This is an optimization exercise on Yosys and OpenROAD, whose aim is small area, a short achievable clock period and few clock cycles, not a production implementation.
Where RTL was checked, it was by simulation tests only, not by an equivalence proof against the original.
Not every run is shown, and edits may drop behaviour that the tests do not exercise.
For runs 2 and 3, only the layout was checked, not whether the RTL still works.

run_1/io_fan.png
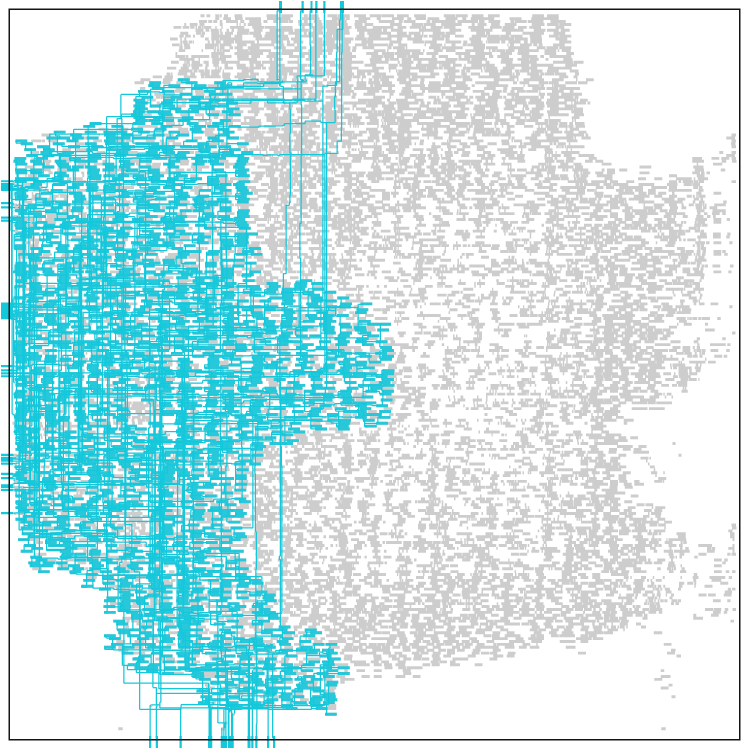
run_1/clk_routes.png
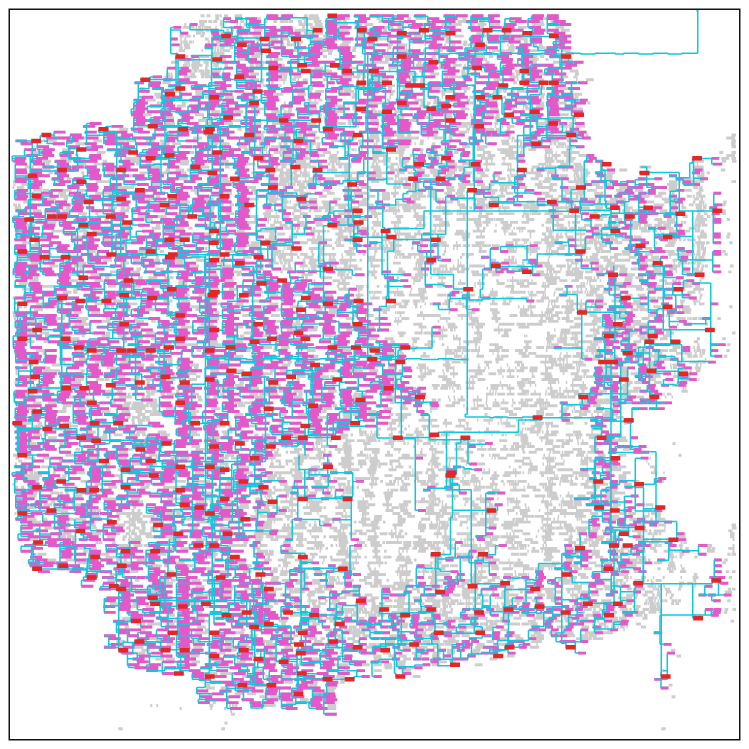
run_1/cell_density.png
The bar under the picture is 200 um long. The die is cut into 34 by 34 equal tiles; white is low, dark blue is high, 0 to 100% covered.
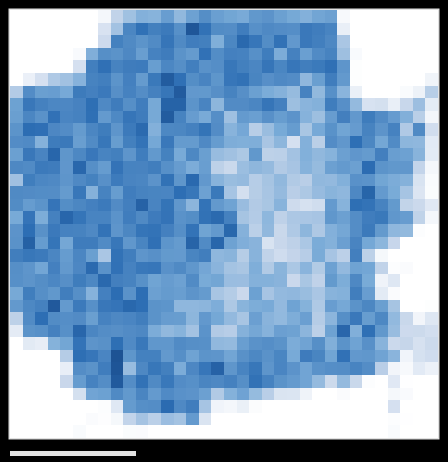
--- flow/design.v: outline only ---
// module mem: 25 lines
// module dot8: 3926 lines
// module fa: 10 lines
// module accum: 135 lines
// module ctrl: 95 lines
// module mvm: 117 lines
// module mvm_top: 37 lines
module mvm_top (
    input  clk,
    input  rst,
    input  [63:0] i_vec_wdata,
    input  [2:0]  i_vec_waddr,
    input  i_vec_wen,
    input  [63:0] i_mat_wdata,
    input  [3:0]  i_mat_waddr,
    input  [1:0]  i_mat_wen,
    input  i_start,
    input  [2:0]  i_vec_start_addr,
    input  [3:0]  i_vec_num_words,
    input  [3:0]  i_mat_start_addr,
    input  [4:0]  i_mat_num_rows_per_olane,
    output o_busy,
    output [63:0] o_result,
    output o_valid
);
  // ...
==> flow/run.sh <==
#!/bin/bash
# synth_recipe.tcl (not shown) runs the flow's synth.tcl, then flattens the netlist and writes it again
# the make line also repeats each setting of config.mk as NAME=value (left out here)
make -C /OpenROAD-flow-scripts/flow DESIGN_CONFIG=/design/flow/config.mk WORK_HOME=/design/flow/orfs CLKGATE_MAP_FILE= SYNTH_SCRIPT=/design/flow/synth_recipe.tcl finish
==> flow/config.mk <==
export PLATFORM = sky130hd
export DESIGN_NAME = mvm_top
export DESIGN_NICKNAME = mvm_top
export VERILOG_FILES = /design/flow/design.v
export SDC_FILE = /design/flow/constraint.sdc
export NUM_CORES = 4
export LEC_CHECK = 0
export CAP_MARGIN = 20
export CORE_MARGIN = 2
export CORE_UTILIZATION = 40
export SETUP_SLACK_MARGIN = 2.6
export SLEW_MARGIN = 20
export SYNTH_HIERARCHICAL = 1
export SYNTH_MINIMUM_KEEP_SIZE = 0
==> flow/constraint.sdc <==
create_clock -name core_clock -period 5.3 [get_ports {clk}]
set_input_delay 1.0600 -clock core_clock [delete_from_list [all_inputs] [get_ports {clk}]]
set_output_delay 1.0600 -clock core_clock [all_outputs]
set_load 0.01 [all_outputs]
==> run summary, run 1 <==
Summed over all layers, the routed wires come to 625,000 um. The overall die area was 464,000 um^2; the synthesis-to-finish area growth was 14.4%. After filler insertion, the fill cell instance count of the layout stands at 38,657. The critical path runs through a total of 4 cells. The cell area that synthesis handed to floorplanning was 183,000 um^2. Quantity of hold-fixing buffers added after cts: 0.

Entering global routing, the biggest net connects 103 pins. The tools report the count of pins over their slew limit as 0. A synthesized cell averages 17.6 um^2. Walking the worst path, the cells encountered are nand2_1, fa_1, fa_1, fa_1.

The H-tree was split into 5 levels. The tools report the half-perimeter wire length of the detailed placement result as 440,000 um. The starting density of the core came out at 40.2%.

The number of core rows was 248; the synthesized netlist cell count was 10,397. Root cell of the clock tree: sky130_fd_sc_hd__clkbuf_16. For this run, the slowest stage of the critical path takes 0.79 ns. The combined global-route utilization of all metal layers is 26.8%, and the wire length of the first global-routing pass is 848,000 um.

Setup repair after global routing could not meet its margin everywhere. The tools report the startpoint class of the critical path as a flip-flop. Most used cell along the critical path: sky130_fd_sc_hd__fa_1. The final-layout setup total negative slack came out at 0 ns. The largest fanout of any net on the critical path is 16, and the net count of the finished layout is 13,249.

The hold violation count in the final report was 0; the number of placed cells counting well taps was 16,535. For this run, the number of Yosys warnings is 12. TritonCTS built the clock tree. After detailed routing, the number of vias per cell comes to 5.66. The worst register-to-register path has a setup slack of 2.51 ns. The slew at the pin closest to its max-slew limit came out at 1.04 ns. The die is 681 um tall. Clock tree synthesis found a total of 4,052 sinks.

The required time at the worst-slack endpoint was 6.14 ns. The run finished with no timing, DRC or antenna violations. The type of the most critical hold path is flip-flop to flip-flop. Clock-pin slew was measured on the worst setup and hold paths at 0.06 ns. The count of nets left with antenna violations once routing finished came out at 0.

Number of cell instances on the worst register-to-register path: 4. The run gives 3.63 ns as the worst path arrival time. The tools report the final setup violation count as 0.

The detailed-route DRC error count was 0. Dividing the detail-routed wire length by the instance count gives 35.6 um. For the non-filler instance count after layout, the log shows 17,527.

The clock passes through at most 4 buffers. The worst path uses 52.6% of the clock period. Number of vias in the routed layout: 99,143. The category of the critical setup timing path is flip-flop to flip-flop.

The run gives 223 as the number of primary I/O pins. The logs give 0 for the max-cap violation count and 0.0889 ns for the worst setup skew after layout. Net count after synthesis: 12,683.

The cell family contributing the most delay on the critical path is adder cells. Counting instances, the worst hold path has a depth of 0. In the final layout, the share of cells above drive strength 1 is 21.8%.

The logs give 415 for the total clock buffers created by CTS and 0 for the global route total overflow. The worst pin sits at a relative slew slack of 30.8%. The run gives 103,718 as the number of global-route vias before repair.

STA classifies the critical path endpoint as a flip-flop. The clock reaches the later pin of the worst-skew pair after 1.02 ns. Port buffering added 221 buffers. The run gives 114 as the initial antenna violation count. Timing would allow up to 358 MHz. The detailed router finished its first iteration with 12,844 violations. The tools report the core footprint as 456,000 um^2. The number of buffer and inverter instances along the worst setup path works out to 0. The slowest stage of the critical path belongs to the cell sky130_fd_sc_hd__dfxtp_4.

The floorplan step set the die width to 681 um. For this run, the detailed router's first-pass iteration total came to 8. The worst path in the final design needs a cycle of 2.79 ns, including I/O delays and setup.

The routability-driven placement congestion ratio came out at 1.00.
Testbench counts for the RTL of run 1, summed over its fixed seeds: cycles 13,267.
Notes on io_fan.png above:
Cyan stands for i_mat_wdata, direction input, edge 36 left, 19 bottom, 9 top, end cells 2,048, buffers 87, wire 50.7 mm.

Notes on clk_routes.png above:
Red stands for clock drivers, count 415. Cyan stands for clock wires, length 47.2 mm. Magenta stands for flip-flops, count 4,052.
There are 416 routed clock nets.

Notes on cell_density.png above:
The emptiest ninth of the die: bottom right. The mean over all tiles is 44%. 18% of the tiles are nearly empty. The fullest tile reaches 86%.

-- run 1: cell usage in the layout (no fill, tap or decap), drive strengths merged, types with 15 or more instances in the layout --
cell type      count
clkinvlp          25
mux2i            128
edfxtp          2565
inv              118
mux2             256
mux4             640
ha                76
clkdlybuf4s50    113
o21ai             39
nand2           1643
and2             453
diode             76
buf              413
clkbuf           550
dlygate4sd2       34
nor2             200
a21oi             56
or2               74
dfxtp           1487
bufinv            49
clkinv           148
fa              2053
xnor2             20
xor2              30
nor3              15
-- run 1: per-stage QoR --
step	instance area [um^2]	worst slack (ns)	hold slack, ns	util, %
after floorplan	184000	1.64	0.310	-
after global placement	193000	1.05	0.311	42.2
after detailed placement	193000	1.02	0.312	42.2
after CTS	209000	2.47	0.303	45.7
after global routing	210000	2.52	0.320	46.0
final	210000	2.51	0.317	46.0
-- run 1: worst register-to-register path: stages, from the launching register on --
cell and delay, ns:
sky130_fd_sc_hd__dfxtp_4 0.79, sky130_fd_sc_hd__nand2_1 0.24, sky130_fd_sc_hd__fa_1 0.63, sky130_fd_sc_hd__fa_1 0.45, sky130_fd_sc_hd__fa_1 0.55
-- run 1: area by class of cell --
type | count | area [um^2] | share of cell area, %
flip-flops and latches | 4052 | 108000 | 51.2
multi-input cells | 5815 | 73400 | 35.0
clock buffers | 546 | 11600 | 5.53
well taps | 6125 | 7660 | 3.65
repair buffers | 573 | 6240 | 2.97
clock inverters | 234 | 2870 | 1.36
inverters | 106 | 398 | 0.189
diodes | 76 | 190 | 0.0906
-- run 1: repair_timing --
action                     4_1_cts  5_1_grt
cloned                           0        1
pin swaps                        1        2
resized for setup              503       86
setup endpoints to repair     2017      205
buffers inserted                77       58
-- run 1: layer usage --
layer / vias to the layer above / wire, um / GRT usage, %
li1: 37781 / - / -
met1: 53594 / 244000 / 36.3
met4: 38 / 33500 / 12.3
met5: - / 337 / 0.208
met2: 6331 / 272000 / 39.3
met3: 1399 / 74200 / 8.78
--- run 2: outline of the changes from run 1 ---
flow/design.v: 4345 -> 4370 lines; modules unchanged: 2
  mem: edited, 25 -> 32 lines
  dot8: edited, 3926 -> 3931 lines
  accum: edited, 135 -> 137 lines
  ctrl: edited, 95 -> 95 lines
  mvm: edited, 117 -> 128 lines
==> module accum as of run 2 <==
module accum (
    input  clk,
    input  [109:0] rows,
    input  first_in,      
    output logic [21:0] result
);
logic [21:0] acc_s, acc_c;
logic first;
wire s2985 = ~(rows[11] ^ rows[33]);
wire c2986 = rows[11] | rows[33];
wire s2987 = ~(rows[7] ^ rows[29]);
wire c2988 = rows[7] | rows[29];
wire s2989 = ~(rows[8] ^ rows[30]);
wire c2990 = rows[8] | rows[30];
wire s2991, c2992;
fa u_s2991 (.a(rows[9]), .b(rows[31]), .c(rows[53]), .s(s2991), .co(c2992));
wire s2993 = ~(rows[75] ^ (acc_s[9] | first));
wire c2994 = rows[75] | (acc_s[9] | first);
wire s2995, c2996;
fa u_s2995 (.a(rows[10]), .b(rows[32]), .c(rows[54]), .s(s2995), .co(c2996));
wire s2997 = ~((acc_s[10] | first) ^ (acc_c[10] | first));
wire c2998 = (acc_s[10] | first) | (acc_c[10] | first);
wire s2999, c3000;
fa u_s2999 (.a(s2985), .b(rows[55]), .c(rows[77]), .s(s2999), .co(c3000));
wire s3001, c3002;
fa u_s3001 (.a(rows[99]), .b((acc_s[11] | first)), .c((acc_c[11] | first)), .s(s3001), .co(c3002));
wire s3003, c3004;
fa u_s3003 (.a(c2986), .b(rows[12]), .c(rows[34]), .s(s3003), .co(c3004));
wire s3005, c3006;
fa u_s3005 (.a(rows[56]), .b((acc_s[12] | first)), .c((acc_c[12] | first)), .s(s3005), .co(c3006));
wire s3007, c3008;
fa u_s3007 (.a(rows[13]), .b(rows[35]), .c(rows[57]), .s(s3007), .co(c3008));
wire s3009, c3010;
fa u_s3009 (.a(rows[79]), .b((acc_s[13] | first)), .c((acc_c[13] | first)), .s(s3009), .co(c3010));
wire s3011, c3012;
fa u_s3011 (.a(rows[14]), .b(rows[36]), .c(rows[58]), .s(s3011), .co(c3012));
wire s3013, c3014;
fa u_s3013 (.a(rows[80]), .b((acc_s[14] | first)), .c((acc_c[14] | first)), .s(s3013), .co(c3014));
wire s3015, c3016;
fa u_s3015 (.a(rows[15]), .b(rows[37]), .c((acc_s[15] | first)), .s(s3015), .co(c3016));
wire s3017, c3018;
fa u_s3017 (.a(rows[16]), .b(rows[38]), .c(rows[60]), .s(s3017), .co(c3018));
wire s3019 = ~(rows[0] ^ rows[22]);
wire c3020 = rows[0] | rows[22];
wire s3021 = ~(rows[1] ^ (acc_s[1] | first));
wire c3022 = rows[1] | (acc_s[1] | first);
wire s3023 = ~(rows[2] ^ (acc_s[2] | first));
wire c3024 = rows[2] | (acc_s[2] | first);
wire s3025 = ~(rows[3] ^ (acc_s[3] | first));
wire c3026 = rows[3] | (acc_s[3] | first);
wire s3027, c3028;
fa u_s3027 (.a(rows[4]), .b(rows[26]), .c((acc_s[4] | first)), .s(s3027), .co(c3028));
wire s3029 = ~(rows[5] ^ (acc_s[5] | first));
wire c3030 = rows[5] | (acc_s[5] | first);
wire s3031 = ~(rows[6] ^ (acc_s[6] | first));
wire c3032 = rows[6] | (acc_s[6] | first);
wire s3033, c3034;
fa u_s3033 (.a(s2987), .b(rows[51]), .c((acc_s[7] | first)), .s(s3033), .co(c3034));
wire s3035, c3036;
fa u_s3035 (.a(c2988), .b(s2989), .c((acc_s[8] | first)), .s(s3035), .co(c3036));
wire s3037, c3038;
fa u_s3037 (.a(c2990), .b(s2991), .c(s2993), .s(s3037), .co(c3038));
wire s3039, c3040;
fa u_s3039 (.a(c2992), .b(c2994), .c(s2995), .s(s3039), .co(c3040));
wire s3041, c3042;
fa u_s3041 (.a(c2996), .b(c2998), .c(s2999), .s(s3041), .co(c3042));
wire s3043, c3044;
fa u_s3043 (.a(c3000), .b(c3002), .c(s3003), .s(s3043), .co(c3044));
wire s3045, c3046;
fa u_s3045 (.a(c3004), .b(c3006), .c(s3007), .s(s3045), .co(c3046));
wire s3047, c3048;
fa u_s3047 (.a(c3008), .b(c3010), .c(s3011), .s(s3047), .co(c3048));
wire s3049, c3050;
fa u_s3049 (.a(c3012), .b(c3014), .c(s3015), .s(s3049), .co(c3050));
wire s3051, c3052;
fa u_s3051 (.a(c3016), .b(s3017), .c((acc_s[16] | first)), .s(s3051), .co(c3052));
wire s3053, c3054;
fa u_s3053 (.a(c3018), .b(rows[17]), .c((acc_s[17] | first)), .s(s3053), .co(c3054));
wire s3055, c3056;
fa u_s3055 (.a(rows[18]), .b(rows[40]), .c((acc_s[18] | first)), .s(s3055), .co(c3056));
wire s3057 = ~(acc_s[19] | first);
wire c3058 = (acc_s[19] | first);
wire s3059 = ~(acc_s[20] | first);
wire c3060 = (acc_s[20] | first);
wire s3061 = ~(acc_s[21] | first);
wire c3062 = (acc_s[21] | first);
wire s3063 = ~(s3019 ^ (acc_s[0] | first));
wire c3064 = s3019 | (acc_s[0] | first);
wire s3065, c3066;
fa u_s3065 (.a(c3020), .b(s3021), .c((acc_c[1] | first)), .s(s3065), .co(c3066));
wire s3067, c3068;
fa u_s3067 (.a(c3022), .b(s3023), .c((acc_c[2] | first)), .s(s3067), .co(c3068));
wire s3069, c3070;
fa u_s3069 (.a(c3024), .b(s3025), .c((acc_c[3] | first)), .s(s3069), .co(c3070));
wire s3071, c3072;
fa u_s3071 (.a(c3026), .b(s3027), .c((acc_c[4] | first)), .s(s3071), .co(c3072));
wire s3073, c3074;
fa u_s3073 (.a(c3028), .b(s3029), .c((acc_c[5] | first)), .s(s3073), .co(c3074));
wire s3075, c3076;
fa u_s3075 (.a(c3030), .b(s3031), .c((acc_c[6] | first)), .s(s3075), .co(c3076));
wire s3077, c3078;
fa u_s3077 (.a(c3032), .b(s3033), .c((acc_c[7] | first)), .s(s3077), .co(c3078));
wire s3079, c3080;
fa u_s3079 (.a(c3034), .b(s3035), .c((acc_c[8] | first)), .s(s3079), .co(c3080));
wire s3081, c3082;
fa u_s3081 (.a(c3036), .b(s3037), .c((acc_c[9] | first)), .s(s3081), .co(c3082));
wire s3083, c3084;
fa u_s3083 (.a(c3038), .b(s3039), .c(s2997), .s(s3083), .co(c3084));
wire s3085, c3086;
fa u_s3085 (.a(c3040), .b(s3041), .c(s3001), .s(s3085), .co(c3086));
wire s3087, c3088;
fa u_s3087 (.a(c3042), .b(s3043), .c(s3005), .s(s3087), .co(c3088));
wire s3089, c3090;
fa u_s3089 (.a(c3044), .b(s3045), .c(s3009), .s(s3089), .co(c3090));
wire s3091, c3092;
fa u_s3091 (.a(c3046), .b(s3047), .c(s3013), .s(s3091), .co(c3092));
wire s3093, c3094;
fa u_s3093 (.a(c3048), .b(s3049), .c((acc_c[15] | first)), .s(s3093), .co(c3094));
wire s3095, c3096;
fa u_s3095 (.a(c3050), .b(s3051), .c((acc_c[16] | first)), .s(s3095), .co(c3096));
wire s3097, c3098;
fa u_s3097 (.a(c3052), .b(s3053), .c((acc_c[17] | first)), .s(s3097), .co(c3098));
wire s3099, c3100;
fa u_s3099 (.a(c3054), .b(s3055), .c((acc_c[18] | first)), .s(s3099), .co(c3100));
wire s3101, c3102;
fa u_s3101 (.a(c3056), .b(s3057), .c((acc_c[19] | first)), .s(s3101), .co(c3102));
wire s3103, c3104;
fa u_s3103 (.a(c3058), .b(s3059), .c((acc_c[20] | first)), .s(s3103), .co(c3104));
wire s3105, c3106;
fa u_s3105 (.a(c3060), .b(s3061), .c((acc_c[21] | first)), .s(s3105), .co(c3106));
always_ff @(posedge clk) begin
    first <= first_in;
    acc_s <= {c3104, c3102, c3100, c3098, c3096, c3094, c3092, c3090, c3088, c3086, c3084, c3082, c3080, c3078, c3076, c3074, c3072, c3070, c3068, c3066, c3064, s3063};
    acc_c <= {s3105, s3103, s3101, s3099, s3097, s3095, s3093, s3091, s3089, s3087, s3085, s3083, s3081, s3079, s3077, s3075, s3073, s3071, s3069, s3067, s3065, (acc_c[0] | first)};
    result <= ~(acc_s + acc_c + 22'd1);
end
endmodule
==> module mvm as of run 2 <==
module mvm (
    input  clk,
    input  rst,
    input  [63:0] i_vec_wdata,
    input  [2:0]  i_vec_waddr,
    input  i_vec_wen,
    input  [63:0] i_mat_wdata,
    input  [3:0]  i_mat_waddr,
    input  [1:0]  i_mat_wen,
    input  i_start,
    input  [2:0]  i_vec_start_addr,
    input  [3:0]  i_vec_num_words,
    input  [3:0]  i_mat_start_addr,
    input  [4:0]  i_mat_num_rows_per_olane,
    output o_busy,
    output [63:0] o_result,
    output o_valid
);
localparam NL = 2;
logic       g_valid, g_first, g_last, psel, mask0, mask1;
logic [3:0] vsel0, vsel1;
logic [7:0] msel0, msel1;
ctrl controller (
    .clk(clk),
    .rst(rst),
    .start(i_start),
    .vec_start_addr(i_vec_start_addr),
    .vec_num_words(i_vec_num_words),
    .mat_start_addr(i_mat_start_addr),
    .mat_num_rows_per_olane(i_mat_num_rows_per_olane),
    .g_valid(g_valid),
    .g_first(g_first),
    .g_last(g_last),
    .vsel0(vsel0),
    .vsel1(vsel1),
    .msel0(msel0),
    .msel1(msel1),
    .psel(psel),
    .mask0(mask0),
    .mask1(mask1),
    .busy(o_busy)
);
logic [63:0] wr_vdata, wr_mdata;
logic [7:0]  wr_vsel;
logic [NL-1:0][15:0] wr_msel;
always_ff @(posedge clk) begin
    wr_vdata <= i_vec_wdata;
    wr_mdata <= i_mat_wdata;
end
genvar wa;
generate
    for (wa = 0; wa < 8; wa++) begin : vsel
        always_ff @(posedge clk)
            wr_vsel[wa] <= i_vec_wen && (i_vec_waddr == wa);
    end
    for (wa = 0; wa < 16; wa++) begin : msel
        always_ff @(posedge clk) begin
            wr_msel[0][wa] <= i_mat_wen[0] && (i_mat_waddr == wa);
            wr_msel[1][wa] <= i_mat_wen[1] && (i_mat_waddr == wa);
        end
    end
endgenerate
logic [63:0] vb0, vb1;
logic [NL-1:0][63:0] mb0, mb1;
mem #(.DATAW(64), .DEPTH(8)) vec_memory (
    .clk(clk),
    .wdata(wr_vdata),
    .wsel(wr_vsel),
    .rsel0(vsel0),
    .rsel1(vsel1),
    .rdata0(vb0),
    .rdata1(vb1)
);
localparam TREE_STAGES = 3;
localparam ROWW = 110;                
localparam TD = TREE_STAGES + 1;      
logic [TD:1] valid_d, first_d, last_d;
logic out_a, out_b;
wire  first_t = first_d[TD-1];       
logic [63:0] p_v0, p_v1;
logic [NL-1:0][21:0] res;
assign p_v0 = (psel ? vb1 : vb0) & {64{!mask0}};
assign p_v1 = (psel ? vb0 : vb1) & {64{!mask1}};
genvar i;
generate
    for (i = 0; i < NL; i++) begin : lane
        logic [ROWW-1:0] rows;
        mem #(.DATAW(64), .DEPTH(16)) mat_memory (
            .clk(clk),
            .wdata(wr_mdata),
            .wsel(wr_msel[i]),
            .rsel0(msel0),
            .rsel1(msel1),
            .rdata0(mb0[i]),
            .rdata1(mb1[i])
        );
        dot8 dot_unit (
            .clk(clk),
            .m0(mb0[i]),
            .m1(mb1[i]),
            .v0(p_v0),
            .v1(p_v1),
            .rows(rows)
        );
        accum accumulator (
            .clk(clk),
            .rows(rows),
            .first_in(first_t),
            .result(res[i])
        );
        assign o_result[32*i +: 32] = {{10{res[i][21]}}, res[i]};
    end
endgenerate
always_ff @(posedge clk) begin
    first_d <= {first_d[TD-1:1], g_first};
    last_d <= {last_d[TD-1:1], g_last};
    if (rst) begin
        valid_d <= '0;
        out_a <= 1'b0;
        out_b <= 1'b0;
    end else begin
        valid_d <= {valid_d[TD-1:1], g_valid};
        out_a <= valid_d[TD] && last_d[TD];    
        out_b <= out_a;                        
    end
end
assign o_valid = out_b;
endmodule
==> module ctrl as of run 2 <==
module ctrl (
    input  clk,
    input  rst,
    input  start,
    input  [2:0] vec_start_addr,
    input  [3:0] vec_num_words,
    input  [3:0] mat_start_addr,
    input  [4:0] mat_num_rows_per_olane,
    output logic       g_valid,
    output logic       g_first,      
    output logic       g_last,       
    output logic [3:0] vsel0,        
    output logic [3:0] vsel1,
    output logic [7:0] msel0,        
    output logic [7:0] msel1,
    output logic       psel,         
    output logic       mask0,        
    output logic       mask1,        
    output logic       busy
);
logic [2:0] j_vs;
logic [1:0] j_g;        
logic       j_odd;      
logic [4:0] r;          
logic [1:0] g;          
logic [2:0] va;         
logic [3:0] ma;         
logic       n_valid, n_first, n_last;
logic [4:0] n_r;
logic [1:0] n_g;
logic [2:0] n_va;
logic [3:0] n_ma;
logic       accept;
assign accept = start && !busy;
always_comb begin
    n_valid = g_valid;
    n_r = r;
    n_g = g;
    n_va = va;
    n_ma = ma;
    n_first = 1'b0;
    if (accept) begin
        n_valid = 1'b1;
        n_r = mat_num_rows_per_olane - 5'd1;
        n_g = 2'((vec_num_words - 4'd1) >> 1);
        n_va = vec_start_addr;
        n_ma = mat_start_addr;
        n_first = 1'b1;
    end else if (g_valid) begin
        if (g == 2'd0) begin
            if (r == 5'd0) begin
                n_valid = 1'b0;
            end else begin
                n_r = r - 5'd1;
                n_g = j_g;
                n_va = j_vs;
                n_ma = ma + (j_odd ? 4'd1 : 4'd2);
                n_first = 1'b1;
            end
        end else begin
            n_g = g - 2'd1;
            n_va = va + 3'd2;
            n_ma = ma + 4'd2;
        end
    end
    n_last = (n_g == 2'd0);
end
always_ff @(posedge clk) begin
    if (accept) begin
        j_vs <= vec_start_addr;
        j_g <= 2'((vec_num_words - 4'd1) >> 1);
        j_odd <= vec_num_words[0];
    end
    r <= n_r;
    g <= n_g;
    va <= n_va;
    ma <= n_ma;
    g_first <= n_first;
    g_last <= n_last;
    vsel0 <= 4'(5'd1 << ((4'(n_va) + 4'd1) >> 1));
    vsel1 <= 4'd1 << n_va[2:1];
    msel0 <= 8'(9'd1 << ((5'(n_ma) + 5'd1) >> 1));
    msel1 <= 8'd1 << n_ma[3:1];
    psel <= n_va[0] ^ n_ma[0];
    mask0 <= n_last && (accept ? vec_num_words[0] : j_odd) && n_ma[0];
    mask1 <= n_last && (accept ? vec_num_words[0] : j_odd) && !n_ma[0];
    if (rst) begin
        g_valid <= 1'b0;
        busy <= 1'b0;
    end else begin
        g_valid <= n_valid;
        busy <= n_valid && !(n_g == 2'd0 && n_r == 5'd0);
    end
end
endmodule
==> module mem as of run 2 <==
module mem #(
    parameter DATAW = 64,
    parameter DEPTH = 16,
    parameter ADDRW = $clog2(DEPTH)
)(
    input  clk,
    input  [DATAW-1:0] wdata,
    input  [DEPTH-1:0] wsel,       
    input  [DEPTH/2-1:0] rsel0,    
    input  [DEPTH/2-1:0] rsel1,    
    output logic [DATAW-1:0] rdata0,
    output logic [DATAW-1:0] rdata1
);
logic [DATAW-1:0] bank0 [0:DEPTH/2-1];
logic [DATAW-1:0] bank1 [0:DEPTH/2-1];
always_ff @(posedge clk) begin
    for (int r = 0; r < DEPTH/2; r++) begin
        if (wsel[2*r])
            bank0[r] <= wdata;
        if (wsel[2*r+1])
            bank1[r] <= wdata;
    end
end
always_comb begin
    rdata0 = '0;
    rdata1 = '0;
    for (int r = 0; r < DEPTH/2; r++) begin
        rdata0 = rdata0 | (bank0[r] & {DATAW{rsel0[r]}});
        rdata1 = rdata1 | (bank1[r] & {DATAW{rsel1[r]}});
    end
end
endmodule
--- a/flow/config.mk
+++ b/flow/config.mk
@@ -9,4 +9,6 @@
 export CORE_MARGIN = 2
 export CORE_UTILIZATION = 40
+export CTS_CLUSTER_DIAMETER = 100
+export CTS_CLUSTER_SIZE = 24
 export SETUP_SLACK_MARGIN = 2.6
 export SLEW_MARGIN = 20
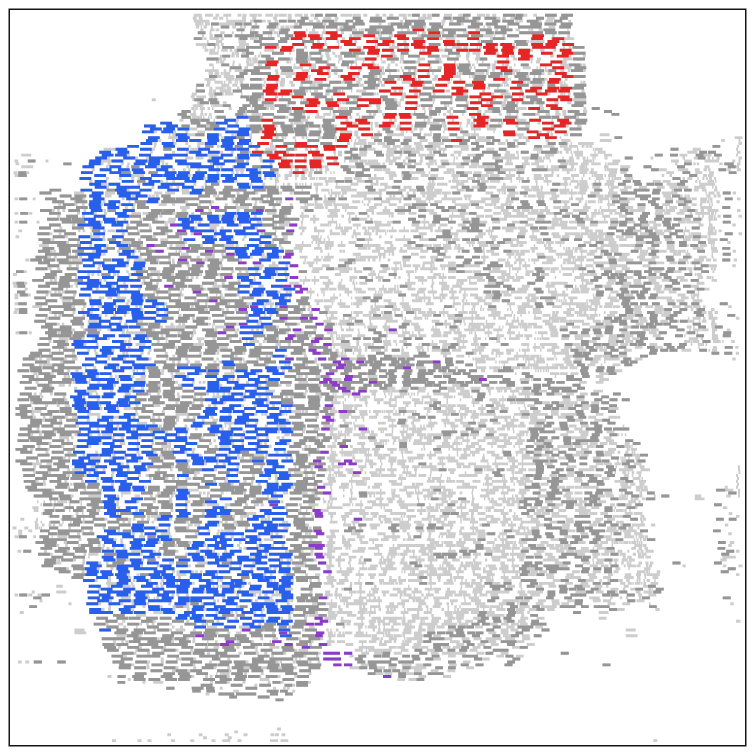
run_2/flops_by_reg.png
Other sequential cells in the stronger gray, the rest of the logic in the fainter gray.
Purple stands for u_mvm.lane.dot_unit.wm0, placed flops 128. Red stands for u_mvm.vec_memory.bank1, placed flops 256, where top middle. Blue stands for u_mvm.lane.mat_memory.bank1, placed flops 1,024.

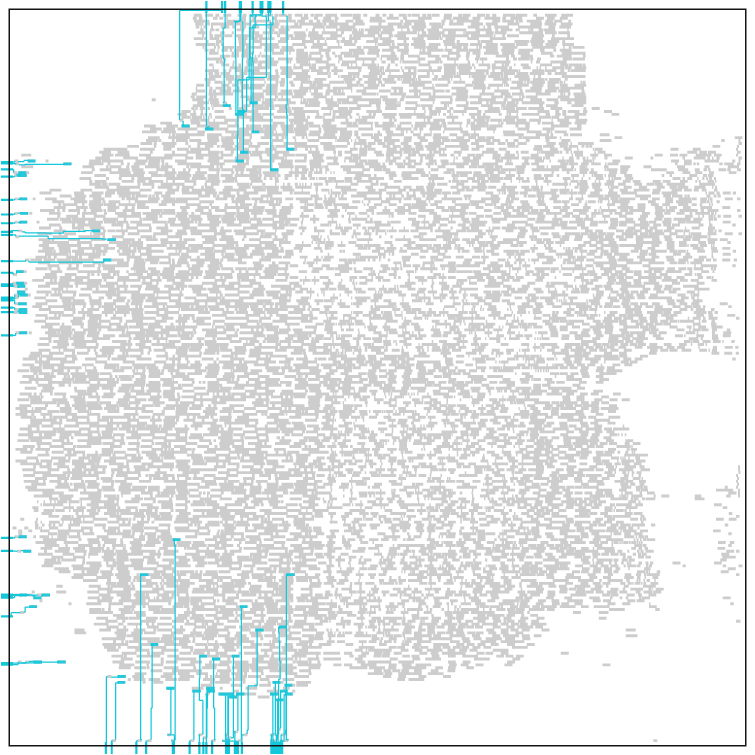
run_2/io_fan.png
Cyan stands for i_mat_wdata, direction input, edge 27 left, 26 bottom, 11 top, end cells 64, buffers 64, wire 4,090 um.

==> run summary, run 2 <==
The tools report the type of element capturing the critical path as a flip-flop. Walking the worst path, the cells encountered are nand2_1, fa_1, fa_1, fa_1. Summed over all layers, the global routing overflow is 0. The worst hold path stage count is 0, and the number of core rows is 250. The path class of the tightest hold or removal check is flip-flop to flip-flop. The initial antenna violation count was 125.

For this design, the CTS-stage hold fixing added 0 buffers. The library cell used most frequently in the layout, excluding fill and tap cells, is sky130_fd_sc_hd__edfxtp_1. The run gives 356 MHz as the maximum operating frequency. Setup repair after global routing left no endpoint under its margin. The number of vias per cell after detailed routing came out at 5.68. Post-synthesis cell area: 186,000 um^2. The horizontal die dimension is 686 um, and the largest fanout of any net on the critical path is 8.

The worst slew slack as a fraction of its limit was 21.2%; the post-synthesis average cell area was 16.0 um^2. Clock latency on the worst-skew pair, taken at its later pin, is 1.03 ns. With fillers left out, the area of the finished cells amounts to 200,000 um^2. After the flow finishes, the layout carries non-filler instances totaling 18,095. The final layout contains routed wiring with a total length of 618,000 um.

Max-cap violations in this run came to 0. In the routed design, unresolved DRC markers number 0.

For the net count of the finished layout, the log shows 13,997. The height of the chip came out at 686 um. The tree is rooted in a sky130_fd_sc_hd__clkbuf_16. The startpoint class of the critical path was a flip-flop. The category of the critical setup timing path was flip-flop to flip-flop. The tools report the starting density of the core as 40.2%. Counting the fill cells in the layout gives 41,319. TritonCTS built the clock tree.

At the end of routability-driven placement, the weighted congestion stood at 1.04. The tools report the maximum number of pins on one net before global-route repair as 87. The largest individual stage delay along the critical path comes from the cell sky130_fd_sc_hd__fa_1.

The synthesis-to-finish area growth was 7.58%. The number of placed cells counting well taps was 17,653. The logs give 219 for the total clock buffers created by CTS and 13,921 for the net count after synthesis.

For this block, the initial DRC count from the detailed router was 13,795. The run gives 460,000 um as the half-perimeter wire length of the detailed placement result. On the worst path, the slowest cell contributes a delay of 0.77 ns. In the layout the commonest cells are sky130_fd_sc_hd__edfxtp_1 (2,565), sky130_fd_sc_hd__fa_1 (2,016), sky130_fd_sc_hd__nand2_1 (1,772). The tools report the count of pins over their slew limit as 0.

In the synthesized netlist, the number of instances is 11,635. The die covers 471,000 um^2. The tools report the wire length of the first global-routing pass as 836,000 um. The placed instances occupy a cell area of 193,000 um^2.

The required time at the worst-slack endpoint was 6.12 ns; the number of H-tree branching levels was 4. The number of global-route vias before repair was 100,917. The clock arrives with 0.129 ns of skew. 223 I/O pins were placed.

The final setup violation count was 0; the per-cell routed wire length was 34.1 um. For the iteration count of the initial detailed-routing pass, the log shows 6. The flow ran to the end and the layout has no timing, DRC or antenna violations. The clock period minus worst slack was 2.81 ns. The slew at the pin closest to its max-slew limit is 1.18 ns, and the slack of the worst reg-to-reg path is 2.49 ns. Measured in cells, the most critical reg-to-reg path has a length of 4.

Global routing used 25.8% of the available tracks across all layers. The run gives 4 as the maximum buffer depth of the clock tree. After layout, the worst path uses 52.9% of the clock period. The detailed router placed 102,789 vias in this run. The cell that appears most often on the critical path is sky130_fd_sc_hd__fa_1. The count of buffers added on input and output ports is 221. The hold violation count in the final report is 0.

Worst path arrival time: 3.63 ns. CTS saw 4,368 sinks. The clock slew seen by the registers of the worst setup and hold paths works out to 0.11 ns. The tools report the post-route antenna net violation count as 0.

For this run, the number of Yosys warnings is 16. The post-route netlist has 8.73% of its cells at a drive strength greater than 1.

The tools report the final-layout setup total negative slack as 0 ns. In this run the standard cell core region covers 464,000 um^2.
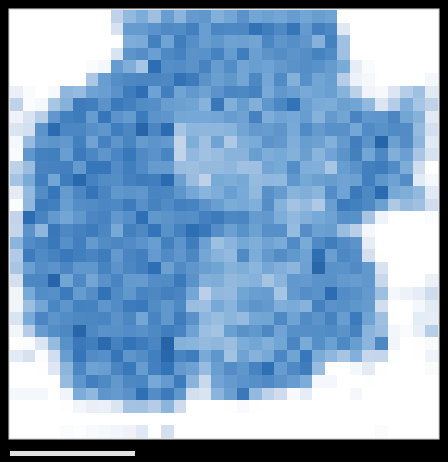
run_2/cell_density.png
The bar under the picture is 200 um long. The die is cut into 34 by 34 equal tiles; white is low, dark blue is high, 0 to 100% covered.
The fullest tile reaches 80%. 21% of the tiles are nearly empty. 1.5% of the tiles are over 75% full. The emptiest ninth of the die: bottom right. The mean over all tiles is 41%.

-- run 2: through the flow --
step	hold slack (ns)	utilization, %	setup slack [ns]
after floorplan	0.310	-	2.59
after global placement	0.312	41.6	1.88
after detailed placement	0.312	41.6	1.89
after CTS	0.286	43.1	2.40
after global routing	0.295	43.2	2.58
final	0.289	43.2	2.49
-- run 2: per-layer routing --
metal	vias up	wire, um	GRT usage, %
met1	54909	242000	35.0
met4	58	33300	11.4
li1	40992	-	-
met5	-	362	0
met2	5768	267000	38.1
met3	1062	75200	8.05
-- run 2: critical path: cells and delay by family (launching register included) --
| family | cells | cell delay [ns] |
|---|---|---|
| adders and majority gates | 3 | 1.79 |
| DFF | 1 | 0.69 |
| and+or+nand+nor | 1 | 0.17 |
-- run 2: what timing repair did --
action,CTS,global route
cloned,0,0
setup endpoints to repair,521,119
pin swaps,1,3
buffers inserted,6,5
gates resized for setup,388,127
hold endpoints to repair,0,0
-- run 2: area by class of cell --
cell class	instances	area (um^2)	area share [%]
diodes	51	128	0.0637
clock buffers	339	5990	2.99
clock inverters	41	693	0.346
inverters	113	432	0.215
multi-input cells	6622	67900	33.9
flip-flops and latches	4368	114000	56.8
well taps	6174	7720	3.86
repair buffers	387	3650	1.82
run_2/clk_routes.png
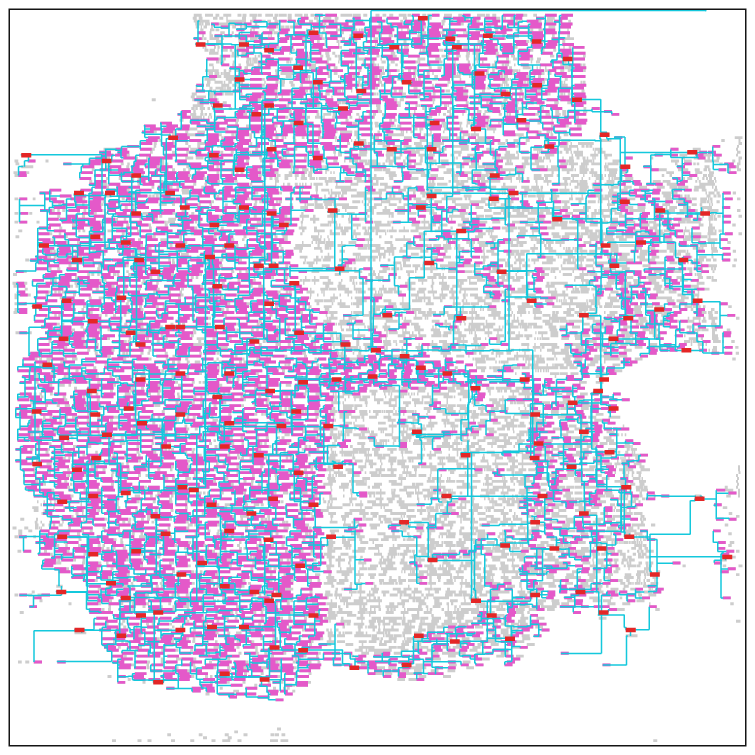

--- run 3 (diff from run 2) ---
--- a/flow/config.mk
+++ b/flow/config.mk
@@ -8,8 +8,6 @@
 export CAP_MARGIN = 20
 export CORE_MARGIN = 2
 export CORE_UTILIZATION = 40
-export CTS_CLUSTER_DIAMETER = 100
-export CTS_CLUSTER_SIZE = 24
 export SETUP_SLACK_MARGIN = 2.6
 export SLEW_MARGIN = 20
 export SYNTH_HIERARCHICAL = 1
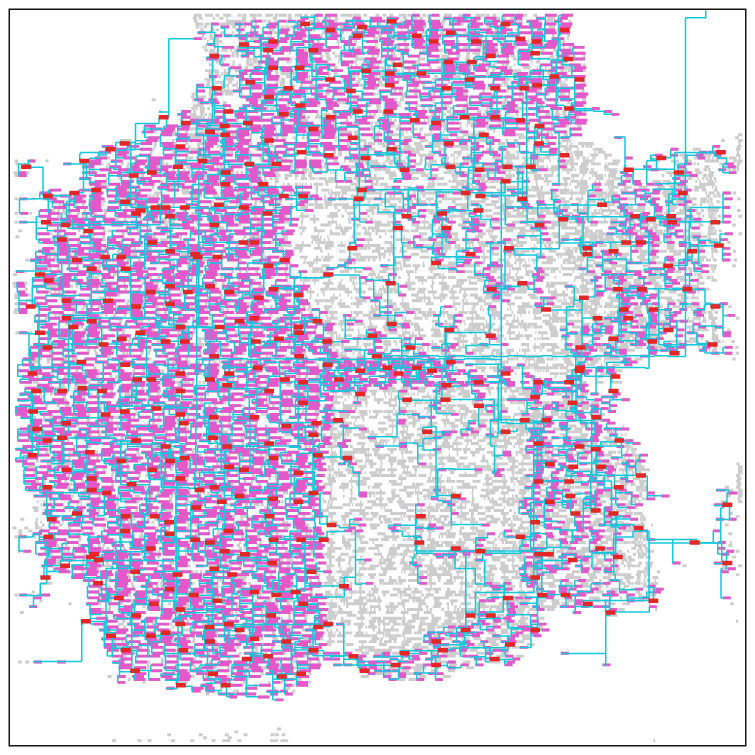
run_3/clk_routes.png
Magenta stands for flip-flops, count 4,368. Red stands for clock drivers, count 440. Cyan stands for clock wires, length 50.4 mm.
There are 441 routed clock nets. Position of the flops: widely spread.

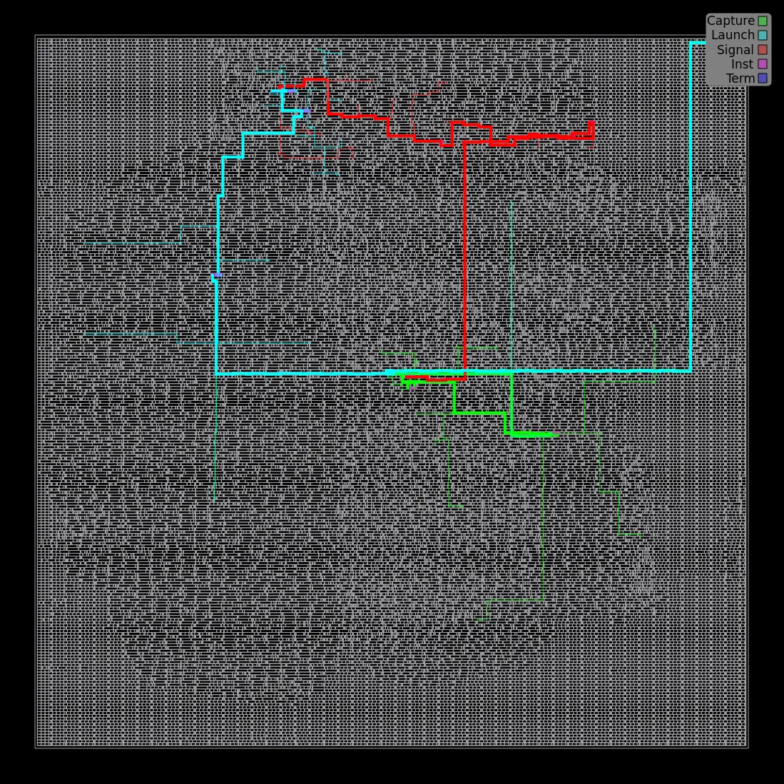
run_3/worst_path.png
Final Core Density: 45.0%
final worst slack: 2.52 ns
filler-free cell count of the finished design: 18,557
final critical delay including setup and external delays: 2.78 ns

==> run summary, run 3 <==
The number of cell instances on the worst register-to-register path is 5, and the detailed-route DRC error count is 0. Measured along the y axis, the die boundary spans 686 um. After detailed routing, the number of vias per cell comes to 5.65. The count of pins over their slew limit is 0, and the iteration count of the initial detailed-routing pass is 8. The largest fanout of any net on the critical path works out to 29. The post-route antenna net violation count was 0.

For the total clock buffers created by CTS, the log shows 440. The worst setup path is launched from a flip-flop. Max-cap violations in this run came to 0. After synthesis the cells add up to 186,000 um^2. The logs give 193,000 um^2 for the instance area at placement and 2.52 ns for the slack of the worst reg-to-reg path. Number of I/O port buffers: 221. Along the worst hold path, the cell count comes to 0. TritonCTS built the clock tree. The first global-routing pass estimated 846,000 um of wire.

The per-cell routed wire length was 33.6 um; the required time at the worst-slack endpoint was 6.09 ns. The worst path arrival time is 3.57 ns. Summed over all layers, the routed wires come to 624,000 um. The category of the critical setup timing path was flip-flop to flip-flop. The net count of the finished layout was 14,219; the combined global-route utilization of all metal layers was 26.0%. For the initial antenna violation count, the log shows 132.

Across the routed clock network, the largest skew measured is 0.111 ns. The number of nets in the synthesized netlist is 13,921. Synthesis produced a netlist whose cell count is 11,635. The tree is rooted in a sky130_fd_sc_hd__clkbuf_16. For the worst-skew pair, the clock arrives at the later sink with an insertion delay of 1.06 ns.

Leaving out fill and tap cells, the most frequent cell in the layout is sky130_fd_sc_hd__edfxtp_1. Once placement completed, the tool counted placed cells totaling 17,653. Static timing analysis puts the maximum clock frequency at 360 MHz. The finished cells cover 209,000 um^2.

The overall die area was 471,000 um^2; the clock slew seen by the registers of the worst setup and hold paths was 0.07 ns. The filler cells instantiated in the layout total 40,504. Averaged over all synthesized cells, the footprint is 16.0 um^2.

The worst hold slack across all endpoints came out at 0.324 ns. Compared with the post-synthesis result, the final layout area differs by 12.1%. In the layout the commonest cells are sky130_fd_sc_hd__edfxtp_1 (2,565), sky130_fd_sc_hd__fa_1 (2,015), sky130_fd_sc_hd__nand2_1 (1,772). The tree built by TritonCTS fans out to 4,368 sinks.

The H-tree was split into 5 levels. The quantity of hold-fixing buffers added after cts came out at 0.

Measured along the x axis, the die boundary spans 686 um. The Yosys step of the flow raised 16 warnings.

After routing, the total negative slack on setup checks comes to 0 ns. Entering global routing, the biggest net connects 87 pins. The half-perimeter wire length of the detailed placement result was 460,000 um; the maximum buffer depth of the clock tree was 4. Pin placement for this block handled 223 I/O pins. The number of DRC markers after the initial detailed-route iteration was 14,507; the global route total overflow was 0. The path class of the tightest hold or removal check is flip-flop to flip-flop.

The hold violation count in the final report is 0, and the number of vias in the routed layout is 104,921. Headroom to the max-slew limit came out at 21.5%. The post-route netlist has 12.3% of its cells at a drive strength greater than 1.

The slew at the pin closest to its max-slew limit is 1.17 ns. The starting density of the core is 40.2%. The floorplan has 250 rows. Setup violations remaining at the end of the flow were counted as 0. The worst path uses 52.5% of the clock period. The core region is 464,000 um^2. The number of global-route vias before repair is 103,340.

The type of element capturing the critical path is a flip-flop. The run finished with no timing, DRC or antenna violations. Setup repair after global routing could not meet its margin everywhere. Routability-driven placement finished with a final weighted congestion of 1.04.
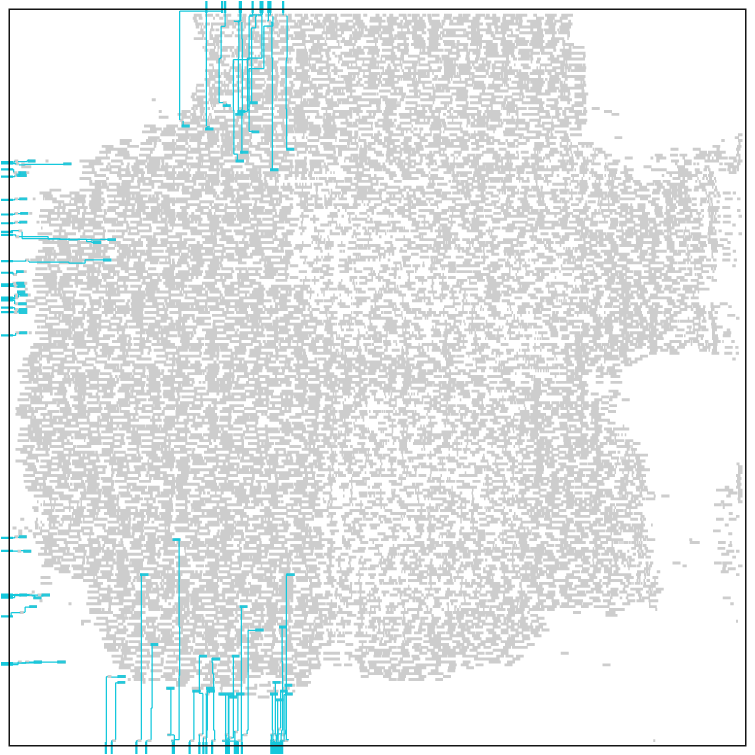
run_3/io_fan.png
Cyan stands for i_mat_wdata, direction input, edge 27 left, 26 bottom, 11 top, end cells 64, buffers 64, wire 4,120 um.

[run 3: timing repair]
action,4_1_cts,5_1_grt
gates resized for setup,475,123
pin swaps,1,6
hold endpoints to repair,0,0
buffers inserted,11,1
endpoints found under the setup margin,530,125
[run 3: routing by layer]
layer / track usage (%) / share of wire (%) / routed length (um) / vias up
li1: - / - / - / 41748
met1: 35.3 / 39 / 243000 / 55621
met2: 38.3 / 43 / 270000 / 6237
met3: 8.14 / 12 / 77200 / 1257
met4: 11.8 / 5.3 / 33300 / 58
met5: 0 / 0.065 / 405 / -
[run 3: worst max-delay path, cell delays in order, from the launching register on]
cell                      delay [ns]
sky130_fd_sc_hd__dfxtp_2        0.90
sky130_fd_sc_hd__buf_4          0.37
sky130_fd_sc_hd__a22oi_1        0.12
sky130_fd_sc_hd__nand2_1        0.11
sky130_fd_sc_hd__mux2i_1        0.18
sky130_fd_sc_hd__nor2_1         0.82
[run 3: final cells by class]
class / count / area (um^2) / area share [%]
antenna: 67 / 168 / 0.0803
clock buffer: 618 / 12500 / 6.01
clock inverter: 207 / 2400 / 1.15
inverter: 113 / 432 / 0.207
multi-input combinational: 6622 / 68000 / 32.6
sequential: 4368 / 114000 / 54.5
tap: 6174 / 7720 / 3.70
timing repair buffer: 388 / 3740 / 1.79
[run 3: through the flow]
step / setup slack, ns / utilization, %
floorplan: 2.59 / -
global placement: 1.88 / 41.6
detailed placement: 1.89 / 41.6
CTS: 2.46 / 44.9
global route: 2.50 / 45.0
finish: 2.52 / 45.0
run_3/cell_density.png
The bar under the picture is 200 um long. The die is cut into 34 by 34 equal tiles; white is low, dark blue is high, 0 to 100% covered.
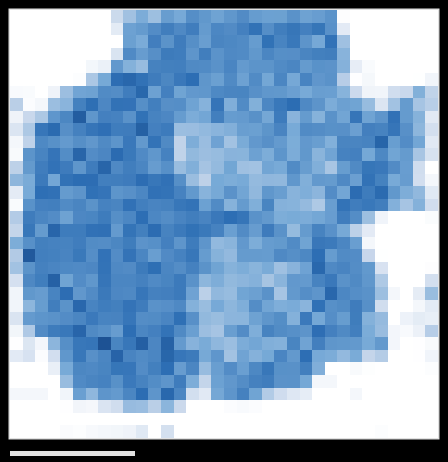

--- run 4 (diff from run 3) ---
--- a/flow/design.v
+++ b/flow/design.v
@@ -3975,10 +3975,12 @@
     input  clk,
     input  [109:0] rows,
     input  first_in,      
-    output logic [21:0] result
+    output logic [21:0] result,
+    output [31-22:0] sext           
 );
 logic [21:0] acc_s, acc_c;
 logic first;
+wire  [21:0] sum = ~(acc_s + acc_c + 22'd1);
 wire s2985 = ~(rows[11] ^ rows[33]);
 wire c2986 = rows[11] | rows[33];
 wire s2987 = ~(rows[7] ^ rows[29]);
@@ -4105,8 +4107,22 @@
     first <= first_in;
     acc_s <= {c3104, c3102, c3100, c3098, c3096, c3094, c3092, c3090, c3088, c3086, c3084, c3082, c3080, c3078, c3076, c3074, c3072, c3070, c3068, c3066, c3064, s3063};
     acc_c <= {s3105, s3103, s3101, s3099, s3097, s3095, s3093, s3091, s3089, s3087, s3085, s3083, s3081, s3079, s3077, s3075, s3073, s3071, s3069, s3067, s3065, (acc_c[0] | first)};
-    result <= ~(acc_s + acc_c + 22'd1);
+    result <= sum;
 end
+genvar k;
+generate
+    for (k = 0; k < 32-22; k++) begin : sx
+        sreg u_sreg (.clk(clk), .d(sum[21]), .q(sext[k]));
+    end
+endgenerate
+endmodule
+module sreg (
+    input  clk,
+    input  d,
+    output logic q
+);
+always_ff @(posedge clk)
+    q <= d;
 endmodule
 module ctrl (
     input  clk,
@@ -4284,6 +4300,7 @@
 wire  first_t = first_d[TD-1];       
 logic [63:0] p_v0, p_v1;
 logic [NL-1:0][21:0] res;
+logic [NL-1:0][9:0]  sext;
 assign p_v0 = (psel ? vb1 : vb0) & {64{!mask0}};
 assign p_v1 = (psel ? vb0 : vb1) & {64{!mask1}};
 genvar i;
@@ -4311,9 +4328,10 @@
             .clk(clk),
             .rows(rows),
             .first_in(first_t),
-            .result(res[i])
+            .result(res[i]),
+            .sext(sext[i])
         );
-        assign o_result[32*i +: 32] = {{10{res[i][21]}}, res[i]};
+        assign o_result[32*i +: 32] = {sext[i], res[i]};
     end
 endgenerate
 always_ff @(posedge clk) begin
--- a/flow/config.mk
+++ b/flow/config.mk
@@ -8,7 +8,9 @@
 export CAP_MARGIN = 20
 export CORE_MARGIN = 2
 export CORE_UTILIZATION = 40
-export SETUP_SLACK_MARGIN = 2.6
+export CTS_CLUSTER_DIAMETER = 100
+export CTS_CLUSTER_SIZE = 24
+export SETUP_SLACK_MARGIN = 2.7
 export SLEW_MARGIN = 20
 export SYNTH_HIERARCHICAL = 1
 export SYNTH_MINIMUM_KEEP_SIZE = 0
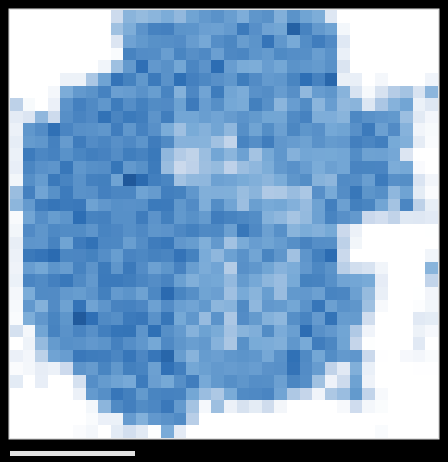
run_4/cell_density.png
The bar under the picture is 200 um long. The die is cut into 34 by 34 equal tiles; white is low, dark blue is high, 0 to 100% covered.
The mean over all tiles is 41%. The emptiest ninth of the die: bottom right. 19% of the tiles are nearly empty. The fullest tile reaches 84%. 1.0% of the tiles are over 75% full.

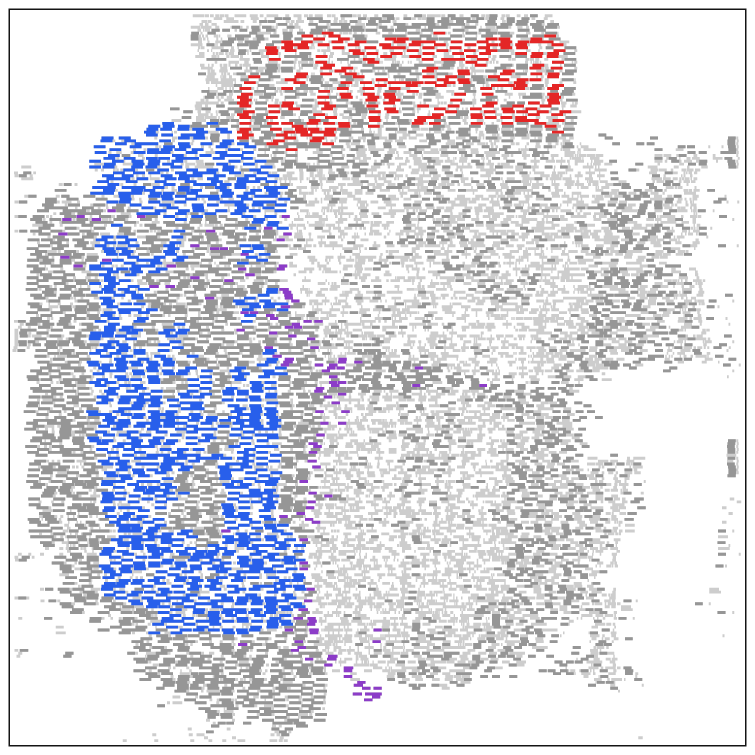
run_4/flops_by_reg.png
Other sequential cells in the stronger gray, the rest of the logic in the fainter gray.
Blue stands for u_mvm.lane.mat_memory.bank1, placed flops 1,024. Red stands for u_mvm.vec_memory.bank1, placed flops 256, where top middle. Purple stands for u_mvm.lane.dot_unit.wm0, placed flops 128.

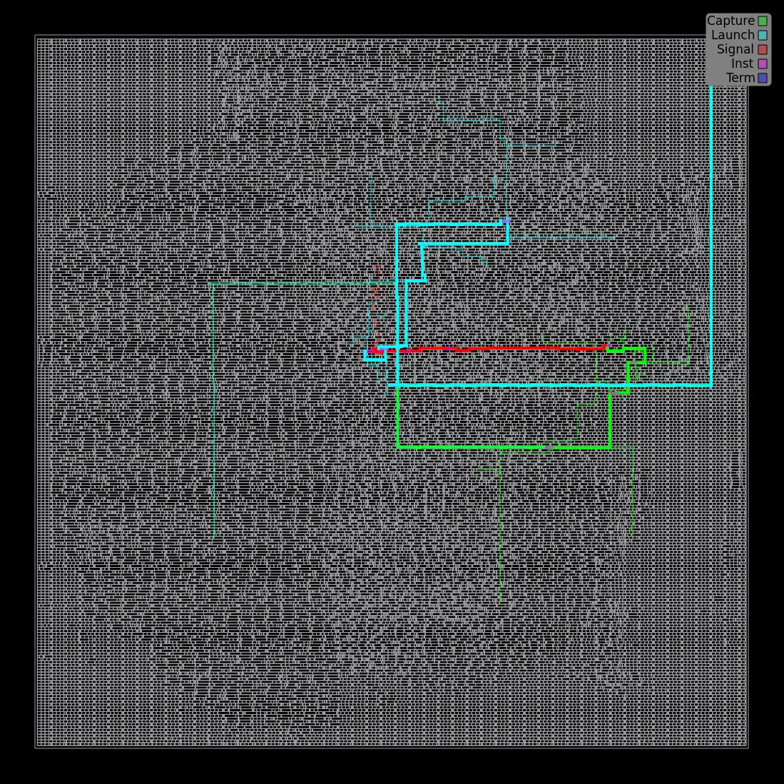
run_4/worst_path.png
Setup Total Neg Slack: 0 ns
Final Core Density: 43.4%
final critical delay including setup and external delays: 2.69 ns
filler-free cell count of the finished design: 18,199
final worst slack: 2.61 ns

==> run summary, run 4 <==
The run finished with no timing, DRC or antenna violations. The run gives 0 as the global route total overflow.

Traced cell by cell, the critical path runs through nand2_1, fa_1, fa_1, fa_1. The post-route antenna net violation count is 0, and the hold violation count in the final report is 0. The number of logic stages on the critical path including buffering is 4, and the synthesized netlist cell count is 11,643. The first TritonRoute pass finished after 6 iterations.

TritonCTS built the clock tree. The run gives 0 as the max-cap violation count.

The wire length of the first global-routing pass is 835,000 um, and the worst slew slack as a fraction of its limit is 13.6%. Root cell of the clock tree: sky130_fd_sc_hd__clkbuf_16. For this configuration, the core starts out at a cell density of 40.2%. The net count after synthesis came out at 13,929.

After synthesis, the mean cell area works out to 16.0 um^2. The tools report the number of core rows as 250. The quantity of hold-fixing buffers added after cts is 0, and the synthesis-to-finish area growth is 8.04%. Setup violations remaining at the end of the flow were counted as 0.

Dividing the final minimum period by the clock period gives 50.7%. The clock passes through at most 4 buffers. The tools report the required time at the worst-slack endpoint as 6.12 ns. The tools report the startpoint class of the critical path as a flip-flop. Derived from the worst setup path, the maximum achievable clock frequency is 372 MHz.

223 I/O pins were placed. The number of global-route vias before repair is 102,282, and the count of filler cells inserted in the layout is 40,946. The most used cell along the critical path was sky130_fd_sc_hd__fa_1. At the end of routability-driven placement, the weighted congestion stood at 1.03.

In this run the register-to-register setup slack is 2.61 ns. The count of pins over their slew limit was 0; the number of vias in the routed layout was 103,211. The core footprint was 464,000 um^2.

Counting every sink on the clock net gives 4,388. The tightest min-delay check is of the flip-flop to flip-flop type. Dividing the detail-routed via count by the number of cells gives 5.67. The number of buffer and inverter instances along the worst setup path is 0, and the height of the chip is 687 um.

The kind of cell with the highest combined delay along the critical path is adder cells. The overall die area is 472,000 um^2, and the worst hold path stage count is 0. Data on the critical path arrives at its endpoint at 3.51 ns. The total of warnings raised by yosys is 17.

Between clock sinks in the finished design, the worst skew comes to 0.119 ns. In the final routed layout, each cell accounts on average for 33.8 um. The net count of the finished layout is 14,034. For the initial antenna violation count, the log shows 112.

The logs give 224 for the total clock buffers created by CTS and 456,000 um for the half-perimeter wire length of the detailed placement result. The library cell used most frequently in the layout, excluding fill and tap cells, is sky130_fd_sc_hd__edfxtp_1. The clock slew seen by the registers of the worst setup and hold paths is 0.10 ns.

Entering global routing, the biggest net connects 80 pins. After detailed routing, the number of remaining DRC violations is 0. The tools report the total routed wirelength as 615,000 um. The combined global-route utilization of all metal layers was 25.7%; the number of cell instances on the worst register-to-register path was 4. The tools report the number of H-tree branching levels as 4. Type of element capturing the critical path: a flip-flop.

The number of DRC markers after the initial detailed-route iteration came out at 14,114. The worst stage delay on the critical path works out to 0.75 ns. Fraction of layout instances using a drive strength above 1: 10.3%. The slew at the pin closest to its max-slew limit works out to 1.29 ns. For the worst-skew pair, the clock arrives at the later sink with an insertion delay of 1.05 ns. Slowest library cell on the worst path: sky130_fd_sc_hd__fa_1. The synthesized netlist occupies a cell area of 186,000 um^2.

The largest fanout of any net on the critical path came out at 8. The category of the critical setup timing path was flip-flop to flip-flop. In the layout the commonest cells are sky130_fd_sc_hd__edfxtp_1 (2,565), sky130_fd_sc_hd__fa_1 (1,987), sky130_fd_sc_hd__nand2_1 (1,760). From left edge to right edge, the die measures 687 um. Setup repair after global routing could not meet its margin everywhere.

The number of I/O port buffers works out to 221. Hold is met by 0.274 ns.
Testbench counts for the RTL of run 4, summed over its fixed seeds: cycles 13,267.
==> run 4: layer usage <==
layer	part of all wire, %	vias to the layer above	track usage, %	wire [um]
li1	-	41166	-	-
met5	0.053	-	0	327
met1	39	54927	35.0	242000
met3	12	1171	7.21	70800
met4	5.7	44	12.1	35200
met2	43	5903	38.1	267000
==> run 4: repair_timing <==
action	in CTS	in global routing
resized for setup	654	199
setup endpoints to repair	668	170
pin swaps	5	9
buffers inserted	8	6
==> run 4: final cells by class <==
cell class / instances / area (um^2) / area share, %
Tap cell: 6174 / 7720 / 3.84
Multi-Input combinational cell: 6624 / 68000 / 33.8
Antenna cell: 111 / 278 / 0.138
Sequential cell: 4388 / 114000 / 56.8
Timing Repair Buffer: 395 / 3600 / 1.79
Clock inverter: 46 / 734 / 0.365
Inverter: 115 / 439 / 0.218
Clock buffer: 346 / 6150 / 3.05
==> run 4: worst register-to-register path, delay by kind of cell, from the launching register on <==
kind	cells	cell delay, ns
simple gates	1	0.14
flops	1	0.56
fa+ha+maj	3	1.79
==> run 4: metrics by stage <==
| step | util [%] | worst slack (ns) | instance area (um^2) | std cells |
|---|---|---|---|---|
| 6_report | 43.4 | 2.61 | 201000 | 18199 |
| 5_1_grt | 43.4 | 2.57 | 201000 | 18127 |
| 4_1_cts | 43.3 | 2.46 | 201000 | 18082 |
| 3_5_place_dp | 41.7 | 1.89 | 193000 | 17682 |
| 3_3_place_gp | 41.7 | 1.92 | 193000 | 17680 |
| 2_1_floorplan | - | 2.59 | 186000 | 11643 |
--- run 5 (diff from run 4) ---
--- a/flow/config.mk
+++ b/flow/config.mk
@@ -10,7 +10,7 @@
 export CORE_UTILIZATION = 40
 export CTS_CLUSTER_DIAMETER = 100
 export CTS_CLUSTER_SIZE = 24
-export SETUP_SLACK_MARGIN = 2.7
+export SETUP_SLACK_MARGIN = 3.1
 export SLEW_MARGIN = 20
 export SYNTH_HIERARCHICAL = 1
 export SYNTH_MINIMUM_KEEP_SIZE = 0
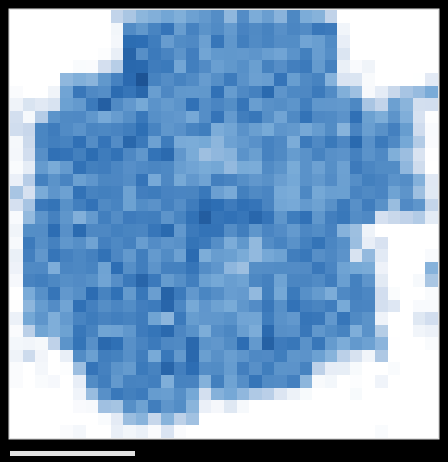
run_5/cell_density.png
The bar under the picture is 200 um long. The die is cut into 34 by 34 equal tiles; white is low, dark blue is high, 0 to 100% covered.
The fullest tile reaches 86%. The emptiest ninth of the die: bottom right. 3.0% of the tiles are over 75% full. The mean over all tiles is 43%.

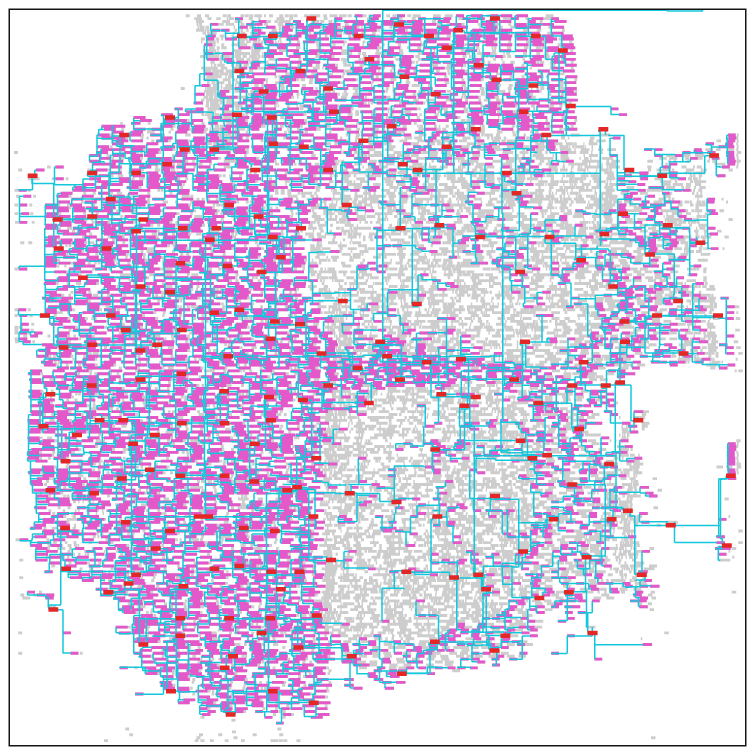
run_5/clk_routes.png
Red stands for clock drivers, count 222. Cyan stands for clock wires, length 46.5 mm. Magenta stands for flip-flops, count 4,388.
There are 223 routed clock nets.

==> run summary, run 5 <==
The flow ran to the end and the layout has no timing, DRC or antenna violations. Summed over all nets, the half-perimeter wirelength after detailed placement is 456,000 um. Once the floorplan was initialized, standard cells occupied 40.2% of the core. The run gives 472,000 um^2 as the overall die area.

At the later pin of the worst-skew pair, clock insertion delay measures 1.05 ns. The final period utilization works out to 49.4%. The count of pins over their slew limit is 0.

STA puts the critical path data required time at 6.19 ns. The quantity of hold-fixing buffers added after cts came out at 0. The finished cells cover 212,000 um^2. In this run the clock root is driven by a sky130_fd_sc_hd__clkbuf_16. The H-tree was split into 4 levels.

Synthesis produced a netlist with a net count of 13,929. In this run the cell area measured after placement is 193,000 um^2. TritonCTS built the clock tree.

The hold violation count in the final report was 0. Across the run, the number of max-cap violations was 0. Setup repair after global routing could not meet its margin everywhere. The tools report the number of vias in the routed layout as 105,378.

The per-cell routed wire length is 34.4 um, and the worst path arrival time is 3.50 ns. Number of placed cells counting well taps: 17,677. For the worst hold slack across all endpoints, the log shows 0.314 ns. Before CTS, the worst setup slack after placement is 1.95 ns. The type of the most critical hold path is flip-flop to flip-flop. The horizontal die dimension works out to 687 um. The total routed wirelength was 635,000 um. The number of DRC markers after the initial detailed-route iteration was 13,684.

The maximum operating frequency is 382 MHz. The filler cells instantiated in the layout total 39,979. The routability-driven placement congestion ratio came out at 1.04.

Of all nets on the critical path, the largest fanout is 8. The finished layout holds 18,442 standard cells, fillers aside. Entering global routing, the biggest net connects 83 pins. The clock drives 4,388 sinks. During I/O placement, the number of pins put on the boundary was 223. The clock period minus worst slack was 2.62 ns; the maximum buffer depth of the clock tree was 4.

The critical path goes through buf_6, nand2_4, fa_2, fa_2, fa_2. Synthesis produced a netlist whose cell count is 11,643. The net count of the finished layout came out at 14,302.

The tools report the fraction of the core area covered by cells at the end of the flow as 45.7%. For this run, the slowest stage of the critical path takes 0.74 ns. The tools report the number of core rows as 250. The combined global-route utilization of all metal layers is 26.2%. Final setup violation count: 0. The slowest library cell on the worst path is sky130_fd_sc_hd__fa_2.

The run gives 0.115 ns as the worst setup skew after layout. The worst setup path is captured at a flip-flop.

Clock-pin slew was measured on the worst setup and hold paths at 0.10 ns. The post-synthesis average cell area came out at 16.0 um^2. The initial antenna violation count is 115. The post-route netlist has 28.7% of its cells at a drive strength greater than 1. The cell area that synthesis handed to floorplanning was 186,000 um^2. The most numerous cell type found on the critical path is sky130_fd_sc_hd__fa_2. For the pin with the worst max-slew slack, the measured transition is 1.09 ns.

The library cell used most frequently in the layout, excluding fill and tap cells, is sky130_fd_sc_hd__edfxtp_1. The worst register-to-register path has a setup slack of 2.68 ns. The count of buffers added on input and output ports is 221.

The height of the chip came out at 687 um. In the final timing run, aggregate negative setup slack is 0 ns.

The tools report the number of global-route vias before repair as 103,636. The iteration count of the initial detailed-routing pass came out at 6. STA classifies the critical path startpoint as a flip-flop.

The wire length of the first global-routing pass came out at 852,000 um. The run gives 0 as the post-route antenna net violation count. The number of vias per cell after detailed routing was 5.71. Relative to the synthesized area, the layout overhead comes to 13.7%. Counting instances, the worst hold path has a depth of 0. The logs give 0 for the global route total overflow and 2.68 ns for the final worst setup slack. Clock tree synthesis inserted a total of 222 buffers.

Worst slew slack as a fraction of its limit: 27.1%. In the layout the commonest cells are sky130_fd_sc_hd__edfxtp_1 (2,565), sky130_fd_sc_hd__a22oi_1 (1,272), sky130_fd_sc_hd__nand2_1 (1,249). The total area inside the core boundary comes to 464,000 um^2. The setup path with the least slack is of type flip-flop to flip-flop.

The number of cells on the worst reg-to-reg path is 5. The logs give 17 for the total of warnings raised by yosys and 0 for the detailed-route DRC error count.
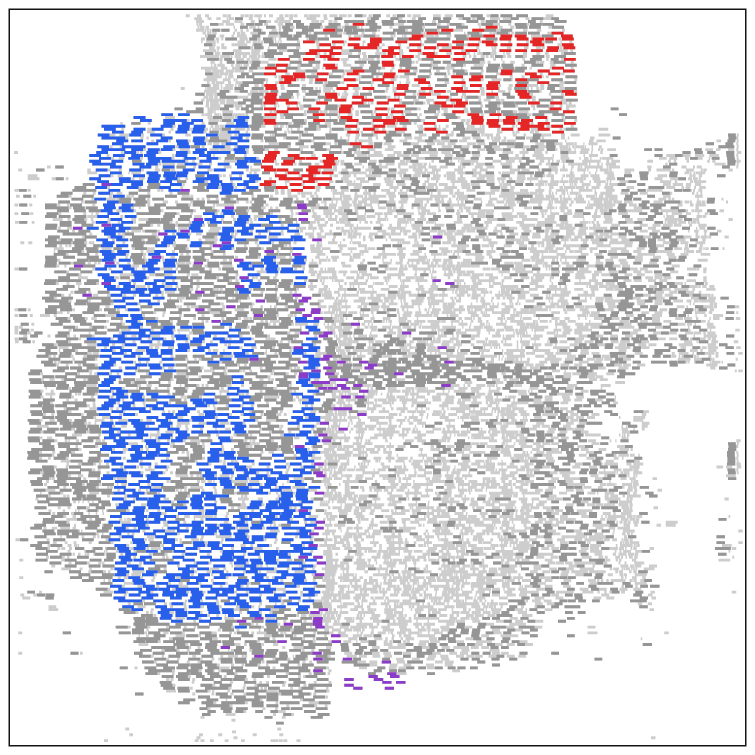
run_5/flops_by_reg.png
Other sequential cells in the stronger gray, the rest of the logic in the fainter gray.
Purple stands for u_mvm.lane.dot_unit.wm0, placed flops 128. Red stands for u_mvm.vec_memory.bank1, placed flops 256, where top middle. Blue stands for u_mvm.lane.mat_memory.bank1, placed flops 1,024.
Another 2,980 sequential cells are not colored.

## run 5: cell types whose count changed in the layout (fill, tap and decap cells not counted), moves of 52 or more
| cell | before | now |
|---|---|---|
| sky130_fd_sc_hd__fa_1 | 1987 | 1042 |
| sky130_fd_sc_hd__fa_2 | 66 | 1011 |
| sky130_fd_sc_hd__nand2_1 | 1760 | 1249 |
| sky130_fd_sc_hd__dfxtp_4 | 131 | 516 |
| sky130_fd_sc_hd__nand2_2 | 1 | 376 |
| sky130_fd_sc_hd__dfxtp_1 | 1348 | 1128 |
| sky130_fd_sc_hd__and2_1 | 452 | 282 |
| sky130_fd_sc_hd__and2_4 | 0 | 169 |
| sky130_fd_sc_hd__dfxtp_2 | 344 | 179 |
| sky130_fd_sc_hd__buf_6 | 10 | 154 |
| sky130_fd_sc_hd__nand2_4 | 0 | 136 |
| sky130_fd_sc_hd__buf_4 | 145 | 226 |
| sky130_fd_sc_hd__nor2_1 | 183 | 112 |
| sky130_fd_sc_hd__nor2_2 | 42 | 94 |
## run 5: critical path, delay by kind of cell (launching register included)
family        cells  cell delay [ns]
fa+ha+maj         3             1.77
flops             1             0.49
buf+inv           1             0.14
simple gates      1             0.05
## run 5: what timing repair did
action / CTS / global route
setup buffers: 154 / 126
pin swaps: 829 / 627
endpoints found under the setup margin: 1054 / 632
gates cloned: 5 / 4
resized for setup: 2826 / 806
## run 5: metal layers
layer / vias up / routed length [um] / global-route usage, %
li1: 41702 / - / -
met2: 6375 / 278000 / 39.1
met3: 1309 / 75400 / 7.66
met5: - / 393 / 0
met1: 55934 / 242000 / 35.0
met4: 58 / 39600 / 13.1
## run 5: cell type report
type | count | area [um^2] | area share (%)
sequential | 4388 | 116000 | 54.6
clock buffer | 344 | 6100 | 2.88
timing repair buffer | 663 | 7240 | 3.41
clock inverter | 48 | 801 | 0.378
multi-input combinational | 6626 | 73800 | 34.8
inverter | 115 | 439 | 0.207
antenna | 84 | 210 | 0.0992
tap | 6174 | 7720 | 3.64
--- run 6 (diff from run 5) ---
--- a/flow/config.mk
+++ b/flow/config.mk
@@ -10,7 +10,7 @@
 export CORE_UTILIZATION = 40
 export CTS_CLUSTER_DIAMETER = 100
 export CTS_CLUSTER_SIZE = 24
-export SETUP_SLACK_MARGIN = 3.1
+export SETUP_SLACK_MARGIN = 2.9
 export SLEW_MARGIN = 20
 export SYNTH_HIERARCHICAL = 1
 export SYNTH_MINIMUM_KEEP_SIZE = 0
==> run summary, run 6 <==
The largest fanout of any net on the critical path is 8. The clock tree synthesis step divided the H-tree into 4 levels. The number of vias per cell after detailed routing was 5.66; the required time at the worst-slack endpoint was 6.12 ns.

For the global route total overflow, the log shows 0. The logs give 1.89 ns for the worst slack after detailed placement and 0 for the hold violation count in the final report.

The combined global-route utilization of all metal layers is 26.0%. The worst pin sits at a relative slew slack of 25.0%. Counting cells, the worst reg-to-reg path comes to 4. The number of logic stages on the critical path including buffering is 4, and the final-layout setup total negative slack is 0 ns. The per-cell routed wire length came out at 34.2 um.

The net count after synthesis is 13,929. The height of the chip is 687 um.

Buffers inserted to repair hold after CTS numbered 0. Once layout is complete, the cells apart from fillers number 18,282. The most used cell along the critical path was sky130_fd_sc_hd__fa_2. The logs give 40.2% for the starting density of the core and 222 for the total clock buffers created by CTS. 223 I/O pins were placed. TritonCTS built the clock tree. The total of warnings raised by yosys was 17.

Traced cell by cell, the critical path runs through nand2_1, fa_2, fa_2, fa_2. The worst stage delay on the critical path was 0.78 ns; the number of global-route vias before repair was 102,348. The slack of the worst reg-to-reg path was 2.74 ns; the core footprint was 464,000 um^2.

Buffers placed on the I/O ports in this run total 221. The synthesis-to-finish area growth is 10.1%. The slowest library cell on the worst path was sky130_fd_sc_hd__fa_2. The logs give 101 for the initial antenna violation count and 11,643 for the synthesized netlist cell count.

The run finished with no timing, DRC or antenna violations. Each instance of the synthesized netlist takes up on average 16.0 um^2. The category of the critical setup timing path was flip-flop to flip-flop. The number of vias in the routed layout was 103,532. After global routing, the most crowded layer is met2. Clock-pin slew was measured on the worst setup and hold paths at 0.09 ns. For the net count of the finished layout, the log shows 14,152. Setup violations remaining at the end of the flow were counted as 0. Routability-driven placement finished with a final weighted congestion of 1.04. The tools report the maximum operating frequency as 390 MHz. Of the cells placed in the final design, the portion with a size suffix greater than 1 is 17.1%.

The tools report the half-perimeter wire length of the detailed placement result as 463,000 um. Type of the most critical hold path: flip-flop to flip-flop. Number of buffer and inverter instances along the worst setup path: 0. STA classifies the critical path endpoint as a flip-flop. No sink is reached through more buffers than the 4 on the longest clock path. After filler insertion, the fill cell instance count of the layout stands at 40,712. The tools report the number of placed cells counting well taps as 17,694.

The run gives 8 as the iteration count of the initial detailed-routing pass. The overall die area was 472,000 um^2. Between clock sinks in the finished design, the worst skew comes to 0.123 ns. The post-route antenna net violation count came out at 0. The detailed-route DRC error count came out at 0. For this design, the sink count on the clock tree is 4,388. The leading cell type in the layout, fill and taps excluded is sky130_fd_sc_hd__edfxtp_1. Worst hold path stage count: 0.

The number of DRC markers after the initial detailed-route iteration is 13,263. The worst path arrival time is 3.38 ns. The run gives 35.3% as the met1 routing resource usage after global routing. The count of pins over their slew limit was 0. The tools report the startpoint class of the critical path as a flip-flop. The run gives 88 as the maximum number of pins on one net before global-route repair.

The final period utilization works out to 48.4%. Global routing consumed, on the met3 layer, 7.30% of the routing resources. The cell family contributing the most delay on the critical path was adder cells.

The root cell of the clock tree is sky130_fd_sc_hd__clkbuf_16. The top cell types in the final layout, fill and taps aside, are sky130_fd_sc_hd__edfxtp_1 (2,565), sky130_fd_sc_hd__fa_1 (1,746), sky130_fd_sc_hd__nand2_1 (1,590). The wire length of the first global-routing pass is 845,000 um, and the number of core rows is 250.

The global routing usage on met2 is 39.1%. The horizontal die dimension is 687 um. Setup repair after global routing could not meet its margin everywhere. The synthesized netlist occupies a cell area of 186,000 um^2. The run gives 0 as the max-cap violation count. The later pin in the worst-skew pair is clocked with a latency of 1.03 ns. The tools report the total routed wirelength as 626,000 um. At the pin with the least slew margin, the transition time is 1.13 ns.
run 6: stage by stage:
step	hold WS, ns	instance area (um^2)	util [%]
after floorplan	0.310	186000	-
after global placement	0.312	193000	41.7
after detailed placement	0.312	193000	41.7
after CTS	0.308	203000	43.8
after global routing	0.329	205000	44.2
final	0.333	205000	44.2
run 6: worst reg2reg max path: cells and delay by family, from the launching register on:
family / cells / cell delay, ns
adders and majority gates: 3 / 1.75
DFF: 1 / 0.49
and+or+nand+nor: 1 / 0.13
run 6: routing by layer:
layer | share of wire, % | wire length [um]
met4 | 5.2 | 32400
met1 | 39 | 247000
met5 | 0.055 | 347
met2 | 44 | 276000
met3 | 11 | 69700
run 6: cell type report:
class	count	area [um^2]	area share (%)
clock buffers	343	6050	2.95
diodes	78	195	0.0951
flip-flops and latches	4388	115000	56.2
clock inverters	45	694	0.338
multi-input cells	6624	69700	34.0
repair buffers	515	5140	2.51
inverters	115	439	0.214
well taps	6174	7720	3.76
run 6: repair_timing:
| action | 4_1_cts | 5_1_grt |
|---|---|---|
| pin swaps | 266 | 326 |
| cloned | 0 | 2 |
| endpoints found under the setup margin | 917 | 342 |
| setup buffers | 63 | 56 |
| resized for setup | 1548 | 409 |
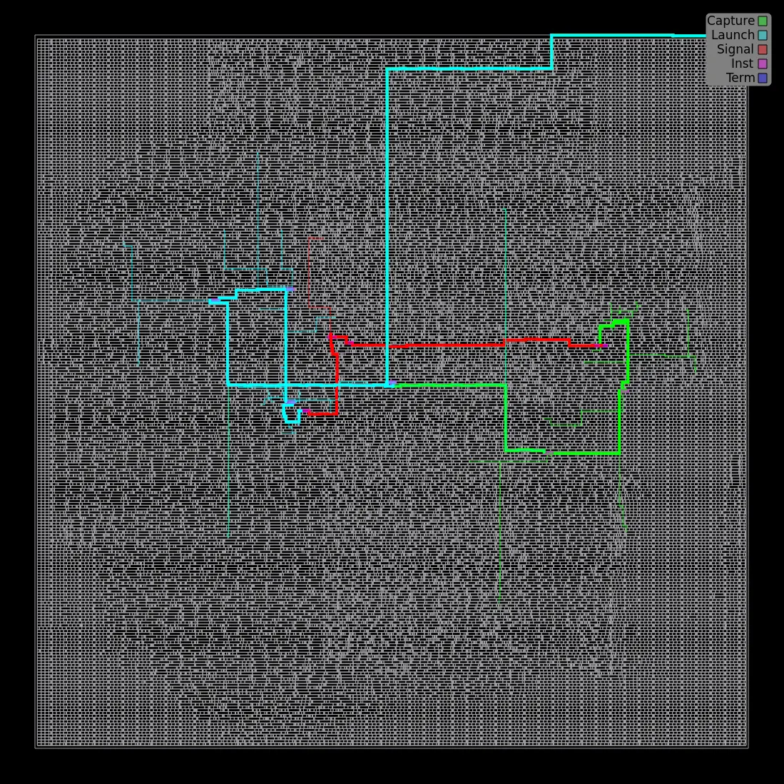
run_6/worst_path.png
final worst slack: 2.74 ns
final critical delay including setup and external delays: 2.56 ns
Final Core Density: 44.2%

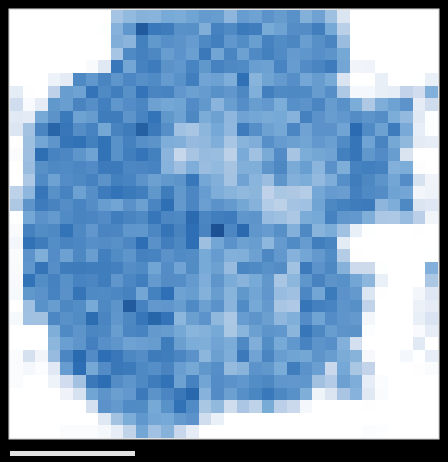
run_6/cell_density.png
The bar under the picture is 200 um long. The die is cut into 34 by 34 equal tiles; white is low, dark blue is high, 0 to 100% covered.
The mean over all tiles is 42%. 20% of the tiles are nearly empty. 1.5% of the tiles are over 75% full. The fullest tile reaches 87%. The emptiest ninth of the die: bottom right.

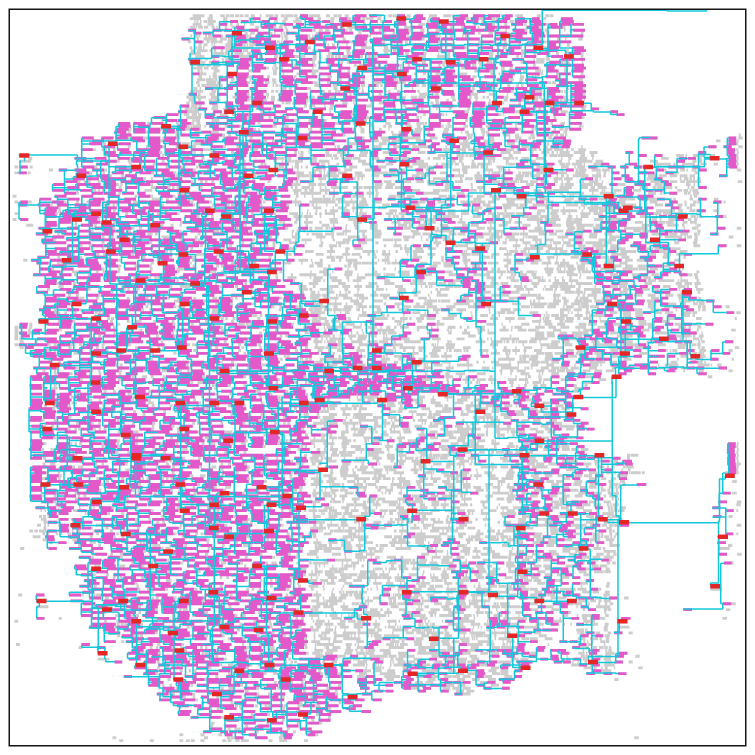
run_6/clk_routes.png
Magenta stands for flip-flops, count 4,388. Red stands for clock drivers, count 222. Cyan stands for clock wires, length 46.9 mm.
There are 223 routed clock nets. Position of the flops: widely spread.

--- run 7 (diff from run 6) ---
--- a/flow/design.v
+++ b/flow/design.v
@@ -4144,78 +4144,110 @@
     output logic       mask1,        
     output logic       busy
 );
-logic [2:0] j_vs;
-logic [1:0] j_g;        
-logic       j_odd;      
-logic [4:0] r;          
-logic [1:0] g;          
-logic [2:0] va;         
-logic [3:0] ma;         
-logic       n_valid, n_first, n_last;
+logic [3:0] j_vsel0, j_vsel1;    
+logic       j_vpar;              
+logic [1:0] j_g;                 
+logic       j_odd;               
+logic [4:0] r;                   
+logic       r_zero;              
+logic [1:0] g;                   
+logic       vpar, mpar;          
+logic       n_valid, n_first, n_last, n_rzero, n_vpar, n_mpar, n_odd;
 logic [4:0] n_r;
 logic [1:0] n_g;
-logic [2:0] n_va;
-logic [3:0] n_ma;
+logic [3:0] n_vsel0, n_vsel1;
+logic [7:0] n_msel0, n_msel1;
 logic       accept;
 assign accept = start && !busy;
 always_comb begin
     n_valid = g_valid;
     n_r = r;
+    n_rzero = r_zero;
     n_g = g;
-    n_va = va;
-    n_ma = ma;
+    n_last = g_last;
+    n_vsel0 = vsel0;
+    n_vsel1 = vsel1;
+    n_msel0 = msel0;
+    n_msel1 = msel1;
+    n_vpar = vpar;
+    n_mpar = mpar;
     n_first = 1'b0;
+    n_odd = j_odd;
     if (accept) begin
         n_valid = 1'b1;
         n_r = mat_num_rows_per_olane - 5'd1;
+        n_rzero = (mat_num_rows_per_olane == 5'd1);
         n_g = 2'((vec_num_words - 4'd1) >> 1);
-        n_va = vec_start_addr;
-        n_ma = mat_start_addr;
+        n_last = (vec_num_words <= 4'd2);
+        n_vsel0 = 4'(5'd1 << ((4'(vec_start_addr) + 4'd1) >> 1));
+        n_vsel1 = 4'd1 << vec_start_addr[2:1];
+        n_msel0 = 8'(9'd1 << ((5'(mat_start_addr) + 5'd1) >> 1));
+        n_msel1 = 8'd1 << mat_start_addr[3:1];
+        n_vpar = vec_start_addr[0];
+        n_mpar = mat_start_addr[0];
         n_first = 1'b1;
+        n_odd = vec_num_words[0];
     end else if (g_valid) begin
-        if (g == 2'd0) begin
-            if (r == 5'd0) begin
+        if (g_last) begin
+            if (r_zero) begin
                 n_valid = 1'b0;
             end else begin
                 n_r = r - 5'd1;
+                n_rzero = (r == 5'd1);
                 n_g = j_g;
-                n_va = j_vs;
-                n_ma = ma + (j_odd ? 4'd1 : 4'd2);
+                n_last = (j_g == 2'd0);
+                n_vsel0 = j_vsel0;
+                n_vsel1 = j_vsel1;
+                n_vpar = j_vpar;
+                if (!j_odd) begin
+                    n_msel0 = msel0 << 1;
+                    n_msel1 = msel1 << 1;
+                end else if (!mpar) begin
+                    n_msel0 = msel0 << 1;
+                end else begin
+                    n_msel1 = msel1 << 1;
+                end
+                n_mpar = mpar ^ j_odd;
                 n_first = 1'b1;
             end
         end else begin
             n_g = g - 2'd1;
-            n_va = va + 3'd2;
-            n_ma = ma + 4'd2;
+            n_last = (g == 2'd1);
+            n_vsel0 = vsel0 << 1;
+            n_vsel1 = vsel1 << 1;
+            n_msel0 = msel0 << 1;
+            n_msel1 = msel1 << 1;
         end
     end
-    n_last = (n_g == 2'd0);
 end
 always_ff @(posedge clk) begin
     if (accept) begin
-        j_vs <= vec_start_addr;
-        j_g <= 2'((vec_num_words - 4'd1) >> 1);
+        j_vsel0 <= n_vsel0;
+        j_vsel1 <= n_vsel1;
+        j_vpar <= vec_start_addr[0];
+        j_g <= n_g;
         j_odd <= vec_num_words[0];
     end
     r <= n_r;
+    r_zero <= n_rzero;
     g <= n_g;
-    va <= n_va;
-    ma <= n_ma;
     g_first <= n_first;
     g_last <= n_last;
-    vsel0 <= 4'(5'd1 << ((4'(n_va) + 4'd1) >> 1));
-    vsel1 <= 4'd1 << n_va[2:1];
-    msel0 <= 8'(9'd1 << ((5'(n_ma) + 5'd1) >> 1));
-    msel1 <= 8'd1 << n_ma[3:1];
-    psel <= n_va[0] ^ n_ma[0];
-    mask0 <= n_last && (accept ? vec_num_words[0] : j_odd) && n_ma[0];
-    mask1 <= n_last && (accept ? vec_num_words[0] : j_odd) && !n_ma[0];
+    vsel0 <= n_vsel0;
+    vsel1 <= n_vsel1;
+    msel0 <= n_msel0;
+    msel1 <= n_msel1;
+    vpar <= n_vpar;
+    mpar <= n_mpar;
+    psel <= n_vpar ^ n_mpar;
+    mask0 <= n_last && n_odd && n_mpar;
+    mask1 <= n_last && n_odd && !n_mpar;
     if (rst) begin
         g_valid <= 1'b0;
         busy <= 1'b0;
     end else begin
         g_valid <= n_valid;
-        busy <= n_valid && !(n_g == 2'd0 && n_r == 5'd0);
+        busy <= n_valid && !(n_last && n_rzero);
     end
 end
 endmodule
--- a/flow/config.mk
+++ b/flow/config.mk
@@ -10,6 +10,7 @@
 export CORE_UTILIZATION = 40
 export CTS_CLUSTER_DIAMETER = 100
 export CTS_CLUSTER_SIZE = 24
+export PLACE_DENSITY = 0.75
 export SETUP_SLACK_MARGIN = 2.9
 export SLEW_MARGIN = 20
 export SYNTH_HIERARCHICAL = 1
==> run summary, run 7 <==
At the end of routability-driven placement, the weighted congestion stood at 1.09. Entering global routing, the biggest net connects 104 pins. After clock tree synthesis, the clock-pin slew on the worst setup and hold paths is 0.10 ns. The run gives 0 ns as the final-layout setup total negative slack.

Max-cap violations in this run came to 0. For the quantity of hold-fixing buffers added after cts, the log shows 0. The critical path goes through buf_12, nand2_4, fa_2, fa_1, fa_2. The tools report the worst path arrival time as 3.49 ns. The number of global-route vias before repair was 104,816. Across the routed clock network, the largest skew measured is 0.120 ns. In the final layout, the share of cells above drive strength 1 is 15.3%. The tools report the iteration count of the initial detailed-routing pass as 7.

The worst register-to-register path has a depth of 5. Dividing the detail-routed via count by the number of cells gives 5.82. After floorplanning, the core was divided into 250 placement rows. The logs give 4 for the maximum buffer depth of the clock tree and 13,943 for the net count after synthesis. TritonCTS built the clock tree.

At the placement stage, the worst setup path has a slack of 2.32 ns. The category of the critical setup timing path was flip-flop to flip-flop. Setup repair after global routing could not meet its margin everywhere. The maximum operating frequency is 387 MHz. Port buffering added 222 buffers. The final layout contains 14,171 nets. In the routed design, unresolved DRC markers number 0.

STA classifies the critical path endpoint as a flip-flop. The wire length of the first global-routing pass is 845,000 um, and the overall die area is 472,000 um^2. Summing over every cut layer, the via total after detailed routing is 106,446.

The total of warnings raised by yosys came out at 17. The run gives 457,000 um as the half-perimeter wire length of the detailed placement result. Leaving out fill and tap cells, the most frequent cells in the layout are sky130_fd_sc_hd__edfxtp_1 (2,592), sky130_fd_sc_hd__fa_1 (1,827), sky130_fd_sc_hd__nand2_1 (1,666). Once the floorplan was initialized, standard cells occupied 40.2% of the core. The flow ran to the end and the layout has no timing, DRC or antenna violations.

The tools report the final design area excluding fillers as 205,000 um^2. The logs give 11,657 for the synthesized netlist cell count and 464,000 um^2 for the core footprint. The slowest library cell on the worst path is sky130_fd_sc_hd__fa_2.

Summed over all layers, the routed wires come to 631,000 um. The number of logic stages on the critical path including buffering came out at 5. The clock network latency to the later pin of the worst-skew pair is 1.06 ns.

The hold violation count in the final report is 0. The per-cell routed wire length is 34.5 um. In this design, the critical path's most frequently occurring cell is sky130_fd_sc_hd__fa_2.

The slew at the pin closest to its max-slew limit came out at 1.29 ns. Combined global-route utilization of all metal layers: 25.8%. The type of the most critical hold path is flip-flop to flip-flop. The initial antenna violation count is 115.

The die is 687 um wide. 223 I/O pins were placed. In this design, the stage delay of the slowest critical-path cell is 0.78 ns.

The worst setup path is launched from a flip-flop. The detailed router finished its first iteration with 15,816 violations. The post-synthesis average cell area is 16.0 um^2, and the total clock buffers created by CTS is 218.

Largest fanout of any net on the critical path: 6. Synthesis-to-finish area growth: 10.0%. The final setup violation count is 0.

Required time at the worst-slack endpoint: 6.21 ns. The die is 687 um tall. The clock drives 4,390 sinks. The worst hold path was traced through 0 stages. The worst pin sits at a relative slew slack of 13.7%. The tree is rooted in a sky130_fd_sc_hd__clkbuf_16.

Summing every instance area after synthesis gives 187,000 um^2. The global route total overflow is 0, and the final period utilization is 48.8%. The run gives 0 as the count of pins over their slew limit.

The number of buffer and inverter instances along the worst setup path is 1, and the slack of the worst reg-to-reg path is 2.72 ns. Summing all placed instances gives a cell area of 193,000 um^2.

Leading cell type in the layout, fill and taps excluded: sky130_fd_sc_hd__edfxtp_1. The clock tree synthesis step divided the H-tree into 4 levels. In this run the remaining antenna-violating nets after routing total 0.

The cell family contributing the most delay on the critical path is adder cells.
Testbench counts for the RTL of run 7, summed over its fixed seeds: cycles 13,267.
[run 7: changes by cell type in the layout (fill, tap and decap cells not counted), moves of 21 or more]
cell	before	now
sky130_fd_sc_hd__a22oi_1	1276	1247
sky130_fd_sc_hd__a22oi_2	4	34
sky130_fd_sc_hd__dfxtp_4	392	364
sky130_fd_sc_hd__edfxtp_1	2565	2592
sky130_fd_sc_hd__fa_1	1746	1827
sky130_fd_sc_hd__fa_2	307	225
sky130_fd_sc_hd__nand2_1	1590	1666
sky130_fd_sc_hd__nand2_2	149	92
sky130_fd_sc_hd__nor2_1	137	161
sky130_fd_sc_hd__nor2_2	79	58
[run 7: metrics by stage]
step | std cells | hold WS, ns
6_report | 18305 | 0.328
5_1_grt | 18225 | 0.333
4_1_cts | 18151 | 0.324
3_5_place_dp | 17689 | 0.312
3_3_place_gp | 17686 | 0.312
2_1_floorplan | 11657 | 0.310
[run 7: what timing repair did]
item	CTS	global route
gates cloned	6	17
pin swaps	130	222
buffers inserted	75	52
endpoints found under the hold margin	0	0
gates resized for setup	1318	450
setup endpoints to repair	917	353
[run 7: layout make-up]
class | count | area [um^2]
clock inverters | 38 | 654
flip-flops and latches | 4390 | 116000
multi-input cells | 6634 | 69100
repair buffers | 532 | 5850
clock buffers | 343 | 5980
well taps | 6174 | 7720
diodes | 85 | 213
fillers | 39942 | 259000
inverters | 109 | 409
[run 7: metal layers]
layer	global-route usage [%]	vias up	wire length [um]
met5	0	-	729
met3	10.5	1564	95200
met4	13.7	84	42700
met2	37.6	8070	269000
met1	33.1	55264	223000
li1	-	41464	-
[run 7: worst register-to-register path: stages (launching register included)]
cell and delay (ns):
sky130_fd_sc_hd__dfxtp_4 0.45, sky130_fd_sc_hd__buf_12 0.14, sky130_fd_sc_hd__nand2_4 0.05, sky130_fd_sc_hd__fa_2 0.78
sky130_fd_sc_hd__fa_1 0.50, sky130_fd_sc_hd__fa_2 0.53
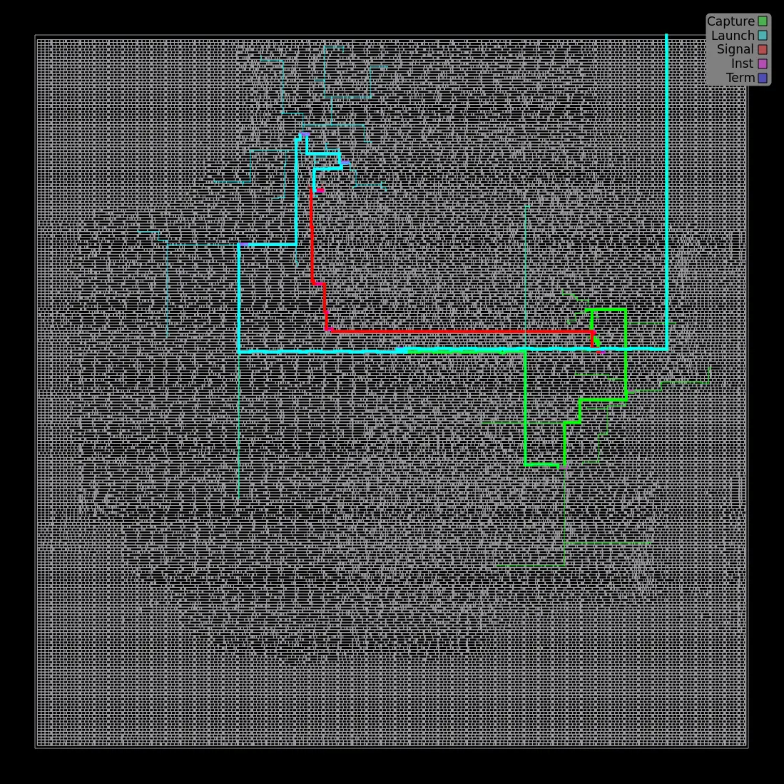
run_7/worst_path.png
Final Core Density: 44.3%
final worst slack: 2.72 ns
filler-free cell count of the finished design: 18,305
final critical delay including setup and external delays: 2.58 ns

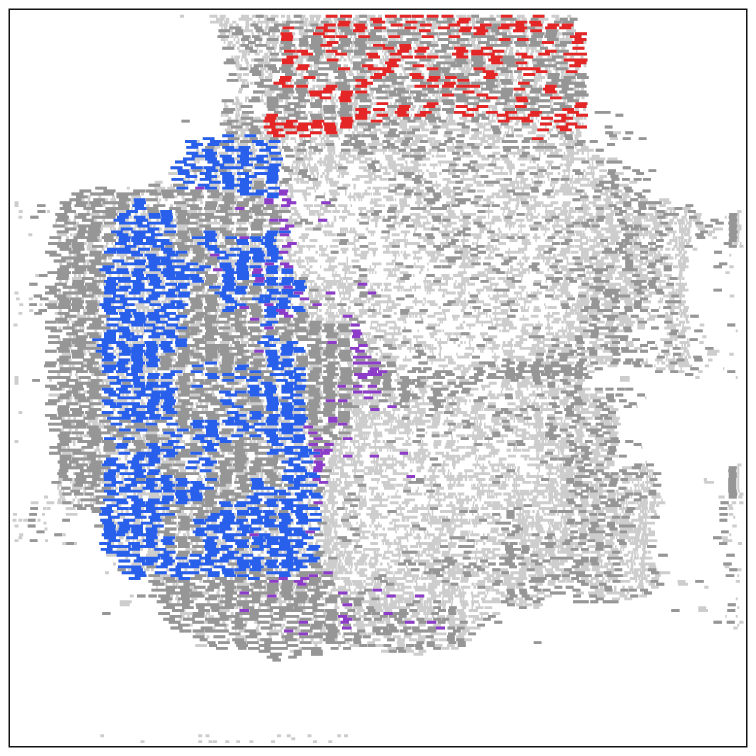
run_7/flops_by_reg.png
Other sequential cells in the stronger gray, the rest of the logic in the fainter gray.
Purple stands for u_mvm.lane.dot_unit.wm0, placed flops 128. Blue stands for u_mvm.lane.mat_memory.bank1, placed flops 1,024. Red stands for u_mvm.vec_memory.bank1, placed flops 256, where top middle.
Another 2,982 sequential cells are not colored.

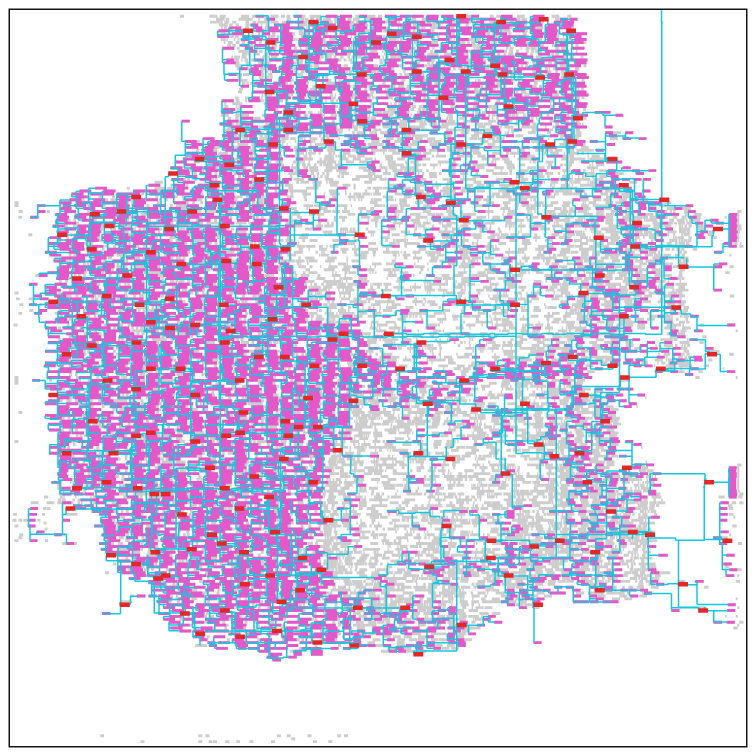
run_7/clk_routes.png
Cyan stands for clock wires, length 44.5 mm. Magenta stands for flip-flops, count 4,390. Red stands for clock drivers, count 218.
There are 219 routed clock nets. Position of the flops: widely spread.

--- run 8 (diff from run 7) ---
--- a/flow/config.mk
+++ b/flow/config.mk
@@ -10,7 +10,6 @@
 export CORE_UTILIZATION = 40
 export CTS_CLUSTER_DIAMETER = 100
 export CTS_CLUSTER_SIZE = 24
-export PLACE_DENSITY = 0.75
 export SETUP_SLACK_MARGIN = 2.9
 export SLEW_MARGIN = 20
 export SYNTH_HIERARCHICAL = 1
==> run summary, run 8 <==
The flow ran to the end and the layout has no timing, DRC or antenna violations. Relative to the synthesized area, the layout overhead comes to 9.81%. Based on the critical path, the design can be clocked at up to 389 MHz. Clock network latency to the later pin of the worst-skew pair: 1.03 ns.

Cells fill 44.2% of the core in the end. The half-perimeter wire length of the detailed placement result came out at 463,000 um. After detailed routing, the average wire length per cell comes to 34.9 um. The tools report the post-route antenna net violation count as 0. After floorplanning, the core was divided into 250 placement rows. Global routing used 26.3% of the available tracks across all layers. The global route total overflow came out at 0. The worst setup skew after layout was 0.0997 ns. The post-synthesis cell area came out at 187,000 um^2. Setup repair after global routing could not meet its margin everywhere.

The hold violation count in the final report was 0. In this run the count of I/O pins placed on the die edge is 223. The final period utilization works out to 48.5%. The fraction of layout instances using a drive strength above 1 is 15.0%, and the number of global-route vias before repair is 103,954.

After clock tree synthesis, the flow added hold-fix buffers numbering 0. STA classifies the critical path startpoint as a flip-flop. Setup violations remaining at the end of the flow were counted as 0. Across the run, the number of max-cap violations was 0.

The total routed wirelength is 640,000 um. The logs give 14,158 for the net count of the finished layout and 464,000 um^2 for the core footprint. The run gives 4 as the maximum buffer depth of the clock tree. The worst hold path stage count was 0; the number of H-tree branching levels was 4. The smallest clock period supported by the final layout is computed as 2.57 ns. The worst register-to-register path has a setup slack of 2.73 ns. The critical path is of the flip-flop to flip-flop type. Synthesis produced 11,657 cells. The detailed router finished its first iteration with 13,835 violations. For the worst flop-to-flop path, the logic depth is 3. The worst path arrival time is 3.03 ns. After detailed routing, the number of vias per cell comes to 5.73. The Yosys step of the flow raised 17 warnings.

The die covers 472,000 um^2. The type of the most critical hold path is flip-flop to flip-flop. The first detailed-routing pass ran for 6 iterations.

Clock-pin slew was measured on the worst setup and hold paths at 0.10 ns. On the final layout, the worst hold slack is 0.330 ns. Largest fanout of any net on the critical path: 45. The worst setup path is captured at a flip-flop. The number of placed cells counting well taps is 17,724, and the total clock buffers created by CTS is 221.

The root cell of the clock tree was sky130_fd_sc_hd__clkbuf_16. For this configuration, the core starts out at a cell density of 40.2%. Leaving out fill and tap cells, the most frequent cell in the layout is sky130_fd_sc_hd__edfxtp_1. From bottom edge to top edge, the die measures 687 um. Entering global routing, the biggest net connects 85 pins. The horizontal die dimension is 687 um, and the slew at the pin closest to its max-slew limit is 1.20 ns. The run gives 852,000 um as the wire length of the first global-routing pass. In the routed design, unresolved DRC markers number 0. The count of pins over their slew limit was 0; the final-layout setup total negative slack was 0 ns. The required time at the worst-slack endpoint is 5.76 ns. The non-filler instance count after layout is 18,318, and the sink count of the clock tree is 4,390. At the end of routability-driven placement, the weighted congestion stood at 1.04.

The initial antenna violation count is 105, and the post-synthesis average cell area is 16.0 um^2. The top cell types in the final layout, fill and taps aside, are sky130_fd_sc_hd__edfxtp_1 (2,592), sky130_fd_sc_hd__fa_1 (1,812), sky130_fd_sc_hd__nand2_1 (1,699). TritonCTS built the clock tree.

When the netlist entered floorplanning its net count stood at 13,943. The number of I/O port buffers was 222. For this block, the via count after detailed routing is 104,949. The worst slew slack as a fraction of its limit is 19.6%.
run 8: cell types whose count changed in the layout (fill, tap and decap cells not counted), moves of 16 or more:
cell	change
sky130_fd_sc_hd__a22oi_2	-24
sky130_fd_sc_hd__nand2_1	+33
sky130_fd_sc_hd__nand2_2	-30
sky130_fd_sc_hd__and2_1	-16
sky130_fd_sc_hd__a22oi_1	+24
sky130_fd_sc_hd__diode_2	+19
sky130_fd_sc_hd__nor2_1	-21
sky130_fd_sc_hd__and2_4	+16
run 8: stage by stage:
step,cell area (um^2),worst slack (ns)
6_report,205000,2.73
5_1_grt,205000,2.70
4_1_cts,203000,2.68
3_5_place_dp,194000,2.00
3_3_place_gp,194000,1.97
2_1_floorplan,187000,2.96
run 8: per-layer routing:
layer | vias to the layer above | wire [um] | part of all wire [%] | GRT usage, %
li1 | 41446 | - | - | -
met4 | 50 | 37600 | 5.9 | 12.6
met2 | 6336 | 276000 | 43 | 38.7
met3 | 1257 | 77700 | 12 | 7.90
met1 | 55860 | 248000 | 39 | 35.6
met5 | - | 328 | 0.051 | 0
run 8: cell type report:
cell class / count / area, um^2
tap: 6174 / 7720
fill: 40907 / 259000
clock buffer: 347 / 6170
antenna: 104 / 260
clock inverter: 44 / 743
timing repair buffer: 517 / 5340
sequential: 4390 / 115000
multi-input combinational: 6633 / 68900
inverter: 109 / 409
run 8: critical path, stage by stage (launching register included):
cell and delay, ns:
sky130_fd_sc_hd__edfxtp_1 0.49, sky130_fd_sc_hd__buf_6 0.27, sky130_fd_sc_hd__a22oi_1 0.26, sky130_fd_sc_hd__nand4_1 0.88
run 8: timing repair:
| action | CTS | global route |
|---|---|---|
| resized for setup | 1299 | 386 |
| cloned | 8 | 12 |
| setup buffers | 36 | 42 |
| pin swaps | 80 | 263 |
| endpoints found under the setup margin | 959 | 345 |
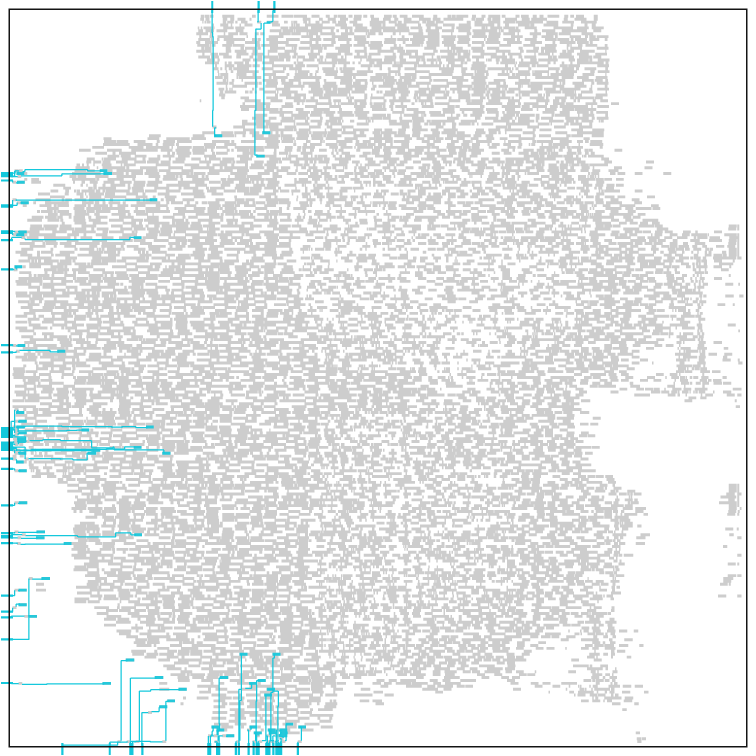
run_8/io_fan.png
Cyan stands for i_mat_wdata, direction input, edge 37 left, 24 bottom, 3 top, end cells 64, buffers 64, wire 3,230 um.

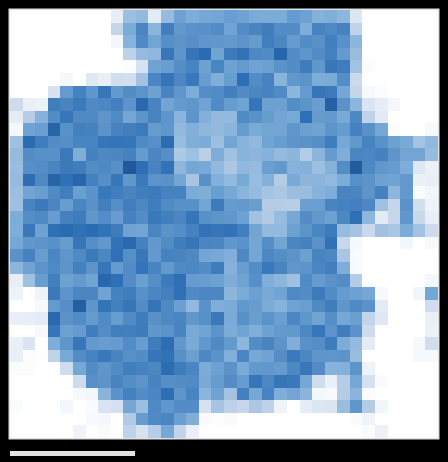
run_8/cell_density.png
The bar under the picture is 200 um long. The die is cut into 34 by 34 equal tiles; white is low, dark blue is high, 0 to 100% covered.
The densest ninth of the die: left middle. The fullest tile reaches 84%. The emptiest ninth of the die: bottom right. 1.8% of the tiles are over 75% full. 20% of the tiles are nearly empty. The mean over all tiles is 42%.

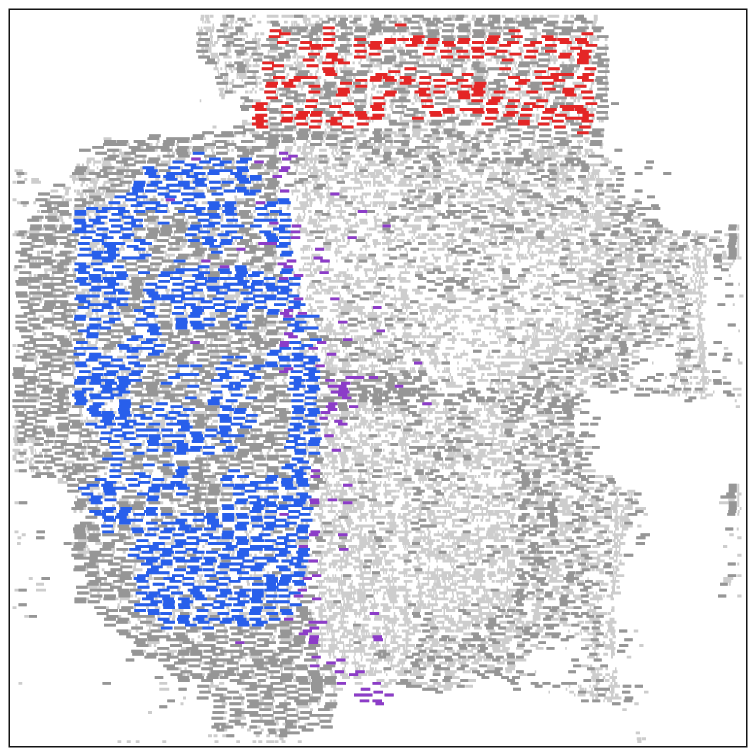
run_8/flops_by_reg.png
Other sequential cells in the stronger gray, the rest of the logic in the fainter gray.
Purple stands for u_mvm.lane.dot_unit.wm0, placed flops 128, where a vertical strip down the middle. Blue stands for u_mvm.lane.mat_memory.bank1, placed flops 1,024. Red stands for u_mvm.vec_memory.bank1, placed flops 256.
Another 2,982 sequential cells are not colored.

--- run 9 (diff from run 8) ---
--- a/flow/config.mk
+++ b/flow/config.mk
@@ -10,7 +10,7 @@
 export CORE_UTILIZATION = 40
 export CTS_CLUSTER_DIAMETER = 100
 export CTS_CLUSTER_SIZE = 24
-export SETUP_SLACK_MARGIN = 2.9
+export SETUP_SLACK_MARGIN = 3.0
 export SLEW_MARGIN = 20
 export SYNTH_HIERARCHICAL = 1
 export SYNTH_MINIMUM_KEEP_SIZE = 0
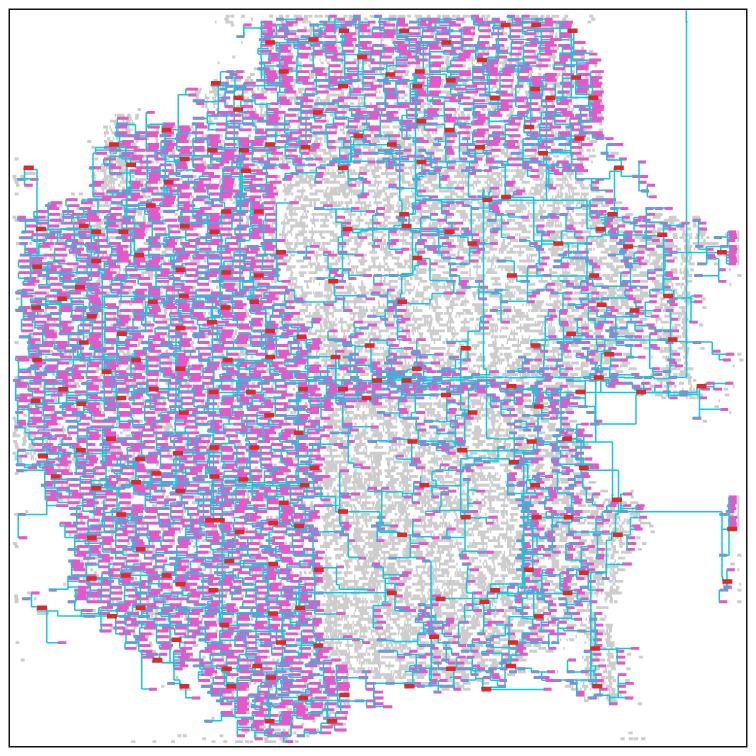
run_9/clk_routes.png
Cyan stands for clock wires, length 47.8 mm. Red stands for clock drivers, count 220. Magenta stands for flip-flops, count 4,390.
Position of the flops: widely spread. There are 221 routed clock nets.

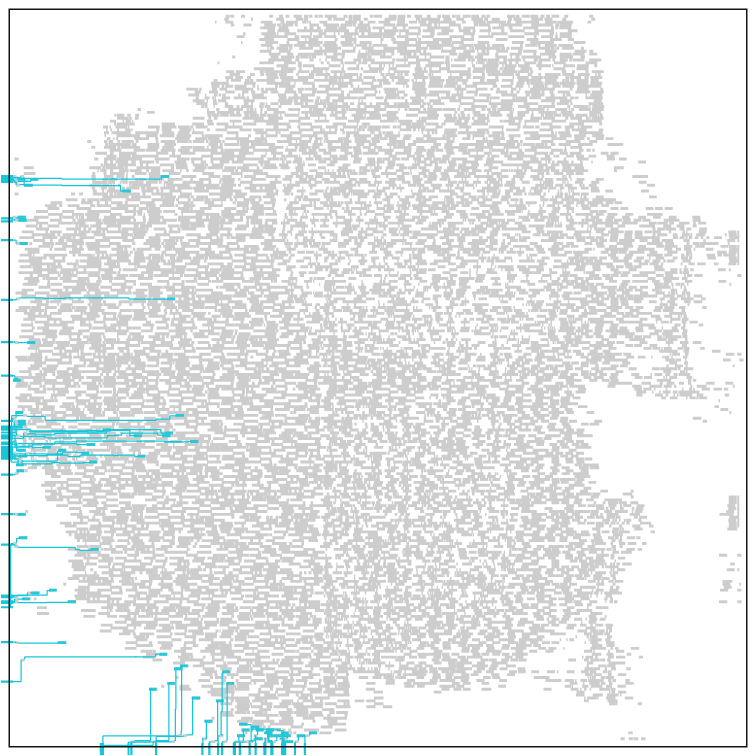
run_9/io_fan.png
Cyan stands for i_mat_wdata, direction input, edge 40 left, 24 bottom, end cells 64, buffers 64, wire 3,380 um.

==> run summary, run 9 <==
The flow ran to the end and the layout has no timing, DRC or antenna violations. Iteration count of the initial detailed-routing pass: 6. The worst register-to-register path has a depth of 4. The type of the most critical hold path is flip-flop to flip-flop. The library cell used most frequently in the layout, excluding fill and tap cells, is sky130_fd_sc_hd__edfxtp_1. The number of H-tree branching levels was 4. Using the TritonRoute via totals, the vias-per-cell ratio works out to 5.73. Cells with a size suffix above 1 make up 19.4% of the layout.

The worst setup path is launched from a flip-flop. The hold violation count in the final report was 0. The number of DRC markers after the initial detailed-route iteration was 14,017; the final-layout setup total negative slack was 0 ns.

The maximum number of pins on one net before global-route repair is 97. Derived from the worst setup path, the maximum achievable clock frequency is 388 MHz. Routability-driven placement congestion ratio: 1.04. Root cell of the clock tree: sky130_fd_sc_hd__clkbuf_16. The clock network latency to the later pin of the worst-skew pair is 1.02 ns. Setup violations remaining at the end of the flow were counted as 0. The worst hold path stage count came out at 0. The maximum buffer depth of the clock tree was 4; the overall die area was 472,000 um^2. The cell area that synthesis handed to floorplanning was 187,000 um^2. After the last flow step, the layout net total stands at 14,226. Dividing the detail-routed wire length by the instance count gives 34.6 um. The tools report the worst slack after detailed placement as 2.07 ns.

Cell family contributing the most delay on the critical path: adder cells. The slew at the pin closest to its max-slew limit is 1.15 ns, and the required time at the worst-slack endpoint is 6.16 ns. The final period utilization is 48.6%, and the sink count of the clock tree is 4,390. In this run the number of cells on the critical path is 4.

Fill cells in the final layout number 40,787. The initialized floorplan defines 250 standard-cell rows.

The cell count after synthesis came out at 11,657. Setup slack on the critical path of the routed design comes to 2.73 ns. On the worst path, the slowest cell contributes a delay of 0.80 ns. The most used cell along the critical path is sky130_fd_sc_hd__fa_2. The die is 687 um tall.

In this run the remaining antenna-violating nets after routing total 0. In the routed design, unresolved DRC markers number 0. Summed over all layers, the routed wires come to 636,000 um.

The run gives 13,943 as the net count after synthesis. The count of pins over their slew limit came out at 0. The slack of the worst reg-to-reg path is 2.73 ns. The starting density of the core is 40.2%. Hold timing on the final database bottoms out at a slack of 0.300 ns. The number of buffer and inverter instances along the worst setup path works out to 0. Across the run, the number of max-cap violations was 0.

The number of global-route vias before repair came out at 103,660. The average instance in the mapped netlist occupies 16.0 um^2. In the layout the commonest cells are sky130_fd_sc_hd__edfxtp_1 (2,592), sky130_fd_sc_hd__nand2_1 (1,569), sky130_fd_sc_hd__fa_1 (1,546). Setup repair after global routing could not meet its margin everywhere.

TritonCTS built the clock tree. The horizontal die dimension is 687 um. For this design, the slowest cell found on the critical path is sky130_fd_sc_hd__fa_2.

The run gives 854,000 um as the wire length of the first global-routing pass. On the final layout, the worst clock skew is 0.109 ns. The global route total overflow was 0.
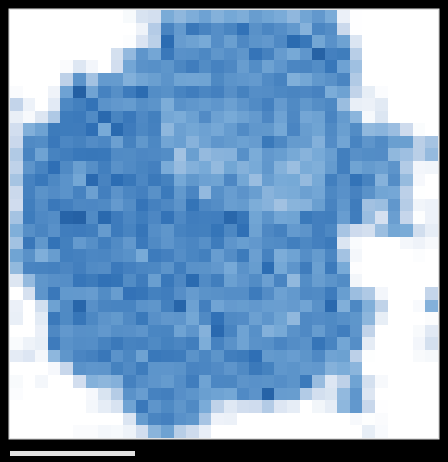
run_9/cell_density.png
The bar under the picture is 200 um long. The die is cut into 34 by 34 equal tiles; white is low, dark blue is high, 0 to 100% covered.
The fullest tile reaches 81%. 1.7% of the tiles are over 75% full. The mean over all tiles is 42%. 20% of the tiles are nearly empty. The emptiest ninth of the die: bottom right.

-- run 9: worst reg2reg max path: stages, from the launching register on --
cell and delay (ns):
sky130_fd_sc_hd__dfxtp_4 0.48, sky130_fd_sc_hd__and2_1 0.18, sky130_fd_sc_hd__fa_2 0.45, sky130_fd_sc_hd__fa_2 0.80, sky130_fd_sc_hd__fa_2 0.51
-- run 9: cell type report --
type	count	area [um^2]	area share [%]
timing repair buffer	586	6090	2.93
sequential	4390	116000	55.9
antenna	108	270	0.130
tap	6174	7720	3.72
multi-input combinational	6633	70300	33.9
clock buffer	338	6030	2.91
inverter	109	409	0.197
clock inverter	45	719	0.347
-- run 9: stage by stage --
stage | cells | utilization [%] | cell area, um^2
floorplan | 11657 | - | 187000
finish | 18383 | 44.7 | 207000
CTS | 18209 | 44.1 | 205000
global placement | 17719 | 41.7 | 194000
detailed placement | 17722 | 41.7 | 194000
global route | 18279 | 44.6 | 207000
-- run 9: layer usage --
metal  GRT usage, %  part of all wire [%]  up-vias
li1               -                     -    41621
met1           35.6                    39    55912
met2           38.4                    43     6502
met3           8.16                    12     1267
met4           12.6                   5.7       48
met5              0                 0.056        -
-- run 9: timing repair --
item | CTS | global route
resized for setup | 1852 | 576
cloned | 9 | 9
endpoints found under the setup margin | 1082 | 437
hold buffers | 0 | 0
pin swaps | 397 | 427
setup buffers | 95 | 55

static timing again, ports no longer ideal:
The results above use ideal ports. As a check the final layouts listed here were re-extracted and re-timed, cells and wires unchanged.
Step 1 (the two cells are an assumption about what drives the block):
set clk [get_ports {clk}]
set_driving_cell -lib_cell sky130_fd_sc_hd__clkbuf_16 $clk
set_driving_cell -lib_cell sky130_fd_sc_hd__buf_2 [delete_from_list [all_inputs] $clk]
Step 2, shift: input delay + t, output delay - t, t = (earliest + latest rising clock arrival at the registers) / 2. This alone moves slack from input paths to output paths.
Slacks: ideal ports / drivers / drivers and shift; pairs: ideal ports / drivers.
| run | t, ns | slack for setup (ns) | latest minus earliest clock arrival (ns) | worst data-port slew with drivers (ns) |
|---|---|---|---|---|
| run 1 | 1.105 | 2.510 / 2.436 / 1.583 | 0.098 / 0.098 | 0.22 |
| run 2 | 1.088 | 2.494 / 2.494 / 1.978 | 0.148 / 0.147 | 0.15 |
| run 3 | 1.124 | 2.519 / 2.442 / 2.004 | 0.111 / 0.112 | 0.16 |
| run 4 | 1.113 | 2.613 / 2.609 / 1.933 | 0.121 / 0.121 | 0.13 |
| run 5 | 1.102 | 2.684 / 2.675 / 1.998 | 0.136 / 0.136 | 0.13 |
| run 6 | 1.095 | 2.736 / 2.647 / 2.002 | 0.133 / 0.133 | 0.10 |
| run 7 | 1.107 | 2.715 / 2.628 / 2.458 | 0.134 / 0.134 | 0.12 |
| run 8 | 1.110 | 2.729 / 2.629 / 2.069 | 0.122 / 0.122 | 0.21 |
| run 9 | 1.099 | 2.726 / 2.627 / 2.134 | 0.111 / 0.111 | 0.19 |
After both steps every run listed still meets setup and hold. For run 1, which loses most, drivers alone change the setup slack by -0.074 ns; drivers and shift together by -0.927 ns.
